From an optimization exercise on the open Yosys and OpenROAD flow, aimed at small area and a short achievable clock period; shortcuts taken in it are not production practice.
In this exercise RTL edits were held to simulation tests only and were not proved equivalent to the original.
Some runs may be left out. An edit can pass the tests and still lose a function that they never use.

[design/flow/design.v]
`timescale 1ns / 1ps
module mux2_1#(parameter width=32)(
    input [width-1:0] a, 
    input [width-1:0] b, 
    input op,
    output wire [width-1:0] c
    );
    assign c=(op==1'b1)?a:b;
endmodule
`timescale 1ns / 1ps
module adder(
	input wire[31:0] a,b,
	output wire signed[31:0] y
    );
	wire signed [31:0]a1 = a;
	wire signed [31:0]b1 = b;
	assign y = a + b;
endmodule
`timescale 1ns / 1ps
module sleft(
    input [31:0]data,
    output wire [31:0]sl_data
    );
    assign sl_data={data[30:0],1'b0};
endmodule
`timescale 1ns / 1ps
module ALU(
    input [31:0]num1, 
    input [31:0]num2, 
    input [3:0]alucontrol,
    output reg [31:0]ans
    );
    wire signed [31:0]r1 = num1;
    wire signed [31:0]r2 = num2;
    always@(*)begin
        case(alucontrol)
            4'b0001:begin
                ans<=num1+num2;
            end
            4'b0010:begin
                ans<=num1-num2;
            end
            4'b0011:begin
                ans<=num1&num2;
            end
            4'b0100:begin
                ans<=num1|num2;
            end
            4'b0101:begin
                ans<=num1^num2;
            end
            4'b0110:begin
                ans<=num1<<num2;
            end
            4'b0111:begin
                ans<=num1>>num2;
            end
            4'b1000:begin
                ans<=$signed(num1)>>>num2;
            end
            4'b1001:begin
                ans<=(num1<num2)?32'b1:32'b0;
            end
            4'b1010:begin
                ans<=(r1<r2)?32'b1:32'b0;
            end
            4'b0000:begin
                ans<=num2;  
            end
            default:begin
                ans<=32'b0;
            end
        endcase
    end
endmodule
`timescale 1ns / 1ps
module compare(
    input [4:0]opcode,
    input [2:0]f3, 
    input [31:0]rd1,
    input [31:0]rd2,
    output reg cmp
    );
    wire signed [31:0] a1 = rd1;
    wire signed [31:0] b1 = rd2;
    always@(*)begin
        if(opcode==5'b11011||opcode==5'b11001)cmp=1'b1;
        else begin
            case(f3)
                3'b000: begin
                    if(rd1==rd2)cmp=1'b1;
                    else cmp=1'b0;
                end
                3'b101: begin
                    if(a1>=b1)cmp=1'b1;
                    else cmp =1'b0;
                end
                3'b111: begin
                    if(rd1>=rd2)cmp=1'b1;
                    else cmp=1'b0;
                end
                3'b100: begin
                    if(a1<b1)cmp=1'b1;
                    else cmp=1'b0;
                end
                3'b110: begin
                    if(rd1<rd2)cmp=1'b1;
                    else cmp=1'b0;
                end
                3'b001: begin
                    if(rd1!=rd2)cmp=1'b1;
                    else cmp=1'b0;
                end
                default:begin
                    cmp = 1'b0;
                end
            endcase
        end
    end
endmodule
`timescale 1ns / 1ps
module alu_control(
    input [1:0]aluop, 
    input [3:0]f4, 
    output reg [3:0]alucontrol 
    );
    always@(*)begin
        case(aluop)
            2'b11:begin
                alucontrol=4'b0000;
            end
            2'b10:begin
                case(f4)
                    4'b0000:begin
                        alucontrol=4'b0001; 
                    end
                    4'b1000:begin
                        alucontrol=4'b0010; 
                    end
                    4'b0111:begin
                        alucontrol=4'b0011; 
                    end
                    4'b0110:begin
                        alucontrol=4'b0100; 
                    end
                    4'b0100:begin
                        alucontrol=4'b0101; 
                    end
                    4'b0001:begin
                        alucontrol=4'b0110; 
                    end
                    4'b0101:begin
                        alucontrol=4'b0111; 
                    end
                    4'b1101:begin
                        alucontrol=4'b1000; 
                    end
                    4'b0011:begin
                        alucontrol=4'b1001; 
                    end
                    4'b0010:begin 
                        alucontrol=4'b1010;
                    end
                    default:begin
                        alucontrol=4'b1111;
                    end
                endcase
            end
            2'b01:begin
                case(f4[2:0])
                    3'b000:begin
                        alucontrol=4'b0001; 
                    end
                    3'b111:begin
                        alucontrol=4'b0011; 
                    end
                    3'b110:begin
                        alucontrol=4'b0100; 
                    end
                    3'b100:begin
                        alucontrol=4'b0101; 
                    end
                    3'b001:begin
                        alucontrol=4'b0110; 
                    end
                    3'b101:begin
                        if(f4[3]==1'b0)alucontrol=4'b0111; 
                        else alucontrol=4'b1000;
                    end
                    3'b011:begin
                        alucontrol=4'b1001; 
                    end
                    3'b010:begin 
                        alucontrol=4'b1010;
                    end
                    default:begin
                        alucontrol=4'b1111;
                    end
                endcase
            end
            2'b00:begin
                alucontrol=4'b0001; 
            end
        endcase
    end
endmodule
`timescale 1ns / 1ps
module main_control(
    input [4:0]opcode,
    input [2:0]f3,
    output reg [1:0]aluop,
    output reg regwrite,regsrc,memread,memwrite,pc_rs1_sel,branch,alusrc,
    output reg [2:0]immsel
);
    always@(*)begin
        case(opcode)
            5'b01100:begin 
                aluop=2'b10;
                regwrite=1'b1;
                memwrite=1'b0;
                regsrc=1'b0; 
                memread=1'b0;
                immsel=3'b0;
                alusrc=1'b0; 
                pc_rs1_sel=1'b0;
                branch<=1'b0;
            end
            5'b00100:begin
                aluop=2'b01;
                regwrite=1'b1;
                memwrite=1'b0;
                regsrc=1'b0;
                memread=1'b0;
                case(f3)
                    3'b101:begin
                        immsel=3'b001;
                    end
                    3'b001:begin
                        immsel=3'b001;
                    end
                    default:begin
                        immsel=3'b000;
                    end
                endcase
                alusrc=1'b1;
                pc_rs1_sel=1'b0;
                branch<=1'b0;
            end
            5'b00000:begin  
                aluop=2'b00;
                regwrite=1'b1;
                memwrite=1'b0;
                regsrc=1'b1;
                memread=1'b1;
                immsel=3'b000;
                alusrc=1'b1;
                pc_rs1_sel=1'b0;
                branch<=1'b0;
            end
            5'b01000:begin  
                aluop=2'b00;
                regwrite=1'b0;
                memwrite=1'b1;
                regsrc=1'b0;
                memread=1'b0;
                immsel=3'b010;
                alusrc=1'b1;
                pc_rs1_sel=1'b0;
                branch<=1'b0;
            end
            5'b11000:begin
                aluop=2'b00;
                regwrite=1'b0;
                memwrite=1'b0;
                regsrc=1'b0;
                memread=1'b0;
                immsel=3'b011;
                alusrc=1'b0;
                pc_rs1_sel=1'b0;
                branch<=1'b1;
            end
            5'b11011:begin 
                aluop=2'b11;
                regwrite=1'b1;
                memread=1'b0;
                memwrite=1'b0;
                regsrc=1'b0;
                alusrc=1'b0;
                immsel= 3'b100;
                pc_rs1_sel=1'b0;    
                branch<=1'b1;   
            end
            5'b11001:begin 
                aluop=2'b11;
                regwrite=1'b1;
                regsrc=1'b0;
                memread=1'b0;
                memwrite=1'b0;
                alusrc=1'b0;
                immsel=3'b100;
                pc_rs1_sel=1'b1;
                branch<=1'b1;
            end
            5'b01101:begin 
                aluop=2'b11;
                regwrite=1'b1;
                memwrite=1'b0;
                regsrc=1'b0;
                memread=1'b0;
                immsel=3'b101;
                alusrc=1'b1;
                pc_rs1_sel=1'b0;
                branch<=1'b0;
            end
            5'b00101:begin 
                aluop=2'b00;
                regwrite=1'b1;
                memwrite=1'b0;
                regsrc=1'b0;
                memread=1'b0;
                immsel=3'b101;
                alusrc=1'b1;
                pc_rs1_sel=1'b0;
                branch<=1'b0;
            end
            default:begin
                aluop=2'b00;
                regwrite=1'b0;
                memwrite=1'b0;
                regsrc=1'b0;
                memread=1'b0;
                immsel=3'b000;
                alusrc=1'b0;
                pc_rs1_sel=1'b0;
                branch<=1'b0;
            end
        endcase
    end
endmodule
`timescale 1ns / 1ps
module controller(
    input [31:0]instr,  
    output [13:0]sigs
    );
    wire [1:0]aluop;
    main_control main_control(
        .opcode(instr[6:2]),
        .f3(instr[14:12]),
        .aluop(aluop),
        .regwrite(sigs[0]),
        .regsrc(sigs[1]),
        .memread(sigs[2]),
        .memwrite(sigs[3]),
        .pc_rs1_sel(sigs[4]),
        .branch(sigs[5]),
        .alusrc(sigs[6]),
        .immsel(sigs[13:11])
    );
    alu_control alu_control(
        .aluop(aluop),
        .f4({instr[30],instr[14:12]}),
        .alucontrol(sigs[10:7])
    );
endmodule
`timescale 1ns / 1ps
module Hazard_detect(
    input memread,
    input [4:0] rs1, rs2, opcode, rd,
    output reg  hazard
    );
    always@(*)begin
        if(memread==1'b1 && rd!=5'b0)begin
            if(rs1==rd)begin
                if(opcode==5'b01100||opcode==5'b00100||opcode==5'b00000||opcode==5'b01000||opcode==5'b11000||opcode==5'b11001)hazard=1'b1;
                else hazard=1'b0; 
            end 
            else begin
                if(rs2!=rd)hazard=1'b0;
                else begin
                    if(opcode==5'b01100||opcode==5'b01000||opcode==5'b11000)hazard=1'b1;
                    else hazard=1'b0;
                end
            end
        end 
        else hazard =1'b0;
    end
endmodule
`timescale 1ns / 1ps
module Forward_detect(
    input [4:0]opcode,rdM,rdW,rs1,rs2,
    input regwriteM,regwriteW,
    output reg[1:0] forwardA,forwardB
);
    always@(*)begin
        if(regwriteM && (rdM != 5'b0) && (rdM == rs1))forwardA<=2'b10;
        else if(regwriteW && (rdW != 5'b0) && (rdW == rs1))forwardA<=2'b01;
        else forwardA<=2'b00;
        if(regwriteM && (rdM != 5'b0) && (rdM == rs2))forwardB<=2'b10;
        else if(regwriteW && (rdW != 5'b0) && (rdW == rs2))forwardB<=2'b01;
        else forwardB<=2'b00;
    end
endmodule
`timescale 1ns / 1ps
module IF(
    input [31:0]dest,lastpc,
    input error,jump,validE,hazard,clk,rst,memhazard,
    input [31:0]imem_rdata,
    output [31:0]imem_addr,
    output reg[31:0]pc, npc, instr,
    output reg validD
);
    wire [1:0]st[31:0];
    wire [31:0]buf_q[31:0];
    wire [4:0]li = lastpc[4:0];
    wire [1:0]stl = st[li];
    assign imem_addr = (error==1'b1) ? dest : npc;
    reg st_we, buf_we;
    reg [1:0]st_d;
    always@(*)begin
        st_we = 1'b0;
        buf_we = 1'b0;
        st_d = stl;
        if(memhazard==1'b0)begin
            if(error==1'b1)begin
                st_we = 1'b1;
                if(jump==1'b1)begin
                    if(stl==2'b01)begin st_d = 2'b10; buf_we = 1'b1; end
                    else st_d = 2'b01;
                end
                else begin
                    if(stl==2'b10)begin st_d = 2'b01; buf_we = 1'b1; end
                    else st_d = 2'b10;
                end
            end
            else if(validE==1'b1)begin
                if(jump==1'b1)begin
                    if(stl==2'b10)begin st_d = 2'b11; st_we = 1'b1; end
                end
                else begin
                    if(stl==2'b01)begin st_d = 2'b00; st_we = 1'b1; end
                end
            end
        end
    end
    genvar g;
    generate
        for(g=0;g<32;g=g+1)begin: entry
            reg [1:0]state;
            reg [31:0]buffer;
            always@(posedge clk or posedge rst)begin
                if(rst)begin
                    state<=2'b00;
                    buffer<=g+1;
                end
                else begin
                    if(st_we==1'b1 && li==g)state<=st_d;
                    if(buf_we==1'b1 && li==g)buffer<=dest;
                end
            end
            assign st[g] = state;
            assign buf_q[g] = buffer;
        end
    endgenerate
    always@(posedge clk or posedge rst)begin
        if(rst)begin
            pc<=32'b0;
            npc<=32'b0;
            instr<=32'h00000013;
            validD<=1'b0;
        end
        else if(memhazard==1'b1)begin
            pc<=pc;
            npc<=npc;
            instr<=instr;
        end
        else if(error==1'b1)begin
            pc<=dest;
            npc<=buf_q[dest[4:0]];
            instr<=imem_rdata;
            validD<=1'b1;
        end
        else if(hazard==1'b0)begin
            pc<=npc;
            npc<=buf_q[npc[4:0]];
            instr<=imem_rdata;
            validD<=1'b1;
        end
    end
endmodule
`timescale 1ns / 1ps
module ID(
        input clk,rst,hazard,flush,pc_rs1_sel,memread,regwrite,memwrite,alusrc,regsrc,memhazard,validD,
        input [31:0]pc,instr,predictpc,
        input [3:0]alucontrol,
        input [2:0]immsel,
        output reg [31:0]pcE,predictpcE,imm,
        output reg regwriteE,regsrcE,memreadE,memwriteE,alusrcE,branch,pc_rs1_selE,validE,
        output reg [3:0]alucontrolE,
        output reg [4:0]rs1,rs2,rdE,opcode,
        output reg [2:0]f3
    );
    always@(posedge clk)begin
        if(rst||((flush==1'b1||hazard==1'b1)&&memhazard==1'b0))begin
            regwriteE<=1'b0;
            memreadE <=1'b0;
            memwriteE<=1'b0; 
            alusrcE<=1'b0;
            regsrcE <=1'b0;
            alucontrolE <= 4'b0;
            pcE<=32'b0;
            rs1<=5'b0;
            rs2<=5'b0;
            rdE<=5'b0;
            branch<=1'b0;
            opcode<=5'b0;
            pc_rs1_selE<=1'b0;
            f3<=3'b0;
            predictpcE<=32'b0;
            imm<=32'b0;
            validE<=1'b0;
        end 
        else if(memhazard==1'b0)begin
            regwriteE<=regwrite;
            memreadE <=memread;
            memwriteE<=memwrite; 
            alusrcE<=alusrc;
            regsrcE <=regsrc;
            alucontrolE <= alucontrol;
            pcE<=pc;
            rs1<=instr[19:15];
            rs2<=instr[24:20];
            rdE<=instr[11:7];
            if(instr[6:2]==5'b11000||instr[6:2]==5'b11011||instr[6:2]==5'b11001)branch<=1'b1;
            else branch<=1'b0;
            opcode<=instr[6:2];
            pc_rs1_selE<=pc_rs1_sel;
            f3<=instr[14:12];
            predictpcE<=predictpc;
            validE<=validD;
            case(immsel)
                3'b000: imm<={{20{instr[31]}},instr[31:20]};
                3'b001: imm<={27'b0,instr[24:20]};
                3'b010: imm<={{20{instr[31]}},instr[31:25],instr[11:7]};
                3'b011: imm<={{20{instr[31]}},instr[31],instr[7],instr[30:25],instr[11:8]};
                3'b100: imm<={{12{instr[31]}},instr[31],instr[19:12],instr[20],instr[30:21]};
                3'b101: imm<={instr[31:12],{12{1'b0}}};
                default: imm<=32'b0;
            endcase
        end
    end
endmodule
`timescale 1ns / 1ps
module EX(
        input clk,rst,regwrite,regsrc,memread,memwrite,memhazard,
        input [4:0]rd,
        input [31:0]ans,ans2,
        input [2:0]f3,
        output reg [2:0]f3M,
        output reg [31:0]B, aluout,
        output reg [4:0]rdM,
        output reg regsrcM,regwriteM,memreadM,memwriteM
);
    always@(posedge clk)begin
        if(rst)begin
            regsrcM<=1'b0;
            regwriteM<=1'b0;
            memreadM<=1'b0;
            memwriteM<=1'b0;
            aluout <=32'b0;
            B<=32'b0;
            rdM<=5'b0;
            f3M<=3'b0;
        end
        else if(memhazard==1'b1)begin
            regsrcM<=regsrcM;
            regwriteM<=regwriteM;
            memreadM<=memreadM;
            memwriteM<=memwriteM;
            aluout <=aluout;
            B<=B;
            rdM<=rdM;
            f3M<=f3M;
        end 
        else begin
            regsrcM<=regsrc;
            regwriteM<=regwrite;
            memreadM<=memread;
            memwriteM<=memwrite;
            aluout <=ans;
            B<=ans2;
            rdM<=rd;
            f3M<=f3;
        end
    end
endmodule
`timescale 1ns / 1ps
module MEM(
    input clk,rst,regsrc,regwrite,memread,memwrite,
    input [4:0]rd,
    input [31:0]aluout,B,
    input [2:0]f3,
    input [31:0]dmem_rdata,
    output dmem_en,dmem_we,
    output [9:0]dmem_addr,
    output [31:0]dmem_wdata,
    output reg[4:0]rdW,
    output reg regsrcW,regwriteW,memreadW,
    output hazard,
    output reg[31:0]ldata,aluoutW
);
    reg [31:0]D_cache[31:0];
    reg [24:0]tag[31:0];
    reg [31:0]valid,dirty;
    reg hazard_again,wb_pend;
    reg [9:0]wb_addr;
    reg [31:0]wb_data;
    wire [4:0]index = aluout[6:2];
    wire [24:0]atag = aluout[31:7];
    wire [31:0]line = D_cache[index];
    wire [24:0]ltag = tag[index];
    wire hit = valid[index]==1'b1 && ltag==atag;
    wire rmiss = memread==1'b1 && !hit;
    wire wmiss = memwrite==1'b1 && valid[index]==1'b1 && ltag!=atag;
    wire [9:0]victim = {ltag[2:0],index,2'b00};
    wire wmiss_wb = !hazard_again && !rmiss && wmiss && dirty[index]==1'b1;
    assign hazard = rmiss || hazard_again;
    assign dmem_en = hazard_again ? wb_pend : (rmiss | wmiss_wb);
    assign dmem_we = hazard_again ? wb_pend : wmiss_wb;
    assign dmem_addr = hazard_again ? wb_addr : (rmiss ? aluout[9:0] : victim);
    assign dmem_wdata = hazard_again ? wb_data : line;
    always@(posedge clk)begin
        if(!rst)begin
            if(hazard_again==1'b1)D_cache[index]<=dmem_rdata;
            else if(rmiss==1'b1)tag[index]<=atag;
            else if(memwrite==1'b1)begin
                D_cache[index]<=B;
                tag[index]<=atag;
            end
        end
    end
    always@(posedge clk or posedge rst)begin
        if(rst)begin
            regsrcW<=1'b0;
            regwriteW<=1'b0;
            ldata<=32'b0;
            aluoutW<=32'b0;
            rdW<=5'b0;
            memreadW<=1'b0;
            valid<=32'b0;
            dirty<=32'b0;
            hazard_again<=1'b0;
            wb_pend<=1'b0;
            wb_addr<=10'b0;
            wb_data<=32'b0;
        end
        else begin
            if(hazard_again==1'b1)begin
                hazard_again<=1'b0;
                wb_pend<=1'b0;
                dirty[index]<=1'b0;
            end
            else if(rmiss==1'b1)begin
                hazard_again<=1'b1;
                wb_pend<=dirty[index];
                wb_addr<=victim;
                wb_data<=line;
                valid[index]<=1'b1;
            end
            else begin
                memreadW<=memread;
                regsrcW<=regsrc;
                regwriteW<=regwrite;
                aluoutW<=aluout;
                rdW<=rd;
                if(memread==1'b1)begin
                    case(f3)
                        3'b000: ldata<={{24{line[7]}},line[7:0]};
                        3'b001: ldata<={{16{line[15]}},line[15:0]};
                        3'b010: ldata<=line;
                        3'b100: ldata<={{24{1'b0}},line[7:0]};
                        3'b101: ldata<={{16{1'b0}},line[15:0]};
                        default: ldata<=32'b0;
                    endcase
                end
                else ldata<=32'b0;
                if(memwrite==1'b1)begin
                    valid[index]<=1'b1;
                    dirty[index]<=1'b1;
                end
            end
        end
    end
endmodule
`timescale 1ns / 1ps
module WB(
	input clk,memhazard,
	input wena,
	input [4:0] rs1,rs2,wrd,
	input [31:0] wdata,
	output reg [31:0] rd1,rd2
    );
	reg [31:0] rf[31:0];
	always @(posedge clk) begin
		if(memhazard==1'b1)begin
			rd1<=rd1;
			rd2<=rd2;
		end
		else begin
			if(wena) begin
				rf[wrd] <= wdata;
			end
			if(rs1==5'b0)rd1<=32'b0;
			else if(wena && rs1==wrd)rd1<=wdata;
			else rd1<=rf[rs1];
			if(rs2==5'b0)rd2<=32'b0;
			else if(wena && rs2==wrd)rd2<=wdata;
			else rd2<=rf[rs2];
		end
	end
endmodule
`timescale 1ns / 1ps
module datapath(
        input clk, rst, hazard,
        input [31:0]imem_rdata,dmem_rdata,
        input [13:0]sigs, 
        input [1:0]forwardA,forwardB,
        output [31:0]instr,rd2M,npc,dest,aluoutM,
        output error,memreadM,memwriteM, memreadE,regwriteM,regwriteW,
        output [4:0]opcodeE,rdE,rdM,rdW,rs1,rs2,
        output [31:0]imem_addr,
        output dmem_en,dmem_we,
        output [9:0]dmem_addr,
        output [31:0]dmem_wdata,
        output wb_en,
        output [31:0]wb_data
    );
    wire [31:0]pc,pcE,predictpcE,ldata,regwritedata,rd1,rd2,imm,tpc,immsl1,r1,aluoutW,r11,r2,r22,r222,rd2true,rd1true,ans,Btrue1,Btrue2,tdest;
    wire regwriteE,regsrcE,memwriteE,alusrcE,branchE,pc_rs1_selE,regsrcW,regsrcM,cmp,jump,memreadW,memhazard;
    wire [3:0]alucontrolE;
    wire [2:0]f3E,f3M;
    wire validD,validE;
    IF IF(
        .clk(clk),
        .rst(rst),
        .error(error),
        .jump(jump),
        .validE(validE),
        .imem_rdata(imem_rdata),
        .imem_addr(imem_addr),
        .validD(validD),
        .lastpc(pcE),
        .dest(dest/4),
        .hazard(hazard),
        .memhazard(memhazard),
        .pc(pc),
        .npc(npc),
        .instr(instr)
    );
    ID ID(
        .clk(clk),
        .rst(rst),
        .pc(pc),
        .instr(instr),
        .hazard(hazard),
        .flush(error),
        .pc_rs1_sel(sigs[4]),
        .memread(sigs[2]),
        .regwrite(sigs[0]),
        .memwrite(sigs[3]),
        .alusrc(sigs[6]),
        .regsrc(sigs[1]),
        .alucontrol(sigs[10:7]),
        .predictpc(npc),
        .immsel(sigs[13:11]),
        .memhazard(memhazard),
        .validD(validD),
        .predictpcE(predictpcE),
        .validE(validE),
        .pcE(pcE),
        .regwriteE(regwriteE),
        .regsrcE(regsrcE),
        .memreadE(memreadE),
        .memwriteE(memwriteE),
        .alusrcE(alusrcE),
        .alucontrolE(alucontrolE),
        .rs1(rs1),
        .rs2(rs2),
        .rdE(rdE),
        .branch(branchE),
        .opcode(opcodeE),
        .pc_rs1_selE(pc_rs1_selE),
        .f3(f3E),
        .imm(imm)
    );
    assign wb_en = regwriteW & ~memhazard;
    assign wb_data = regwritedata;
    mux2_1 m1(.b(aluoutW),.a(ldata),.op(regsrcW),.c(regwritedata));
    WB WB(
        .clk(clk),
        .wena(regwriteW),
        .wrd(rdW),
        .wdata(regwritedata),
        .rs1(instr[19:15]),
        .rs2(instr[24:20]),
        .memhazard(memhazard),
        .rd1(rd1),
        .rd2(rd2)
    );
    mux2_1 m2(.a(rd1),.b(pcE*4),.op(pc_rs1_selE),.c(tpc));
    sleft sleft(.data(imm),.sl_data(immsl1));
    adder adder(.a(tpc),.b(immsl1),.y(tdest));
    assign dest=(branchE==1'b1&&cmp==1'b1)?tdest:4*pcE+32'd4;
    mux2_1 m3(.b(rd1),.a(aluoutM),.op(forwardA[1]),.c(r1));
    wire [31:0]t1,t2;
    mux2_1 m12(.b(aluoutW),.a(ldata),.op(memreadW==1'b1),.c(t1));
    mux2_1 m4(.b(r1),.a(t1),.op(forwardA[0]),.c(r11));
    mux2_1 m5(.b(rd2),.a(aluoutM),.op(forwardB[1]),.c(r2));
    mux2_1 m13(.b(aluoutW),.a(ldata),.op(memreadW==1'b1),.c(t2));
    mux2_1 m6(.b(r2),.a(t2),.op(forwardB[0]),.c(r22));
    mux2_1 m7(.b(r22),.a(imm),.op(alusrcE),.c(r222));
    mux2_1 m8(.b(r11),.a(4*pcE),.op((opcodeE==5'b00101)?1'b1:1'b0),.c(rd1true));
    mux2_1 m9(.b(r222),.a(4*pcE+32'd4),.op((opcodeE==5'b11011||opcodeE==5'b11001)?1'b1:1'b0),.c(rd2true));
    ALU alu(.num1(rd1true),.num2(rd2true),.alucontrol(alucontrolE),.ans(ans));
    mux2_1 m10(.b(rd2),.a(aluoutM),.op(forwardB[1]),.c(Btrue1));
    mux2_1 m11(.b(Btrue1),.a(t2),.op(forwardB[0]),.c(Btrue2));
    EX EX(
        .clk(clk),
        .rst(rst),
        .rd(rdE),
        .ans(ans),
        .ans2(Btrue2), 
        .regwrite(regwriteE),
        .regsrc(regsrcE),   
        .memread(memreadE),    
        .memwrite(memwriteE),
        .f3(f3E),
        .memhazard(memhazard),
        .B(rd2M),
        .aluout(aluoutM),
        .rdM(rdM),
        .regsrcM(regsrcM),
        .regwriteM(regwriteM),
        .memreadM(memreadM),
        .memwriteM(memwriteM),
        .f3M(f3M)
    );
    compare compare(
        .opcode(opcodeE),
        .f3(f3E),
        .rd1(rd1true),
        .rd2(rd2true),
        .cmp(cmp)
    );
    assign jump = (cmp==1'b1 && branchE==1'b1)?1'b1:1'b0; 
    assign error = validE==1'b1 && !((branchE==1'b0 && predictpcE==pcE+1) ||
                                    (branchE==1'b1 && dest/4==predictpcE));
    MEM MEM(
      .clk(clk),
      .rst(rst),
      .regsrc(regsrcM),
      .regwrite(regwriteM),
      .memread(memreadM),
      .memwrite(memwriteM),
      .rd(rdM),
      .aluout(aluoutM),
      .B(rd2M),
      .f3(f3M),
      .dmem_rdata(dmem_rdata),
      .dmem_en(dmem_en),
      .dmem_we(dmem_we),
      .dmem_addr(dmem_addr),
      .dmem_wdata(dmem_wdata),
      .memreadW(memreadW),
      .rdW(rdW),
      .regsrcW(regsrcW),
      .regwriteW(regwriteW),
      .ldata(ldata),
      .aluoutW(aluoutW),
      .hazard(memhazard)
    );
endmodule
`timescale 1ns / 1ps
module riscv(
    input clk,rst,
    output [31:0]memwdata,memaddra,pc,dest, 
    output memreadM,memwriteM,error,
    output [31:0]imem_addr,
    input [31:0]imem_rdata,
    output dmem_en,dmem_we,
    output [9:0]dmem_addr,
    output [31:0]dmem_wdata,
    input [31:0]dmem_rdata,
    output wb_en,
    output [4:0]wb_rd,
    output [31:0]wb_data
    );
    wire [31:0]instr;
    wire [13:0]sigs;
    wire [4:0]rdE,rdM,rdW,rs1,rs2,opcodeE;
    wire hazard,memreadE,regwriteM,regwriteW;
    wire [1:0]forwardA,forwardB;
    controller controller(
        .instr(instr),  
        .sigs(sigs)
    );
    datapath datapath(
        .clk(clk),
        .rst(rst),
        .hazard(hazard),
        .sigs(sigs),
        .imem_rdata(imem_rdata),
        .dmem_rdata(dmem_rdata),
        .imem_addr(imem_addr),
        .dmem_en(dmem_en),
        .dmem_we(dmem_we),
        .dmem_addr(dmem_addr),
        .dmem_wdata(dmem_wdata),
        .wb_en(wb_en),
        .wb_data(wb_data), 
        .forwardA(forwardA),
        .forwardB(forwardB),
        .instr(instr),
        .rd2M(memwdata),
        .npc(pc),
        .dest(dest),
        .error(error),
        .aluoutM(memaddra),
        .memreadM(memreadM),
        .memwriteM(memwriteM),
        .memreadE(memreadE),
        .opcodeE(opcodeE),
        .regwriteM(regwriteM),
        .regwriteW(regwriteW),
        .rdE(rdE),
        .rdM(rdM),
        .rdW(rdW),
        .rs1(rs1),
        .rs2(rs2)
    );
    assign wb_rd = rdW;
    Hazard_detect Hazard_detect(
        .opcode(instr[6:2]),
        .memread(memreadE),
        .rd(rdE),
        .rs1(instr[19:15]),
        .rs2(instr[24:20]),
        .hazard(hazard)
    );
    Forward_detect Forward_detect(
        .opcode(opcodeE),
        .rdM(rdM),
        .rdW(rdW),
        .rs1(rs1),
        .rs2(rs2),
        .regwriteM(regwriteM),
        .regwriteW(regwriteW),
        .forwardA(forwardA),
        .forwardB(forwardB)
    );
endmodule
`timescale 1ns / 1ps
module top(
    input clk,rst,
    output [31:0]imem_addr,
    input [31:0]imem_rdata,
    output dmem_en,dmem_we,
    output [9:0]dmem_addr,
    output [31:0]dmem_wdata,
    input [31:0]dmem_rdata,
    output [31:0]memwdata,memaddra,
    output memreadM,memwriteM,
    output wb_en,
    output [4:0]wb_rd,
    output [31:0]wb_data
);
    wire [31:0]pc,dest;
    wire error;
    riscv riscv(
        .clk(clk),
        .rst(rst),
        .memwdata(memwdata),
        .memaddra(memaddra),
        .pc(pc),
        .dest(dest),
        .memreadM(memreadM),
        .memwriteM(memwriteM),
        .error(error),
        .imem_addr(imem_addr),
        .imem_rdata(imem_rdata),
        .dmem_en(dmem_en),
        .dmem_we(dmem_we),
        .dmem_addr(dmem_addr),
        .dmem_wdata(dmem_wdata),
        .dmem_rdata(dmem_rdata),
        .wb_en(wb_en),
        .wb_rd(wb_rd),
        .wb_data(wb_data)
    );
endmodule
[design/flow/run.sh]
#!/bin/bash
# synth_recipe.tcl (not shown) runs the flow's synth.tcl, then flattens the netlist and writes it again
# the make line also repeats each setting of config.mk as NAME=value (left out here)
make -C /OpenROAD-flow-scripts/flow DESIGN_CONFIG=/design/flow/config.mk WORK_HOME=/design/flow/orfs CLKGATE_MAP_FILE= SYNTH_SCRIPT=/design/flow/synth_recipe.tcl finish
[design/flow/config.mk]
export PLATFORM = sky130hd
export DESIGN_NAME = top
export DESIGN_NICKNAME = top
export VERILOG_FILES = /design/flow/design.v
export SDC_FILE = /design/flow/constraint.sdc
export NUM_CORES = 4
export LEC_CHECK = 0
export CAP_MARGIN = 20
export CORE_MARGIN = 2
export CORE_UTILIZATION = 40
export SLEW_MARGIN = 20
[design/flow/constraint.sdc]
create_clock -name core_clock -period 20.0 [get_ports {clk}]
set_input_delay 4.0000 -clock core_clock [delete_from_list [all_inputs] [get_ports {clk}]]
set_output_delay 4.0000 -clock core_clock [all_outputs]
set_load 0.01 [all_outputs]
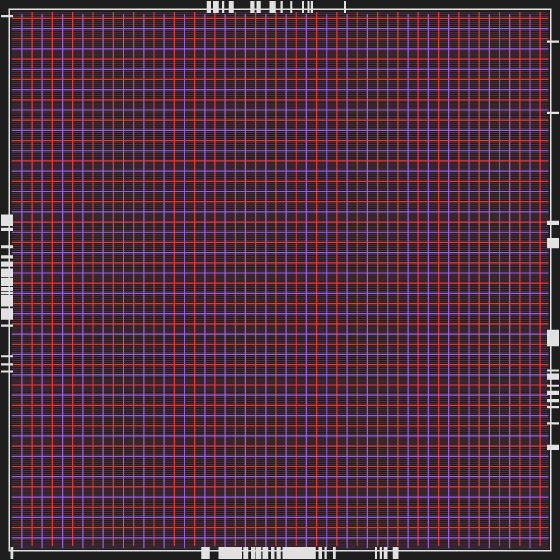
*Supply network, run 1*
Pins as bars on the die edge.
VDD -> red
VSS -> purple
met4 straps = 52
met1 rails = 264
rows = 263
signal pins = 246

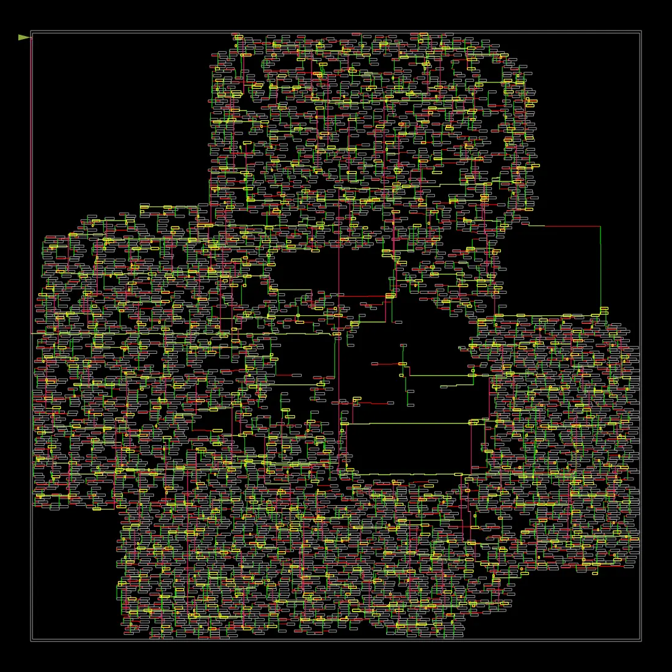
*Clock routing, run 1*
Worst Skew: 0.157 ns
FFs & Latches: 4,410
clock buf count: 629
clock sinks: 4,410

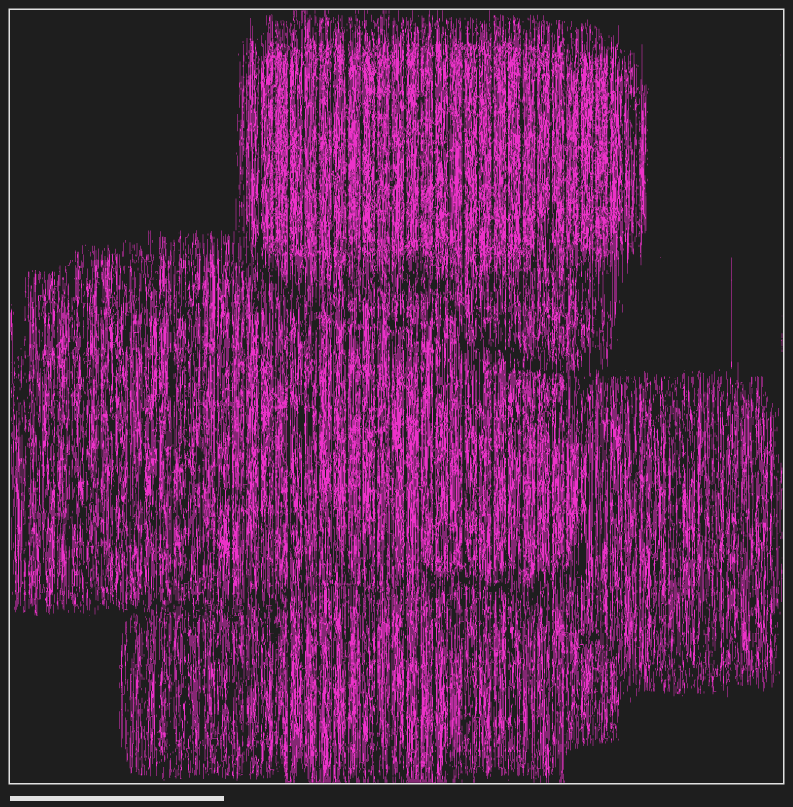
*Metal 2, run 1*
Bar = 200 um.
longest straight run = 164 um
nets with wire on the layer = 12,147

==> results.txt, run 1 <==
M1 wire length=307,000 um; Fill cells=44,768; synthesized flop and latch total=4,410; num ports=246; crit-path max cell delay=0.80 ns; Iter 0 DRT Violations=22,866; Synth area leaders=edfxtp_1, dfrtp_1, mux4_2; hold worst-path end=riscv.datapath.IF.npc[21]; drt drc=0; Hold Path Origin=riscv.datapath.IF.entry[0].buffer[21]; cts hold-fix bufs=0; met3 wire len=97,000 um; htree depth=5; Max-Cap Viols=0; ANT nets after route=0; Non-Filler Instances=20,778; share of the synthesized area in the top cell type=42.5%; FP Rows=263; Routed WL=798,000 um; full die area=520,000 um2; Worst Setup Start Kind=flop; minimum clock period=17.38 ns; final core occ=45.5%; Core ar.=513,000 um2; Clk Tree Root Cell=clkbuf_16; Post-synth EDFFs=2,912; syn avg cell area=15.3 um2; Layout area overhead=13.4%; largest net degree at the start of global routing=170; setup bufs post-CTS=0; CTS tree=done; Worst R2R Path Depth=30; CP endpoint=imem_addr[0]; period utilization=86.9%; Register Area=124,000 um2; gr ovfl total=0; gr busiest metal=met2; count leader, synth=edfxtp_1; HPWL after DPL=469,000 um; met3 Use GR=8.71%; CP Class=reg -> out; relative slew slack=10.7%; clock-pin slew on the worst setup and hold paths=0.06 ns; synthesized cell area=206,000 um2; routability congestion estimate=0.994; Die Y=721 um; Vias/cell=6.75; fin nets=13,824; via count=140,192; Most used DFF post-synth=edfxtp_1; commonest cells in the netlist=edfxtp_1, mux2_2, mux4_2, dfrtp_1, clkbuf_1; Global Route Usage Sum=29.8%; first-pass GRT wire length=1,090,000 um; Max Fclk=0.0575 GHz; worst r2r src=riscv.datapath.MEM.rdW[4]; status=finished clean; R2R setup slack=6.90 ns; Syn Inst Count=13,480; worst path required time=16.00 ns; DR top layer=met5; most used cell, CP=buf_4; CTS max path bufs=4; worst min path class=reg -> reg; unrepaired setup endpoints after global routing=no; CP bufs+invs=7; Final setup viols=0; CP max stage cell=nor4_1; cell family with most CP delay=simple AND/OR/NAND/NOR gates; largest fanout on the critical path=44; vias in the first global route=133,560; Critical path origin=riscv.datapath.MEM.rdW[4]; CTS buffer count=462; Hold Violations, Final=0; met2 GRT Util=43.3%; dpl cells=19,905; WL met2=342,000 um; crit end category=output pin; Worst path depth=28; ys async rst share=29.3%; Cell variety after synth=95; Worst R2R End=riscv.datapath.IF.entry[15].buffer[27]; crit path DAT=13.38 ns; Die W=721 um; synth warn=11; Yosys top cell by area=edfxtp_1; Post-CTS Resized=0; # port buffers=241
run 1: cells by family (layout without fill, tap and decap cells):
family	count (synthesis)	in the layout	share of synthesized area [%]
flops	4410	4410	60.3
xor+xnor	175	175	0.752
compound gates	2602	2602	9.05
fa+ha+maj	145	145	0.893
simple gates	2082	2082	4.76
mux	2795	2795	21.9
other cells	1	21	0.00182
buf+inv	1270	1791	2.39
run 1: sequential cells by signal, indices dropped and copies added (netlist names), 64 cells and up, named ones only:
name,flops
riscv.datapath.WB.rf,1024
riscv.datapath.MEM.D_cache,1024
riscv.datapath.IF.entry.buffer,960
riscv.datapath.MEM.tag,800
riscv.datapath.IF.entry.state,64
run 1: worst reg2reg max path: cells and delay by family (launching register included):
family          cells  cell delay [ns]
simple gates       11             4.75
buf+inv             8             3.73
compound gates      6             2.11
mux                 3             0.94
flops               1             0.72
fa+ha+maj           1             0.52
xor+xnor            1             0.12
run 1: cell usage in the layout, fill, tap and decap left out, types with 213 or more instances in the layout:
| cell type | n |
|---|---|
| mux2i_1 | 213 |
| dfrtp_1 | 1198 |
| a22o_1 | 254 |
| nand2_1 | 582 |
| a21oi_1 | 397 |
| edfxtp_1 | 2912 |
| clkdlybuf4s50_1 | 240 |
| a22oi_1 | 586 |
| nor2_1 | 505 |
| clkbuf_16 | 468 |
| buf_4 | 527 |
| mux2_2 | 1272 |
| mux4_2 | 1226 |
| o21ai_0 | 342 |
run 1: area by class of cell:
cell class                      instances  share of cell area (%)
Clock buffer                          629                    5.46
Timing Repair Buffer                  780                    2.84
Clock inverter                        224                   0.947
Sequential cell                      4410                    53.2
Tap cell                             6757                    3.62
Multi-Input combinational cell       7801                    33.6
Antenna cell                           19                  0.0204
Inverter                              158                   0.258
run 1: through the flow:
stage	instance area [um2]	setup slack (ns)	hold slack [ns]
2_1_floorplan	206000	-6.24	0.423
3_3_place_gp	218000	3.75	0.433
3_5_place_dp	218000	3.71	0.441
4_1_cts	233000	2.52	0.454
5_1_grt	233000	2.45	0.466
6_report	233000	2.62	0.447
--- run 2 (changed files replaced; the others as in run 1) ---
==> design/flow/design.v <==
`timescale 1ns / 1ps
module top(
    input clk,rst,
    output [31:0]imem_addr,
    input [31:0]imem_rdata,
    output dmem_en,dmem_we,
    output [9:0]dmem_addr,
    output [31:0]dmem_wdata,
    input [31:0]dmem_rdata,
    output [31:0]memwdata,memaddra,
    output memreadM,memwriteM,
    output wb_en,
    output [4:0]wb_rd,
    output [31:0]wb_data
);
    reg [29:0] pcD, npcD;
    reg [31:0] instr;
    reg validD;
    wire [1:0]  st [0:31];
    wire [31:0] bw;
    wire [29:0] bdata [0:31];
    reg validE, errE, jumpE;
    reg [29:0] destE;
    reg [4:0] pcE;
    reg regwriteE, memreadE, memwriteE;
    reg [4:0] rdE;
    reg [2:0] f3E;
    reg alusrcE;
    reg [31:0] immE;
    reg fAM, fAW, fBM, fBW;
    reg [10:0] opE;
    reg [31:0] rd1, rd2;
    reg [31:0] rf [1:31];
    reg regwriteM, memreadM_r, memwriteM_r;
    reg [4:0] rdM;
    reg [2:0] f3M;
    reg [31:0] aluM, BM;
    reg [31:0] lineM;
    reg [2:0] ltagM;
    reg validM, dirtyM, teqM;
    reg regwriteW;
    reg [4:0] rdW;
    reg [31:0] wdW;
    reg [31:0] dc [0:31];
    reg [24:0] tg [0:31];
    reg [31:0] valid, dirty;
    reg hagain, wb_pend;
    reg [9:0] wb_addr;
    reg [31:0] wb_dat;
    localparam OADD=0, OSUB=1, OAND=2, OOR=3, OXOR=4, OSLL=5, OSRL=6, OSRA=7, OSLTU=8, OSLT=9, OPB=10;
    wire hitM = validM & teqM;
    wire rmiss = memreadM_r & ~hitM;
    wire mh = rmiss | hagain;
    wire wmiss_wb = ~hagain & memwriteM_r & validM & ~teqM & dirtyM;
    wire [4:0] idxM = aluM[6:2];
    assign dmem_en = hagain ? wb_pend : (rmiss | wmiss_wb);
    assign dmem_we = hagain ? wb_pend : wmiss_wb;
    assign dmem_addr = hagain ? wb_addr : (rmiss ? aluM[9:0] : {ltagM, idxM, 2'b00});
    assign dmem_wdata = hagain ? wb_dat : lineM;
    assign memaddra = aluM;
    assign memwdata = BM;
    assign memreadM = memreadM_r;
    assign memwriteM = memwriteM_r;
    reg [31:0] ldext;
    always @(*) begin
        case (f3M)
            3'b000: ldext = {{24{lineM[7]}}, lineM[7:0]};
            3'b001: ldext = {{16{lineM[15]}}, lineM[15:0]};
            3'b010: ldext = lineM;
            3'b100: ldext = {24'b0, lineM[7:0]};
            3'b101: ldext = {16'b0, lineM[15:0]};
            default: ldext = 32'b0;
        endcase
    end
    wire [31:0] resM = memreadM_r ? ldext : aluM;
    wire dc_we = hagain | (~rmiss & memwriteM_r);
    wire [31:0] dc_wd = hagain ? dmem_rdata : BM;
    wire tg_we = ~hagain & (rmiss | memwriteM_r);
    wire v_set = tg_we;
    wire d_set = ~hagain & ~rmiss & memwriteM_r;
    always @(posedge clk) begin
        if (dc_we) dc[idxM] <= dc_wd;
        if (tg_we) tg[idxM] <= aluM[31:7];
    end
    always @(posedge clk or posedge rst) begin
        if (rst) begin
            valid <= 32'b0;
            dirty <= 32'b0;
            hagain <= 1'b0;
        end else begin
            if (v_set) valid[idxM] <= 1'b1;
            if (hagain) dirty[idxM] <= 1'b0;
            else if (d_set) dirty[idxM] <= 1'b1;
            hagain <= rmiss;
        end
    end
    always @(posedge clk) begin
        if (rmiss) begin
            wb_pend <= dirtyM;
            wb_addr <= {ltagM, idxM, 2'b00};
            wb_dat <= lineM;
        end
    end
    always @(posedge clk or posedge rst) begin
        if (rst) regwriteW <= 1'b0;
        else if (~mh) regwriteW <= regwriteM;
    end
    always @(posedge clk) begin
        if (~mh) begin
            rdW <= rdM;
            wdW <= resM;
        end
    end
    assign wb_en = regwriteW & ~mh;
    assign wb_rd = rdW;
    assign wb_data = wdW;
    wire [31:0] A  = fAM ? aluM : (fAW ? wdW : rd1);
    wire [31:0] Bf = fBM ? aluM : (fBW ? wdW : rd2);
    wire [31:0] Bo = alusrcE ? immE : Bf;
    wire sub = opE[OSUB] | opE[OSLT] | opE[OSLTU];
    wire [32:0] sum = {1'b0, A} + {1'b0, sub ? ~Bo : Bo} + {32'b0, sub};
    wire ltu = ~sum[32];
    wire lts = (A[31] ^ Bo[31]) ? A[31] : sum[31];
    wire big = |Bo[31:5];
    wire [4:0] sh = Bo[4:0];
    wire [31:0] sll_r = A << sh;
    wire [31:0] srl_r = A >> sh;
    wire [31:0] sra_r = $signed(A) >>> sh;
    wire [31:0] ansE =
          ({32{opE[OADD] | opE[OSUB]}} & sum[31:0])
        | ({32{opE[OAND]}} & (A & Bo))
        | ({32{opE[OOR]}}  & (A | Bo))
        | ({32{opE[OXOR]}} & (A ^ Bo))
        | ({32{opE[OSLL] & ~big}} & sll_r)
        | ({32{opE[OSRL] & ~big}} & srl_r)
        | ({32{opE[OSRA]}} & (big ? {32{A[31]}} : sra_r))
        | {31'b0, (opE[OSLTU] & ltu) | (opE[OSLT] & lts)}
        | ({32{opE[OPB]}} & Bo);
    wire [31:0] aN = mh ? aluM : sum[31:0];
    wire [4:0] idxN = aN[6:2];
    wire same = idxN == idxM;
    wire [31:0] lineN = (dc_we & same) ? dc_wd : dc[idxN];
    wire [24:0] tagN = (tg_we & same) ? aluM[31:7] : tg[idxN];
    wire validN = (v_set & same) | valid[idxN];
    wire dirtyN = (same & hagain) ? 1'b0 : ((same & d_set) | dirty[idxN]);
    wire teqN = tagN == aN[31:7];
    always @(posedge clk) begin
        lineM <= lineN;
        ltagM <= tagN[2:0];
        teqM <= teqN;
    end
    always @(posedge clk or posedge rst) begin
        if (rst) begin
            validM <= 1'b0;
            dirtyM <= 1'b0;
        end else begin
            validM <= validN;
            dirtyM <= dirtyN;
        end
    end
    always @(posedge clk or posedge rst) begin
        if (rst) begin
            regwriteM <= 1'b0;
            memreadM_r <= 1'b0;
            memwriteM_r <= 1'b0;
        end else if (~mh) begin
            regwriteM <= regwriteE;
            memreadM_r <= memreadE;
            memwriteM_r <= memwriteE;
        end
    end
    always @(posedge clk) begin
        if (~mh) begin
            rdM <= rdE;
            f3M <= f3E;
            aluM <= ansE;
            BM <= Bf;
        end
    end
    wire [4:0] op5 = instr[6:2];
    wire [2:0] f3 = instr[14:12];
    wire [4:0] rs1D = instr[19:15];
    wire [4:0] rs2D = instr[24:20];
    wire [4:0] rdD = instr[11:7];
    wire isR = op5 == 5'b01100;
    wire isI = op5 == 5'b00100;
    wire isLd = op5 == 5'b00000;
    wire isSt = op5 == 5'b01000;
    wire isB = op5 == 5'b11000;
    wire isJal = op5 == 5'b11011;
    wire isJalr = op5 == 5'b11001;
    wire isLui = op5 == 5'b01101;
    wire isAuipc = op5 == 5'b00101;
    wire regwriteD = isR | isI | isLd | isJal | isJalr | isLui | isAuipc;
    wire branchD = isB | isJal | isJalr;
    wire [31:0] immI = {{20{instr[31]}}, instr[31:20]};
    wire [31:0] immS = {{20{instr[31]}}, instr[31:25], instr[11:7]};
    wire [31:0] offB = {{19{instr[31]}}, instr[31], instr[7], instr[30:25], instr[11:8], 1'b0};
    wire [31:0] offJ = {{11{instr[31]}}, instr[31], instr[19:12], instr[20], instr[30:21], 1'b0};
    wire [31:0] immU = {instr[31:12], 12'b0};
    wire L1 = isR | isI | isLd | isSt | isB | isJalr;
    wire L2 = isR | isSt | isB;
    wire hz = memreadE & (rdE != 5'b0) & (((rs1D == rdE) & L1) | ((rs2D == rdE) & L2));
    wire [31:0] rfr1 = rf[rs1D];
    wire [31:0] rfr2 = rf[rs2D];
    wire [31:0] rf1 = (rs1D == 5'b0) ? 32'b0 : ((regwriteW & (rs1D == rdW)) ? wdW : rfr1);
    wire [31:0] rf2 = (rs2D == 5'b0) ? 32'b0 : ((regwriteW & (rs2D == rdW)) ? wdW : rfr2);
    wire fAMn = regwriteE & (rdE != 5'b0) & (rdE == rs1D);
    wire fAWn = regwriteM & (rdM != 5'b0) & (rdM == rs1D);
    wire fBMn = regwriteE & (rdE != 5'b0) & (rdE == rs2D);
    wire fBWn = regwriteM & (rdM != 5'b0) & (rdM == rs2D);
    wire [31:0] nA = fAMn ? ansE : (fAWn ? resM : rf1);
    wire [31:0] nB = fBMn ? ansE : (fBWn ? resM : rf2);
    wire ceq = nA == nB;
    wire cltu = nA < nB;
    wire clt = $signed(nA) < $signed(nB);
    reg cmpD;
    always @(*) begin
        case (f3)
            3'b000: cmpD = ceq;
            3'b001: cmpD = ~ceq;
            3'b100: cmpD = clt;
            3'b101: cmpD = ~clt;
            3'b110: cmpD = cltu;
            3'b111: cmpD = ~cltu;
            default: cmpD = 1'b0;
        endcase
    end
    wire [31:0] tbase = isJalr ? rf1 : {pcD, 2'b00};
    wire [31:0] toff = isAuipc ? immU : (isB ? offB : offJ);
    wire [31:0] tsum = tbase + toff;
    wire [30:0] pc1 = {1'b0, pcD} + 31'd1;
    wire eq_t = tsum[31:2] == npcD;
    wire eq_n = pc1[29:0] == npcD;
    wire takenD = isJal | isJalr | (isB & cmpD);
    wire errD = validD & (branchD ? (takenD ? ~eq_t : ~eq_n) : (~eq_n | pc1[30]));
    wire [29:0] destD = takenD ? tsum[31:2] : pc1[29:0];
    reg [10:0] opD;
    always @(*) begin
        opD = 11'b0;
        if (isR) begin
            case ({instr[30], f3})
                4'b0000: opD[OADD] = 1'b1;
                4'b1000: opD[OSUB] = 1'b1;
                4'b0111: opD[OAND] = 1'b1;
                4'b0110: opD[OOR] = 1'b1;
                4'b0100: opD[OXOR] = 1'b1;
                4'b0001: opD[OSLL] = 1'b1;
                4'b0101: opD[OSRL] = 1'b1;
                4'b1101: opD[OSRA] = 1'b1;
                4'b0011: opD[OSLTU] = 1'b1;
                4'b0010: opD[OSLT] = 1'b1;
                default: opD = 11'b0;
            endcase
        end else if (isI) begin
            case (f3)
                3'b000: opD[OADD] = 1'b1;
                3'b111: opD[OAND] = 1'b1;
                3'b110: opD[OOR] = 1'b1;
                3'b100: opD[OXOR] = 1'b1;
                3'b001: opD[OSLL] = 1'b1;
                3'b101: if (instr[30]) opD[OSRA] = 1'b1; else opD[OSRL] = 1'b1;
                3'b011: opD[OSLTU] = 1'b1;
                default: opD[OSLT] = 1'b1;
            endcase
        end else if (isJal | isJalr | isLui | isAuipc) opD[OPB] = 1'b1;
        else opD[OADD] = 1'b1;
    end
    wire alusrcD = isI | isLd | isSt | isJal | isJalr | isLui | isAuipc;
    wire [31:0] immD = isI ? (((f3 == 3'b001) | (f3 == 3'b101)) ? {27'b0, instr[24:20]} : immI) :
                       isSt ? immS :
                       isLui ? immU :
                       isAuipc ? tsum :
                       (isJal | isJalr) ? {pc1[29:0], 2'b00} : immI;
    wire bubble = errE | hz;
    always @(posedge clk or posedge rst) begin
        if (rst) begin
            validE <= 1'b0;
            errE <= 1'b0;
            jumpE <= 1'b0;
            regwriteE <= 1'b0;
            memreadE <= 1'b0;
            memwriteE <= 1'b0;
        end else if (~mh) begin
            validE <= validD & ~bubble;
            errE <= errD & ~bubble;
            jumpE <= takenD & ~bubble;
            regwriteE <= regwriteD & ~bubble;
            memreadE <= isLd & ~bubble;
            memwriteE <= isSt & ~bubble;
        end
    end
    always @(posedge clk) begin
        if (~mh) begin
            destE <= destD;
            pcE <= pcD[4:0];
            rdE <= rdD;
            f3E <= f3;
            alusrcE <= alusrcD;
            immE <= immD;
            opE <= opD;
            fAM <= fAMn;
            fAW <= fAWn;
            fBM <= fBMn;
            fBW <= fBWn;
            rd1 <= rf1;
            rd2 <= rf2;
            if (regwriteW & (rdW != 5'b0)) rf[rdW] <= wdW;
        end
    end
    wire [29:0] fpc = errE ? destE : npcD;
    assign imem_addr = {2'b00, fpc};
    wire [4:0] fi = fpc[4:0];
    wire [5:0] fi1 = {1'b0, fi} + 6'd1;
    wire [29:0] predN = bw[fi] ? bdata[fi] : {24'b0, fi1};
    always @(posedge clk or posedge rst) begin
        if (rst) begin
            pcD <= 30'b0;
            npcD <= 30'b0;
            instr <= 32'h00000013;
            validD <= 1'b0;
        end else if (~mh & (errE | ~hz)) begin
            pcD <= fpc;
            npcD <= predN;
            instr <= imem_rdata;
            validD <= 1'b1;
        end
    end
    wire [1:0] stl = st[pcE];
    reg st_we, buf_we;
    reg [1:0] st_d;
    always @(*) begin
        st_we = 1'b0;
        buf_we = 1'b0;
        st_d = stl;
        if (~mh) begin
            if (errE) begin
                st_we = 1'b1;
                if (jumpE) begin
                    if (stl == 2'b01) begin st_d = 2'b10; buf_we = 1'b1; end
                    else st_d = 2'b01;
                end else begin
                    if (stl == 2'b10) begin st_d = 2'b01; buf_we = 1'b1; end
                    else st_d = 2'b10;
                end
            end else if (validE) begin
                if (jumpE) begin
                    if (stl == 2'b10) begin st_d = 2'b11; st_we = 1'b1; end
                end else begin
                    if (stl == 2'b01) begin st_d = 2'b00; st_we = 1'b1; end
                end
            end
        end
    end
    genvar g;
    generate
        for (g = 0; g < 32; g = g + 1) begin : pe
            reg [1:0] s;
            reg w;
            reg [29:0] b;
            always @(posedge clk or posedge rst) begin
                if (rst) begin
                    s <= 2'b00;
                    w <= 1'b0;
                end else begin
                    if (st_we && pcE == g) s <= st_d;
                    if (buf_we && pcE == g) w <= 1'b1;
                end
            end
            always @(posedge clk) begin
                if (buf_we && pcE == g) b <= destE;
            end
            assign st[g] = s;
            assign bw[g] = w;
            assign bdata[g] = b;
        end
    endgenerate
endmodule
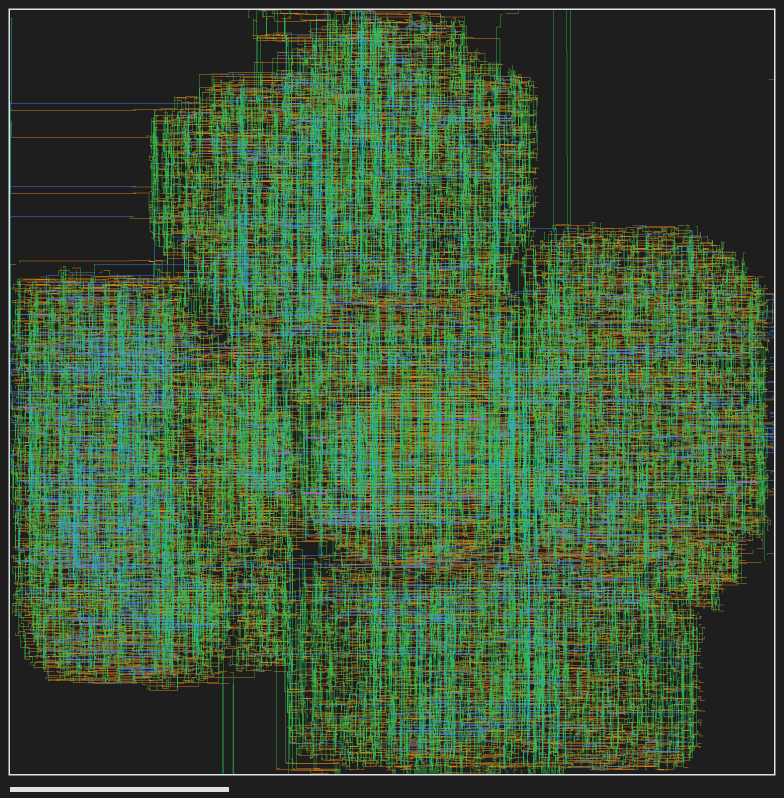
*Wiring by layer, run 2*
Bar = 200 um.
M5 -> purple  # wire length 104 um
M1 -> orange  # wire length 266 mm
M3 -> blue  # wire length 62.0 mm
M2 -> green  # wire length 314 mm
M4 -> cyan  # wire length 32.8 mm

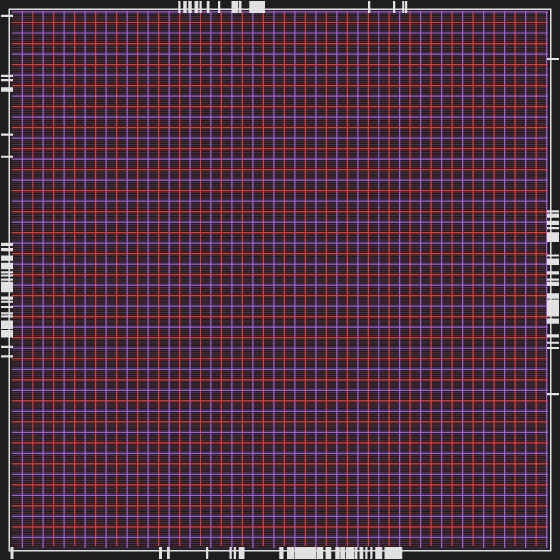
*Supply network, run 2*
Pins as bars on the die edge.
VDD -> red
VSS -> purple
met1 rails = 256
met4 straps = 51

==> results.txt, run 2 <==
hold worst-path end=f3M[1]; full die area=488,000 um2 (-6.1%); minimum clock period=11.26 ns (-6.12 ns); Synth area leaders=edfxtp_1, mux4_2, dfrtp_1; cts hold-fix bufs=0 (unchanged); Max-Cap Viols=0 (unchanged); vias in the first global route=119,148 (-11%); Worst Setup Start Kind=flop; via count=125,302 (-11%); gr ovfl total=0 (unchanged); Die Y=699 um (-3.1%); Top reg by flops=dc; Max Fclk=0.0888 GHz (+54%); synthesized cell area=193,000 um2 (-6.1%); drt drc=0 (unchanged); worst r2r src=fBW; Syn Inst Count=13,012 (-3.5%); setup bufs post-CTS=0 (unchanged); syn avg cell area=14.8 um2 (-2.7%); # port buffers=241 (unchanged); Clk Tree Root Cell=clkbuf_16; share of the synthesized area in the top cell type=63.4% (+21 points); crit end category=flop; status=finished clean; largest fanout on the critical path=61 (+39%); CP Class=reg -> reg; ys async rst share=6.06% (-23 points); DR top layer=met5; Hold Violations, Final=0 (unchanged); largest net degree at the start of global routing=179 (+5.3%); Vias/cell=6.22 (-7.7%); period utilization=56.3% (-31 points); pre-CTS worst setup slack=9.01 ns (+5.30 ns); count leader, synth=edfxtp_1; commonest non-fill, non-tap cell in the layout=edfxtp_1; ANT nets after route=0 (unchanged); Worst R2R Path Depth=36 (+20%); met3 wire len=62,000 um (-36%); synth warn=1 (-10); WL met2=314,000 um (-8.3%); fin nets=13,541 (-2.0%)
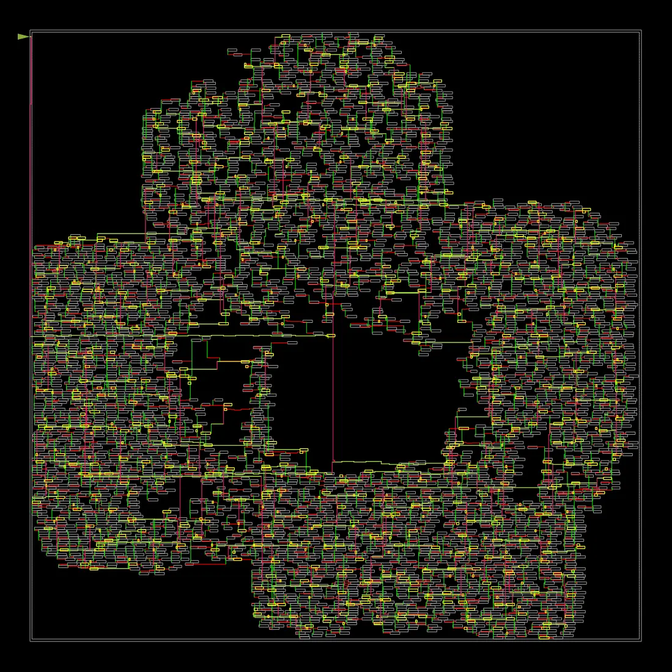
*Clock routing, run 2*
Worst-Skew Late Latency: 1.08 ns
FFs & Latches: 4,354
Worst Skew: 0.121 ns
clock sinks: 4,354
CTS buffer count: 449

run 2: cell types whose count changed in the layout (fill, tap and decap cells not counted), moves of 395 or more:
cell and change:
edfxtp_1 +1169, mux2_2 -1024, dfrtp_1 -947, nand2_1 +870, mux4_2 -477, a21oi_1 +426, a22oi_1 -395
run 2: per-stage QoR:
stage | cells | area [um2] | util (%)
detailed placement | 19263 | 205000 | 42.6
floorplan | 13013 | 193000 | -
global route | 20120 | 221000 | 45.8
finish | 20129 | 221000 | 45.8
global placement | 19255 | 205000 | 42.6
CTS | 20103 | 220000 | 45.7
run 2: how the worst max path moves through the flow:
stage | slack (ns) | endpoint | cells after the start | from
after floorplan | 8.73 | async pin | 1 | rst
after global placement | 8.95 | errE | 36 | fBW
after detailed placement | 9.01 | errE | 36 | fBW
after CTS | 9.02 | errE | 36 | fBW
after global routing | 8.39 | errE | 36 | fBW
final | 8.74 | errE | 36 | fBW
run 2: cells by family after synthesis:
group           after synthesis  share of synthesized area, %
flops                      4354                          67.0
simple gates               2908                          6.53
compound gates             2781                          9.37
mux                        1511                          12.8
buf+inv                    1049                          2.09
xor+xnor                    237                          1.09
fa+ha+maj                   171                          1.12
other cells                   1                       0.00194
run 2: cell type report:
class	instances	area, um2	area share [%]
Tap cell	6425	8040	3.65
Inverter	169	668	0.303
Clock inverter	269	2930	1.33
Multi-Input combinational cell	7610	61100	27.7
Timing Repair Buffer	720	6380	2.89
Sequential cell	4354	129000	58.7
Clock buffer	571	12000	5.44
Antenna cell	11	27.5	0.0125
run 2: layer usage:
| layer | global-route usage (%) | vias to the layer above |
|---|---|---|
| li1 | - | 51993 |
| met1 | 36.4 | 65144 |
| met2 | 42.6 | 6835 |
| met3 | 4.68 | 1316 |
| met4 | 10.9 | 14 |
| met5 | 0 | - |
==> run 3: a larger rewrite; changed files in full <==
removed: design/flow/run.sh
==> design/flow/design.v <==
`timescale 1ns / 1ps
module ohmux #(parameter W = 32, parameter N = 32) (
    input [N-1:0] sel,
    input [N*W-1:0] d,
    output [W-1:0] q
);
    wire [W-1:0] t [0:N];
    assign t[0] = {W{1'b0}};
    genvar i;
    generate
        for (i = 0; i < N; i = i + 1) begin : m
            assign t[i+1] = t[i] | ({W{sel[i]}} & d[i*W +: W]);
        end
    endgenerate
    assign q = t[N];
endmodule
module dec32 (
    input [4:0] a,
    output [31:0] y
);
    genvar i;
    generate
        for (i = 0; i < 32; i = i + 1) begin : d
            assign y[i] = a == i;
        end
    endgenerate
endmodule
`timescale 1ns / 1ps
module ks_add #(parameter N = 32, parameter L = 5) (
    input [N-1:0] a, b,
    input ci,
    output [N-1:0] s,
    output co
);
    wire [N-1:0] G [0:L];
    wire [N-1:0] P [0:L];
    wire [N-1:0] c;
    genvar i, l;
    generate
        for (i = 0; i < N; i = i + 1) begin : lv0
            if (i == 0) begin : b0
                assign G[0][0] = (a[0] & b[0]) | ((a[0] | b[0]) & ci);
            end else begin : bi
                assign G[0][i] = a[i] & b[i];
            end
            assign P[0][i] = a[i] | b[i];
        end
        for (l = 0; l < L; l = l + 1) begin : lv
            for (i = 0; i < N; i = i + 1) begin : bt
                if (i >= (1 << l)) begin : m
                    assign G[l+1][i] = G[l][i] | (P[l][i] & G[l][i-(1<<l)]);
                    assign P[l+1][i] = P[l][i] & P[l][i-(1<<l)];
                end else begin : p
                    assign G[l+1][i] = G[l][i];
                    assign P[l+1][i] = P[l][i];
                end
            end
        end
        for (i = 0; i < N; i = i + 1) begin : sm
            if (i == 0) begin : c0
                assign c[0] = ci;
            end else begin : ci_
                assign c[i] = G[L][i-1];
            end
            assign s[i] = a[i] ^ (b[i] ^ c[i]);
        end
    endgenerate
    assign co = G[L][N-1];
endmodule
`timescale 1ns / 1ps
module cmp_tree #(parameter N = 32) (
    input [N-1:0] a, b,
    output lt, eq
);
    wire gt;
    cmp_node #(N) n(.a(a), .b(b), .lt(lt), .gt(gt));
    assign eq = ~(lt | gt);
endmodule
module cmp_node #(parameter N = 32) (
    input [N-1:0] a, b,
    output lt, gt
);
    generate
        if (N == 1) begin : leaf
            assign lt = ~a[0] & b[0];
            assign gt = a[0] & ~b[0];
        end else begin : node
            localparam H = N / 2;
            wire lt_h, gt_h, lt_l, gt_l;
            cmp_node #(N - H) hi(.a(a[N-1:H]), .b(b[N-1:H]), .lt(lt_h), .gt(gt_h));
            cmp_node #(H) lo(.a(a[H-1:0]), .b(b[H-1:0]), .lt(lt_l), .gt(gt_l));
            assign lt = lt_h | (~gt_h & lt_l);
            assign gt = gt_h | (~lt_h & gt_l);
        end
    endgenerate
endmodule
module br_cmp (
    input [31:0] x, y,
    input ci,
    input [31:0] s,
    input c1,
    input sbit,
    input [31:0] ex,
    input [31:0] za, zb,
    input fam, fbm, cadd, cslt,
    output eq, ltu, lt
);
    wire both = fam & fbm;
    wire one = fam ^ fbm;
    wire nlt, neq;
    cmp_tree #(32) ncmp(.a(za), .b(zb), .lt(nlt), .eq(neq));
    wire nslt = (za[31] ^ zb[31]) ? za[31] : nlt;
    wire [31:0] z = fam ? zb : za;
    wire elt, eeq;
    cmp_tree #(32) ecmp(.a(ex), .b(z), .lt(elt), .eq(eeq));
    wire eslt = (ex[31] ^ z[31]) ? ex[31] : elt;
    wire [31:0] k = (x & y) | ((x | y) & ~z);
    wire [31:0] r = x ^ y ^ z;
    wire eqS = &(~(r ^ {k[30:0], ci}));
    wire [31:0] unused_s;
    wire c32;
    ks_add #(32) csa(.a(~r), .b({k[30:0], ci}), .ci(1'b1), .s(unused_s), .co(c32));
    wire geS = c1 ? (k[31] & c32) : (k[31] | c32);
    wire ltuS = ~geS;
    wire ltS = (s[31] ^ z[31]) ? s[31] : ltuS;
    wire zhi0 = ~(|z[31:1]);
    wire eqB = zhi0 & (z[0] == sbit);
    wire ltuB = ~zhi0 | (z[0] & ~sbit);
    wire ltB = ~z[31] & ltuB;
    wire veq  = cadd ? eqS : cslt ? eqB : eeq;
    wire vltu = cadd ? ltuS : cslt ? ltuB : elt;
    wire vlt  = cadd ? ltS : cslt ? ltB : eslt;
    assign eq  = both | (one ? veq : neq);
    assign ltu = ~both & (one ? (fam ? vltu : (~vltu & ~veq)) : nlt);
    assign lt  = ~both & (one ? (fam ? vlt : (~vlt & ~veq)) : nslt);
endmodule
module tag_eq (
    input [31:0] a, b,
    input ci,
    input [24:0] t,
    output eq
);
    wire [6:0] low_unused;
    wire c7;
    ks_add #(7, 3) lowadd(.a(a[6:0]), .b(b[6:0]), .ci(ci), .s(low_unused), .co(c7));
    wire [24:0] ah = a[31:7];
    wire [24:0] bh = b[31:7];
    wire [24:0] r = ah ^ bh ^ t;
    wire [24:0] k = (ah & bh) | ((ah | bh) & ~t);
    assign eq = &(~(r ^ {k[23:0], c7}));
endmodule
module sum_eq30 (
    input [31:0] a, b,
    input ci,
    input [29:0] t,
    output eq
);
    wire c2 = (a[1] & b[1]) | ((a[1] | b[1]) & ((a[0] & b[0]) | ((a[0] | b[0]) & ci)));
    wire [29:0] ah = a[31:2];
    wire [29:0] bh = b[31:2];
    wire [29:0] r = ah ^ bh ^ t;
    wire [29:0] k = (ah & bh) | ((ah | bh) & ~t);
    assign eq = &(~(r ^ {k[28:0], c2}));
endmodule
`timescale 1ns / 1ps
module top(
    input clk,rst,
    output [31:0]imem_addr,
    input [31:0]imem_rdata,
    output dmem_en,dmem_we,
    output [9:0]dmem_addr,
    output [31:0]dmem_wdata,
    input [31:0]dmem_rdata,
    output [31:0]memwdata,memaddra,
    output memreadM,memwriteM,
    output wb_en,
    output [4:0]wb_rd,
    output [31:0]wb_data
);
    reg [29:0] pcD, npcD;
    reg [31:0] instr;
    reg validD;
    wire [1:0]  st [0:31];
    wire [31:0] bw;
    reg validE, errE, jumpE;
    reg [4:0] pcE;
    reg [4:0] idxE;
    reg [4:0] shE;
    reg bigE;
    reg regwriteE, memreadE, memwriteE;
    reg [4:0] rdE;
    reg [2:0] f3E;
    reg [31:0] immE;
    reg sAM, sAW, sAR, sFM, sFW, sFR, sBM, sBW, sBR, sBI;
    reg [10:0] opE;
    reg [31:0] rd1, rd2;
    wire [32*32-1:0] rfq;
    reg [31:0] rs1OH, rs2OH;
    reg regwriteM, memreadM_r, memwriteM_r;
    reg [4:0] rdM;
    reg [2:0] f3M;
    reg [31:0] aluM, BM;
    reg [31:0] lineM;
    reg rmissR;
    reg dmem_enR, dmem_weR, wb_enR;
    reg [9:0] dmem_addrR;
    reg regwriteW;
    reg [4:0] rdW;
    reg [31:0] wdW;
    wire [32*32-1:0] dcq;
    wire [32*25-1:0] tgq;
    reg [31:0] idxOH;
    reg [31:0] valid, dirty;
    reg hagain;
    localparam OADD=0, OSUB=1, OAND=2, OOR=3, OXOR=4, OSLL=5, OSRL=6, OSRA=7, OSLTU=8, OSLT=9, OPB=10;
    wire rmiss = rmissR;
    wire mh = rmiss | hagain;
    wire [4:0] idxM = aluM[6:2];
    assign dmem_en = dmem_enR;
    assign dmem_we = dmem_weR;
    assign dmem_addr = dmem_addrR;
    assign dmem_wdata = lineM;
    assign memaddra = aluM;
    assign memwdata = BM;
    assign memreadM = memreadM_r;
    assign memwriteM = memwriteM_r;
    reg [31:0] ldext;
    always @(*) begin
        case (f3M)
            3'b000: ldext = {{24{lineM[7]}}, lineM[7:0]};
            3'b001: ldext = {{16{lineM[15]}}, lineM[15:0]};
            3'b010: ldext = lineM;
            3'b100: ldext = {24'b0, lineM[7:0]};
            3'b101: ldext = {16'b0, lineM[15:0]};
            default: ldext = 32'b0;
        endcase
    end
    wire [31:0] resM = memreadM_r ? ldext : aluM;
    wire dc_we = hagain | memwriteM_r;
    wire [31:0] dc_wd = hagain ? dmem_rdata : BM;
    wire tg_we = rmiss | memwriteM_r;
    genvar gc;
    generate
        for (gc = 0; gc < 32; gc = gc + 1) begin : cl
            reg [31:0] d;
            reg [24:0] t;
            always @(posedge clk) begin
                if (dc_we && idxM == gc) d <= dc_wd;
                if (tg_we && idxM == gc) t <= aluM[31:7];
            end
            assign dcq[gc*32 +: 32] = d;
            assign tgq[gc*25 +: 25] = t;
        end
    endgenerate
    always @(posedge clk or posedge rst) begin
        if (rst) begin
            valid <= 32'b0;
            dirty <= 32'b0;
            hagain <= 1'b0;
        end else begin
            if (tg_we) valid[idxM] <= 1'b1;
            if (hagain) dirty[idxM] <= 1'b0;
            else if (memwriteM_r) dirty[idxM] <= 1'b1;
            hagain <= rmiss;
        end
    end
    always @(posedge clk or posedge rst) begin
        if (rst) regwriteW <= 1'b0;
        else if (~mh) regwriteW <= regwriteM;
    end
    always @(posedge clk) begin
        if (~mh) begin
            rdW <= rdM;
            wdW <= resM;
        end
    end
    assign wb_en = wb_enR;
    assign wb_rd = rdW;
    assign wb_data = wdW;
    wire [31:0] A  = ({32{sAM}} & aluM) | ({32{sAW}} & wdW) | ({32{sAR}} & rd1);
    wire [31:0] Bf = ({32{sFM}} & aluM) | ({32{sFW}} & wdW) | ({32{sFR}} & rd2);
    wire [31:0] Bo = ({32{sBM}} & aluM) | ({32{sBW}} & wdW) | ({32{sBR}} & rd2) | ({32{sBI}} & immE);
    wire sub = opE[OSUB] | opE[OSLT] | opE[OSLTU];
    wire [31:0] Bx = Bo ^ {32{sub}};
    wire [32:0] sum;
    ks_add #(32) alu_add(.a(A), .b(Bx), .ci(sub), .s(sum[31:0]), .co(sum[32]));
    wire ltu = ~sum[32];
    wire lts = (A[31] ^ Bo[31]) ? A[31] : sum[31];
    wire big = bigE;
    wire [4:0] sh = shE;
    wire [31:0] sll_r = A << sh;
    wire [31:0] srl_r = A >> sh;
    wire [31:0] sra_r = $signed(A) >>> sh;
    wire addE = opE[OADD] | opE[OSUB];
    wire [31:0] ansNA =
          ({32{opE[OAND]}} & (A & Bo))
        | ({32{opE[OOR]}}  & (A | Bo))
        | ({32{opE[OXOR]}} & (A ^ Bo))
        | ({32{opE[OSLL] & ~big}} & sll_r)
        | ({32{opE[OSRL] & ~big}} & srl_r)
        | ({32{opE[OSRA]}} & (big ? {32{A[31]}} : sra_r))
        | ({32{opE[OPB]}} & Bo);
    wire sltE = opE[OSLTU] | opE[OSLT];
    wire sbit = (opE[OSLTU] & ltu) | (opE[OSLT] & lts);
    wire [31:0] ansE = ({32{addE}} & sum[31:0]) | {31'b0, sbit} | ansNA;
    wire regwriteW_n = mh ? regwriteW : regwriteM;
    wire [4:0] idxS = idxE;
    wire sameS = (idxS == idxM) & memwriteM_r;
    wire [24:0] tgS;
    wire [31:0] dcS;
    ohmux #(25, 32) tgrd(.sel(idxOH), .d(tgq), .q(tgS));
    ohmux #(32, 32) dcrd(.sel(idxOH), .d(dcq), .q(dcS));
    wire [31:0] lineS = sameS ? BM : dcS;
    wire teqS;
    tag_eq teq(.a(A), .b(Bx), .ci(sub), .t(sameS ? aluM[31:7] : tgS), .eq(teqS));
    wire validS = sameS | (|(valid & idxOH));
    wire dirtyS = sameS | (|(dirty & idxOH));
    wire [2:0] ltagS = sameS ? aluM[9:7] : tgS[2:0];
    wire dirtyH = dirty[idxM];
    reg [2:0] ltagH;
    integer ih;
    always @(*) begin
        ltagH = 3'b0;
        for (ih = 0; ih < 32; ih = ih + 1)
            if (idxM == ih) ltagH = tgq[ih*25 +: 3];
    end
    wire rmiss_n = ~mh & memreadE & ~(validS & teqS);
    wire wmwb_n = ~mh & memwriteE & validS & ~teqS & dirtyS;
    always @(posedge clk) begin
        lineM <= mh ? (hagain ? dmem_rdata : lineM) : lineS;
        dmem_addrR <= mh ? {ltagH, idxM, 2'b00} : (memreadE ? sum[9:0] : {ltagS, idxS, 2'b00});
    end
    always @(posedge clk or posedge rst) begin
        if (rst) begin
            rmissR <= 1'b0;
            dmem_enR <= 1'b0;
            dmem_weR <= 1'b0;
            wb_enR <= 1'b0;
        end else begin
            rmissR <= rmiss_n;
            dmem_enR <= rmiss ? dirtyH : (rmiss_n | wmwb_n);
            dmem_weR <= rmiss ? dirtyH : wmwb_n;
            wb_enR <= regwriteW_n & ~(rmiss_n | rmiss);
        end
    end
    always @(posedge clk or posedge rst) begin
        if (rst) begin
            regwriteM <= 1'b0;
            memreadM_r <= 1'b0;
            memwriteM_r <= 1'b0;
        end else if (~mh) begin
            regwriteM <= regwriteE;
            memreadM_r <= memreadE;
            memwriteM_r <= memwriteE;
        end
    end
    always @(posedge clk) begin
        if (~mh) begin
            rdM <= rdE;
            f3M <= f3E;
            aluM <= ansE;
            BM <= Bf;
        end
    end
    wire [4:0] op5 = instr[6:2];
    wire [2:0] f3 = instr[14:12];
    wire [4:0] rs1D = instr[19:15];
    wire [4:0] rs2D = instr[24:20];
    wire [4:0] rdD = instr[11:7];
    wire isR = op5 == 5'b01100;
    wire isI = op5 == 5'b00100;
    wire isLd = op5 == 5'b00000;
    wire isSt = op5 == 5'b01000;
    wire isB = op5 == 5'b11000;
    wire isJal = op5 == 5'b11011;
    wire isJalr = op5 == 5'b11001;
    wire isLui = op5 == 5'b01101;
    wire isAuipc = op5 == 5'b00101;
    wire regwriteD = isR | isI | isLd | isJal | isJalr | isLui | isAuipc;
    wire branchD = isB | isJal | isJalr;
    wire [31:0] immI = {{20{instr[31]}}, instr[31:20]};
    wire [31:0] immS = {{20{instr[31]}}, instr[31:25], instr[11:7]};
    wire [31:0] offB = {{19{instr[31]}}, instr[31], instr[7], instr[30:25], instr[11:8], 1'b0};
    wire [31:0] offJ = {{11{instr[31]}}, instr[31], instr[19:12], instr[20], instr[30:21], 1'b0};
    wire [31:0] immU = {instr[31:12], 12'b0};
    wire L1 = isR | isI | isLd | isSt | isB | isJalr;
    wire L2 = isR | isSt | isB;
    wire hz = memreadE & (rdE != 5'b0) & (((rs1D == rdE) & L1) | ((rs2D == rdE) & L2));
    wire [31:0] rfr1, rfr2;
    ohmux #(32, 32) rfrd1(.sel(rs1OH), .d(rfq), .q(rfr1));
    ohmux #(32, 32) rfrd2(.sel(rs2OH), .d(rfq), .q(rfr2));
    reg byp1, byp2;
    wire [31:0] rf1 = byp1 ? wdW : rfr1;
    wire [31:0] rf2 = byp2 ? wdW : rfr2;
    wire fAMn = regwriteE & (rdE != 5'b0) & (rdE == rs1D);
    wire fAWn = regwriteM & (rdM != 5'b0) & (rdM == rs1D);
    wire fBMn = regwriteE & (rdE != 5'b0) & (rdE == rs2D);
    wire fBWn = regwriteM & (rdM != 5'b0) & (rdM == rs2D);
    wire [31:0] nBfull = ({32{fBMn}} & ansE) | ({32{~fBMn & fBWn}} & resM) | ({32{~fBMn & ~fBWn}} & rf2);
    wire [31:0] zA = fAWn ? resM : rf1;
    wire [31:0] zB = fBWn ? resM : rf2;
    wire ceq, cltu, clt;
    br_cmp bcmp(.x(A), .y(Bx), .ci(sub), .s(sum[31:0]), .c1(sum[32]), .sbit(sbit), .ex(ansNA), .za(zA), .zb(zB),
                .fam(fAMn), .fbm(fBMn), .cadd(addE), .cslt(sltE), .eq(ceq), .ltu(cltu), .lt(clt));
    wire [6:0] nAlo = ({7{fAMn}} & (addE ? sum[6:0] : ansNA[6:0])) | ({7{~fAMn & fAWn}} & resM[6:0]) | ({7{~fAMn & ~fAWn}} & rf1[6:0]);
    wire [6:0] aoff = isSt ? immS[6:0] : immI[6:0];
    wire [6:0] idxsum, idxsum1;
    wire idx_co_unused, idx1_co_unused;
    ks_add #(7, 3) idxadd(.a(nAlo), .b(aoff), .ci(1'b0), .s(idxsum), .co(idx_co_unused));
    ks_add #(7, 3) idxadd1(.a(7'd1), .b(aoff), .ci(1'b0), .s(idxsum1), .co(idx1_co_unused));
    wire [4:0] idxD = (fAMn & sltE) ? (sbit ? idxsum1[6:2] : aoff[6:2]) : idxsum[6:2];
    wire [31:0] idxDOH;
    dec32 idxdec(.a(idxD), .y(idxDOH));
    reg cmpD;
    always @(*) begin
        case (f3)
            3'b000: cmpD = ceq;
            3'b001: cmpD = ~ceq;
            3'b100: cmpD = clt;
            3'b101: cmpD = ~clt;
            3'b110: cmpD = cltu;
            3'b111: cmpD = ~cltu;
            default: cmpD = 1'b0;
        endcase
    end
    wire [31:0] toffP = isAuipc ? immU : (isB ? offB : offJ);
    wire [31:0] psum, jsum;
    wire psum_co_unused, jsum_co_unused;
    ks_add #(32) pc_add(.a({pcD, 2'b00}), .b(toffP), .ci(1'b0), .s(psum), .co(psum_co_unused));
    ks_add #(32) jr_add(.a(rf1), .b(offJ), .ci(1'b0), .s(jsum), .co(jsum_co_unused));
    wire [31:0] tsum = isJalr ? jsum : psum;
    wire [30:0] pc1;
    ks_add #(30) pc_inc(.a(pcD), .b(30'b0), .ci(1'b1), .s(pc1[29:0]), .co(pc1[30]));
    wire eqP, eqJ;
    sum_eq30 peq(.a({pcD, 2'b00}), .b(toffP), .ci(1'b0), .t(npcD), .eq(eqP));
    sum_eq30 jeq(.a(rf1), .b(offJ), .ci(1'b0), .t(npcD), .eq(eqJ));
    wire eq_t = isJalr ? eqJ : eqP;
    wire eq_n = pc1[29:0] == npcD;
    wire takenD = isJal | isJalr | (isB & cmpD);
    reg [10:0] opD;
    always @(*) begin
        opD = 11'b0;
        if (isR) begin
            case ({instr[30], f3})
                4'b0000: opD[OADD] = 1'b1;
                4'b1000: opD[OSUB] = 1'b1;
                4'b0111: opD[OAND] = 1'b1;
                4'b0110: opD[OOR] = 1'b1;
                4'b0100: opD[OXOR] = 1'b1;
                4'b0001: opD[OSLL] = 1'b1;
                4'b0101: opD[OSRL] = 1'b1;
                4'b1101: opD[OSRA] = 1'b1;
                4'b0011: opD[OSLTU] = 1'b1;
                4'b0010: opD[OSLT] = 1'b1;
                default: opD = 11'b0;
            endcase
        end else if (isI) begin
            case (f3)
                3'b000: opD[OADD] = 1'b1;
                3'b111: opD[OAND] = 1'b1;
                3'b110: opD[OOR] = 1'b1;
                3'b100: opD[OXOR] = 1'b1;
                3'b001: opD[OSLL] = 1'b1;
                3'b101: if (instr[30]) opD[OSRA] = 1'b1; else opD[OSRL] = 1'b1;
                3'b011: opD[OSLTU] = 1'b1;
                default: opD[OSLT] = 1'b1;
            endcase
        end else if (isJal | isJalr | isLui | isAuipc) opD[OPB] = 1'b1;
        else opD[OADD] = 1'b1;
    end
    wire alusrcD = isI | isLd | isSt | isJal | isJalr | isLui | isAuipc;
    wire [31:0] immD = isI ? (((f3 == 3'b001) | (f3 == 3'b101)) ? {27'b0, instr[24:20]} : immI) :
                       isSt ? immS :
                       isLui ? immU :
                       isAuipc ? psum :
                       (isJal | isJalr) ? {pc1[29:0], 2'b00} : immI;
    wire [4:0] shD = alusrcD ? immD[4:0] : nBfull[4:0];
    wire bigD = ~alusrcD & (|nBfull[31:5]);
    wire bubble = errE | hz;
    wire errT = validD & ~eq_t & ~bubble;
    wire errN = validD & (branchD ? ~eq_n : (~eq_n | pc1[30])) & ~bubble;
    wire [29:0] fX = (errE | ~hz) ? predN : npcD;
    wire [29:0] fT = errT ? tsum[31:2] : fX;
    wire [29:0] fN = errN ? pc1[29:0] : fX;
    always @(posedge clk or posedge rst) begin
        if (rst) begin
            validE <= 1'b0;
            errE <= 1'b0;
            jumpE <= 1'b0;
            regwriteE <= 1'b0;
            memreadE <= 1'b0;
            memwriteE <= 1'b0;
        end else if (~mh) begin
            validE <= validD & ~bubble;
            errE <= takenD ? errT : errN;
            jumpE <= takenD & ~bubble;
            regwriteE <= regwriteD & ~bubble;
            memreadE <= isLd & ~bubble;
            memwriteE <= isSt & ~bubble;
        end
    end
    always @(posedge clk) begin
        if (~mh) begin
            pcE <= pcD[4:0];
            idxE <= idxD;
            shE <= shD;
            bigE <= bigD;
            idxOH <= idxDOH;
            rdE <= rdD;
            f3E <= f3;
            immE <= immD;
            opE <= opD;
            sAM <= fAMn;
            sAW <= ~fAMn & fAWn;
            sAR <= ~fAMn & ~fAWn;
            sFM <= fBMn;
            sFW <= ~fBMn & fBWn;
            sFR <= ~fBMn & ~fBWn;
            sBM <= ~alusrcD & fBMn;
            sBW <= ~alusrcD & ~fBMn & fBWn;
            sBR <= ~alusrcD & ~fBMn & ~fBWn;
            sBI <= alusrcD;
            rd1 <= rf1;
            rd2 <= rf2;
        end
    end
    reg [29:0] fpcR;
    wire [29:0] fpc = fpcR;
    assign imem_addr = {2'b00, fpc};
    wire [4:0] fi = fpc[4:0];
    wire [5:0] fi1 = {1'b0, fi} + 6'd1;
    wire [30*32-1:0] bq;
    wire [29:0] predB;
    wire [31:0] fiOH;
    dec32 fidec(.a(fi), .y(fiOH));
    ohmux #(30, 32) bdrd(.sel(fiOH), .d(bq), .q(predB));
    wire predW = |(bw & fiOH);
    wire [29:0] predN = predW ? predB : {24'b0, fi1};
    always @(posedge clk or posedge rst) begin
        if (rst) begin
            pcD <= 30'b0;
            npcD <= 30'b0;
            instr <= 32'h00000013;
            rs1OH <= 32'h1;
            rs2OH <= 32'h1;
            validD <= 1'b0;
        end else if (~mh & (errE | ~hz)) begin
            pcD <= fpc;
            npcD <= predN;
            instr <= imem_rdata;
            rs1OH <= nrs1OH;
            rs2OH <= nrs2OH;
            validD <= 1'b1;
        end
    end
    always @(posedge clk or posedge rst) begin
        if (rst) begin
            fpcR <= 30'b0;
        end else if (~mh) begin
            fpcR <= takenD ? fT : fN;
        end
    end
    wire fetchEn = ~mh & (errE | ~hz);
    wire [4:0] rdW_n = mh ? rdW : rdM;
    wire [4:0] rs1_n = fetchEn ? imem_rdata[19:15] : rs1D;
    wire [4:0] rs2_n = fetchEn ? imem_rdata[24:20] : rs2D;
    always @(posedge clk or posedge rst) begin
        if (rst) begin
            byp1 <= 1'b0;
            byp2 <= 1'b0;
        end else begin
            byp1 <= regwriteW_n & (rdW_n != 5'b0) & (rs1_n == rdW_n);
            byp2 <= regwriteW_n & (rdW_n != 5'b0) & (rs2_n == rdW_n);
        end
    end
    wire [31:0] nrs1OH, nrs2OH;
    dec32 rs1dec(.a(imem_rdata[19:15]), .y(nrs1OH));
    dec32 rs2dec(.a(imem_rdata[24:20]), .y(nrs2OH));
    assign rfq[31:0] = 32'b0;
    genvar gr;
    generate
        for (gr = 1; gr < 32; gr = gr + 1) begin : rfe
            reg [31:0] q;
            always @(posedge clk) begin
                if (~mh && regwriteW && rdW == gr) q <= wdW;
            end
            assign rfq[gr*32 +: 32] = q;
        end
    endgenerate
    wire [1:0] stl = st[pcE];
    reg st_we, buf_we;
    reg [1:0] st_d;
    always @(*) begin
        st_we = 1'b0;
        buf_we = 1'b0;
        st_d = stl;
        if (~mh) begin
            if (errE) begin
                st_we = 1'b1;
                if (jumpE) begin
                    if (stl == 2'b01) begin st_d = 2'b10; buf_we = 1'b1; end
                    else st_d = 2'b01;
                end else begin
                    if (stl == 2'b10) begin st_d = 2'b01; buf_we = 1'b1; end
                    else st_d = 2'b10;
                end
            end else if (validE) begin
                if (jumpE) begin
                    if (stl == 2'b10) begin st_d = 2'b11; st_we = 1'b1; end
                end else begin
                    if (stl == 2'b01) begin st_d = 2'b00; st_we = 1'b1; end
                end
            end
        end
    end
    genvar g;
    generate
        for (g = 0; g < 32; g = g + 1) begin : pe
            reg [1:0] s;
            reg w;
            reg [29:0] b;
            always @(posedge clk or posedge rst) begin
                if (rst) begin
                    s <= 2'b00;
                    w <= 1'b0;
                end else begin
                    if (st_we && pcE == g) s <= st_d;
                    if (buf_we && pcE == g) w <= 1'b1;
                end
            end
            always @(posedge clk) begin
                if (buf_we && pcE == g) b <= fpcR;
            end
            assign st[g] = s;
            assign bw[g] = w;
            assign bq[g*30 +: 30] = b;
        end
    endgenerate
endmodule
==> design/flow/flow/run.sh <==
#!/bin/bash
# Standard ORFS layout, with repair_timing asked for more setup slack than the
# clock period needs so that the resizer works on the real critical paths.
set -euo pipefail
bash standard.sh SETUP_SLACK_MARGIN=13 finish > run_standard.log 2>&1
==> design/flow/standard.sh <==
#!/bin/bash
# synth_recipe.tcl (not shown) runs the flow's synth.tcl, then flattens the netlist and writes it again
# the make line also repeats each setting of config.mk as NAME=value (left out here)
make -C /OpenROAD-flow-scripts/flow DESIGN_CONFIG=/design/flow/config.mk WORK_HOME=/design/flow/orfs CLKGATE_MAP_FILE= SYNTH_SCRIPT=/design/flow/synth_recipe.tcl "${@:-finish}"
==> design/flow/config.mk <==
export PLATFORM = sky130hd
export DESIGN_NAME = top
export DESIGN_NICKNAME = top
export VERILOG_FILES = /design/flow/design.v
export SDC_FILE = /design/flow/constraint.sdc
export NUM_CORES = 4
export LEC_CHECK = 0
export CAP_MARGIN = 20
export CELL_PAD_IN_SITES_DETAIL_PLACEMENT = 1
export CORE_MARGIN = 2
export CORE_UTILIZATION = 40
export SLEW_MARGIN = 20
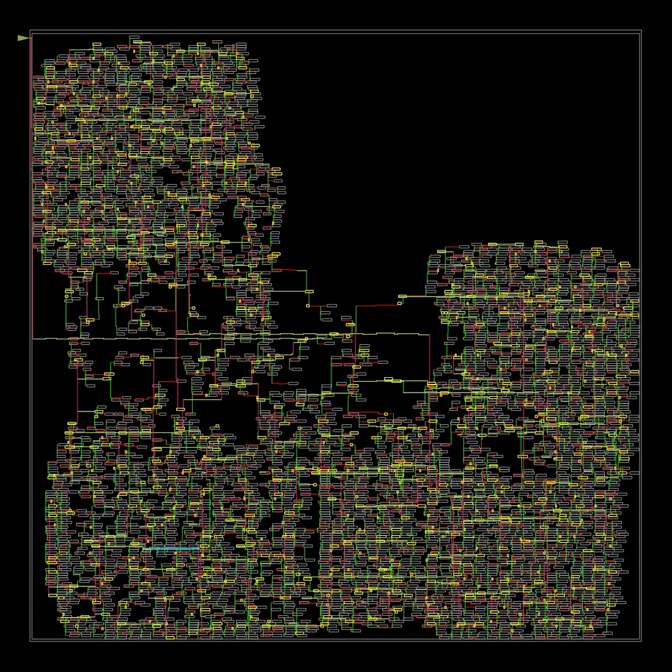
*Clock routing, run 3*
Worst Skew: 0.110 ns
Worst-Skew Late Latency: 1.10 ns
clock buf count: 535
CTS buffer count: 451

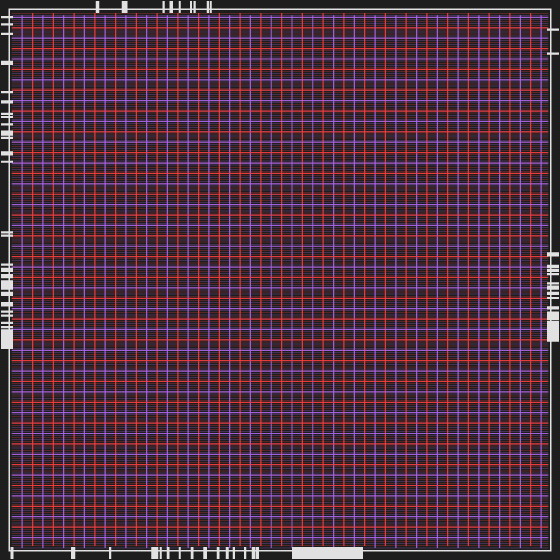
*Supply network, run 3*
Pins as bars on the die edge.
VSS -> purple
VDD -> red
met5 straps = 51
met4 straps = 51

==> results.txt, run 3 <==
Layout area overhead=16.9%; dpl cells=20,587 (+6.9%); final core occ=47.0% (+1.2 points); share of the synthesized area in the top cell type=62.2% (-1.2 points); period utilization=36.7% (-20 points); syn avg cell area=13.9 um2 (-6.3%); vias in the first global route=151,865 (+27%); count leader, synth=edfxtp_1; # port buffers=241 (unchanged); minimum clock period=7.35 ns (-3.91 ns); Worst R2R Path Depth=22 (-39%); Die Y=706 um (+1.0%); Non-Filler Instances=21,687 (+7.7%); synthesized cell area=197,000 um2 (+2.1%); Syn Inst Count=14,170 (+8.9%); Vias/cell=7.28 (+17%); most frequent cells in the layout=edfxtp_1, a22oi_1, nand2_1; ys async rst share=8.07% (+2.0 points); via count=157,838 (+26%); Max-Cap Viols=0 (unchanged); full die area=498,000 um2 (+2.0%); worst r2r src=wdW[8]; drt pass-1 iters=14; clock sinks=4,460 (+2.4%); worst path required time=20.97 ns; drt drc=0 (unchanged); Max Fclk=0.136 GHz (+53%); Worst Setup Start Kind=flop; crit end category=flop; synth warn=7 (+6); Clk Tree Root Cell=clkbuf_16; Top reg by flops=cl.d; Critical path origin=wdW[8]; CP endpoint=fpcR[25]; htree depth=5; CTS max path bufs=4; Worst R2R End=fpcR[25]; largest fanout on the critical path=37 (-39%); gr ovfl total=0 (unchanged); commonest non-fill, non-tap cell in the layout=edfxtp_1; largest net degree at the start of global routing=151 (-16%); fin nets=15,300 (+13%); status=finished clean; hold worst-path end=valid[31]; crit path DAT=8.32 ns; ANT nets after route=0 (unchanged); Hold Violations, Final=0 (unchanged); Synth area leaders=edfxtp_1, a22oi_1, dfrtp_1; CP Class=reg -> reg; hold path depth=1
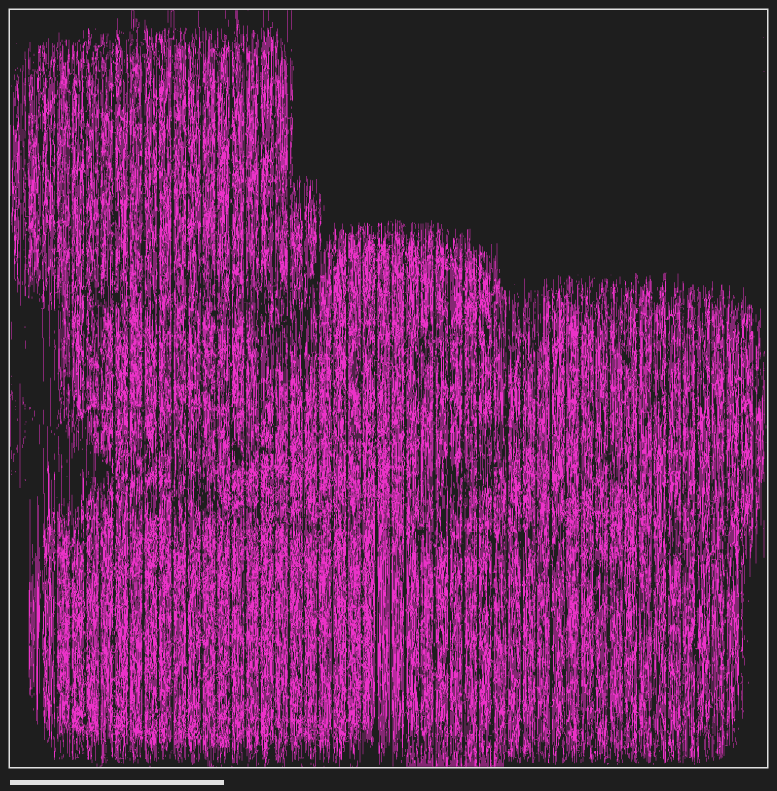
*Metal 2, run 3*
Bar = 200 um.
met2 GRT Util: 52.2%
Routed WL: 953,000 um

==> run 3: cell count changes after synthesis, sizes merged, moves of 124 or more <==
cell    delta
ha       +155
xnor2    +196
a22oi   +1352
a21oi    -352
nand4    +276
a211oi   -125
nand2    -660
a22o     +389
mux4     -711
a221oi   +376
mux2i    -375
o21ai    -124
inv      +323
==> run 3: cell type report <==
cell class | count | area [um2]
Clock inverter | 307 | 3220
Sequential cell | 4460 | 132000
Clock buffer | 535 | 11600
Timing Repair inverter | 1 | 5.00
Antenna cell | 30 | 75.1
Timing Repair Buffer | 1072 | 10500
Tap cell | 6475 | 8100
Multi-Input combinational cell | 8319 | 62700
Inverter | 488 | 1930
Fill cell | 48641 | 260000
==> run 3: cells by family after synthesis <==
logic type                 Yosys count  share of synthesized area [%]
AOI/OAI and AO/OA                 4300                           16.3
xor gates and xnor gates           389                           1.73
adders and majority gates          471                           3.40
buffers and inverters             1393                           2.71
DFF                               4460                           67.0
muxes                              347                           2.11
other                                1                        0.00190
and+or+nand+nor                   2809                           6.84
==> run 3: timing repair <==
item | CTS | global route
pin swaps | 29 | 47
endpoints found under the setup margin | 74 | 70
hold buffers | 0 | 0
setup buffers | 148 | 54
gates resized for setup | 426 | 194
cloned | 15 | 11
==> run 3: worst max-delay path, stage by stage (launching register included) <==
cell	delay, ns
edfxtp_1	0.53
buf_4	0.58
a22oi_1	0.27
a22oi_1	1.04
nand3_1	0.31
nand3_1	0.27
a211oi_1	0.12
o21a_1	0.28
maj3_1	0.42
maj3_1	0.35
o21ai_0	0.45
nor4b_1	0.29
nand3b_1	0.29
o311ai_1	0.44
xnor2_1	0.13
a41oi_1	0.25
o211ai_1	0.17
nor3_4	0.21
buf_8	0.20
buf_12	0.12
buf_16	0.13
mux2_2	0.33
o21ai_1	0.11
==> run 3: per-stage QoR <==
stage	setup WS, ns	cell area (um2)
2_1_floorplan	11.17	197000
3_3_place_gp	10.90	210000
3_5_place_dp	10.88	210000
4_1_cts	12.92	229000
5_1_grt	12.77	230000
6_report	12.65	230000
==> run 3: routing by layer <==
layer	share of wire (%)	wire [um]	up-vias	global-route usage (%)
met5	0.12	1150	-	1.01
met4	9.1	86800	62	25.4
met3	16	152000	4363	14.0
met2	41	391000	15593	52.2
met1	34	322000	79719	45.7
li1	-	-	58101	-

==> what the ideal ports hide <==
In the flow no input, the clock included, has a driving cell. The finished layouts below were timed again as built, in two steps. Step 1: set_driving_cell puts a clkbuf_16 on clk and a buf_2 on each other input, an assumption about the parent block. Step 2 times the ports against the registers' clock, not the clock port: input delays grow and output delays shrink by t, the midpoint of the rising clock arrivals with the driver on. Slacks: no drivers / after step 1 / after step 2; pairs: no drivers / after step 1.
| run | shift t [ns] | setup slack, ns | hold slack, ns | clock arrival spread, ns |
|---|---|---|---|---|
| run 1 | 1.165 | 2.616 / 2.490 / 3.655 | 0.447 / 0.447 / 0.447 | 0.167 / 0.166 |
| run 2 | 1.159 | 8.740 / 8.740 / 8.740 | 0.416 / 0.416 / 0.416 | 0.153 / 0.153 |
| run 3 | 1.180 | 12.652 / 12.652 / 12.652 | 0.466 / 0.466 / 0.466 | 0.124 / 0.124 |
After both steps setup and hold are still met in every run listed.
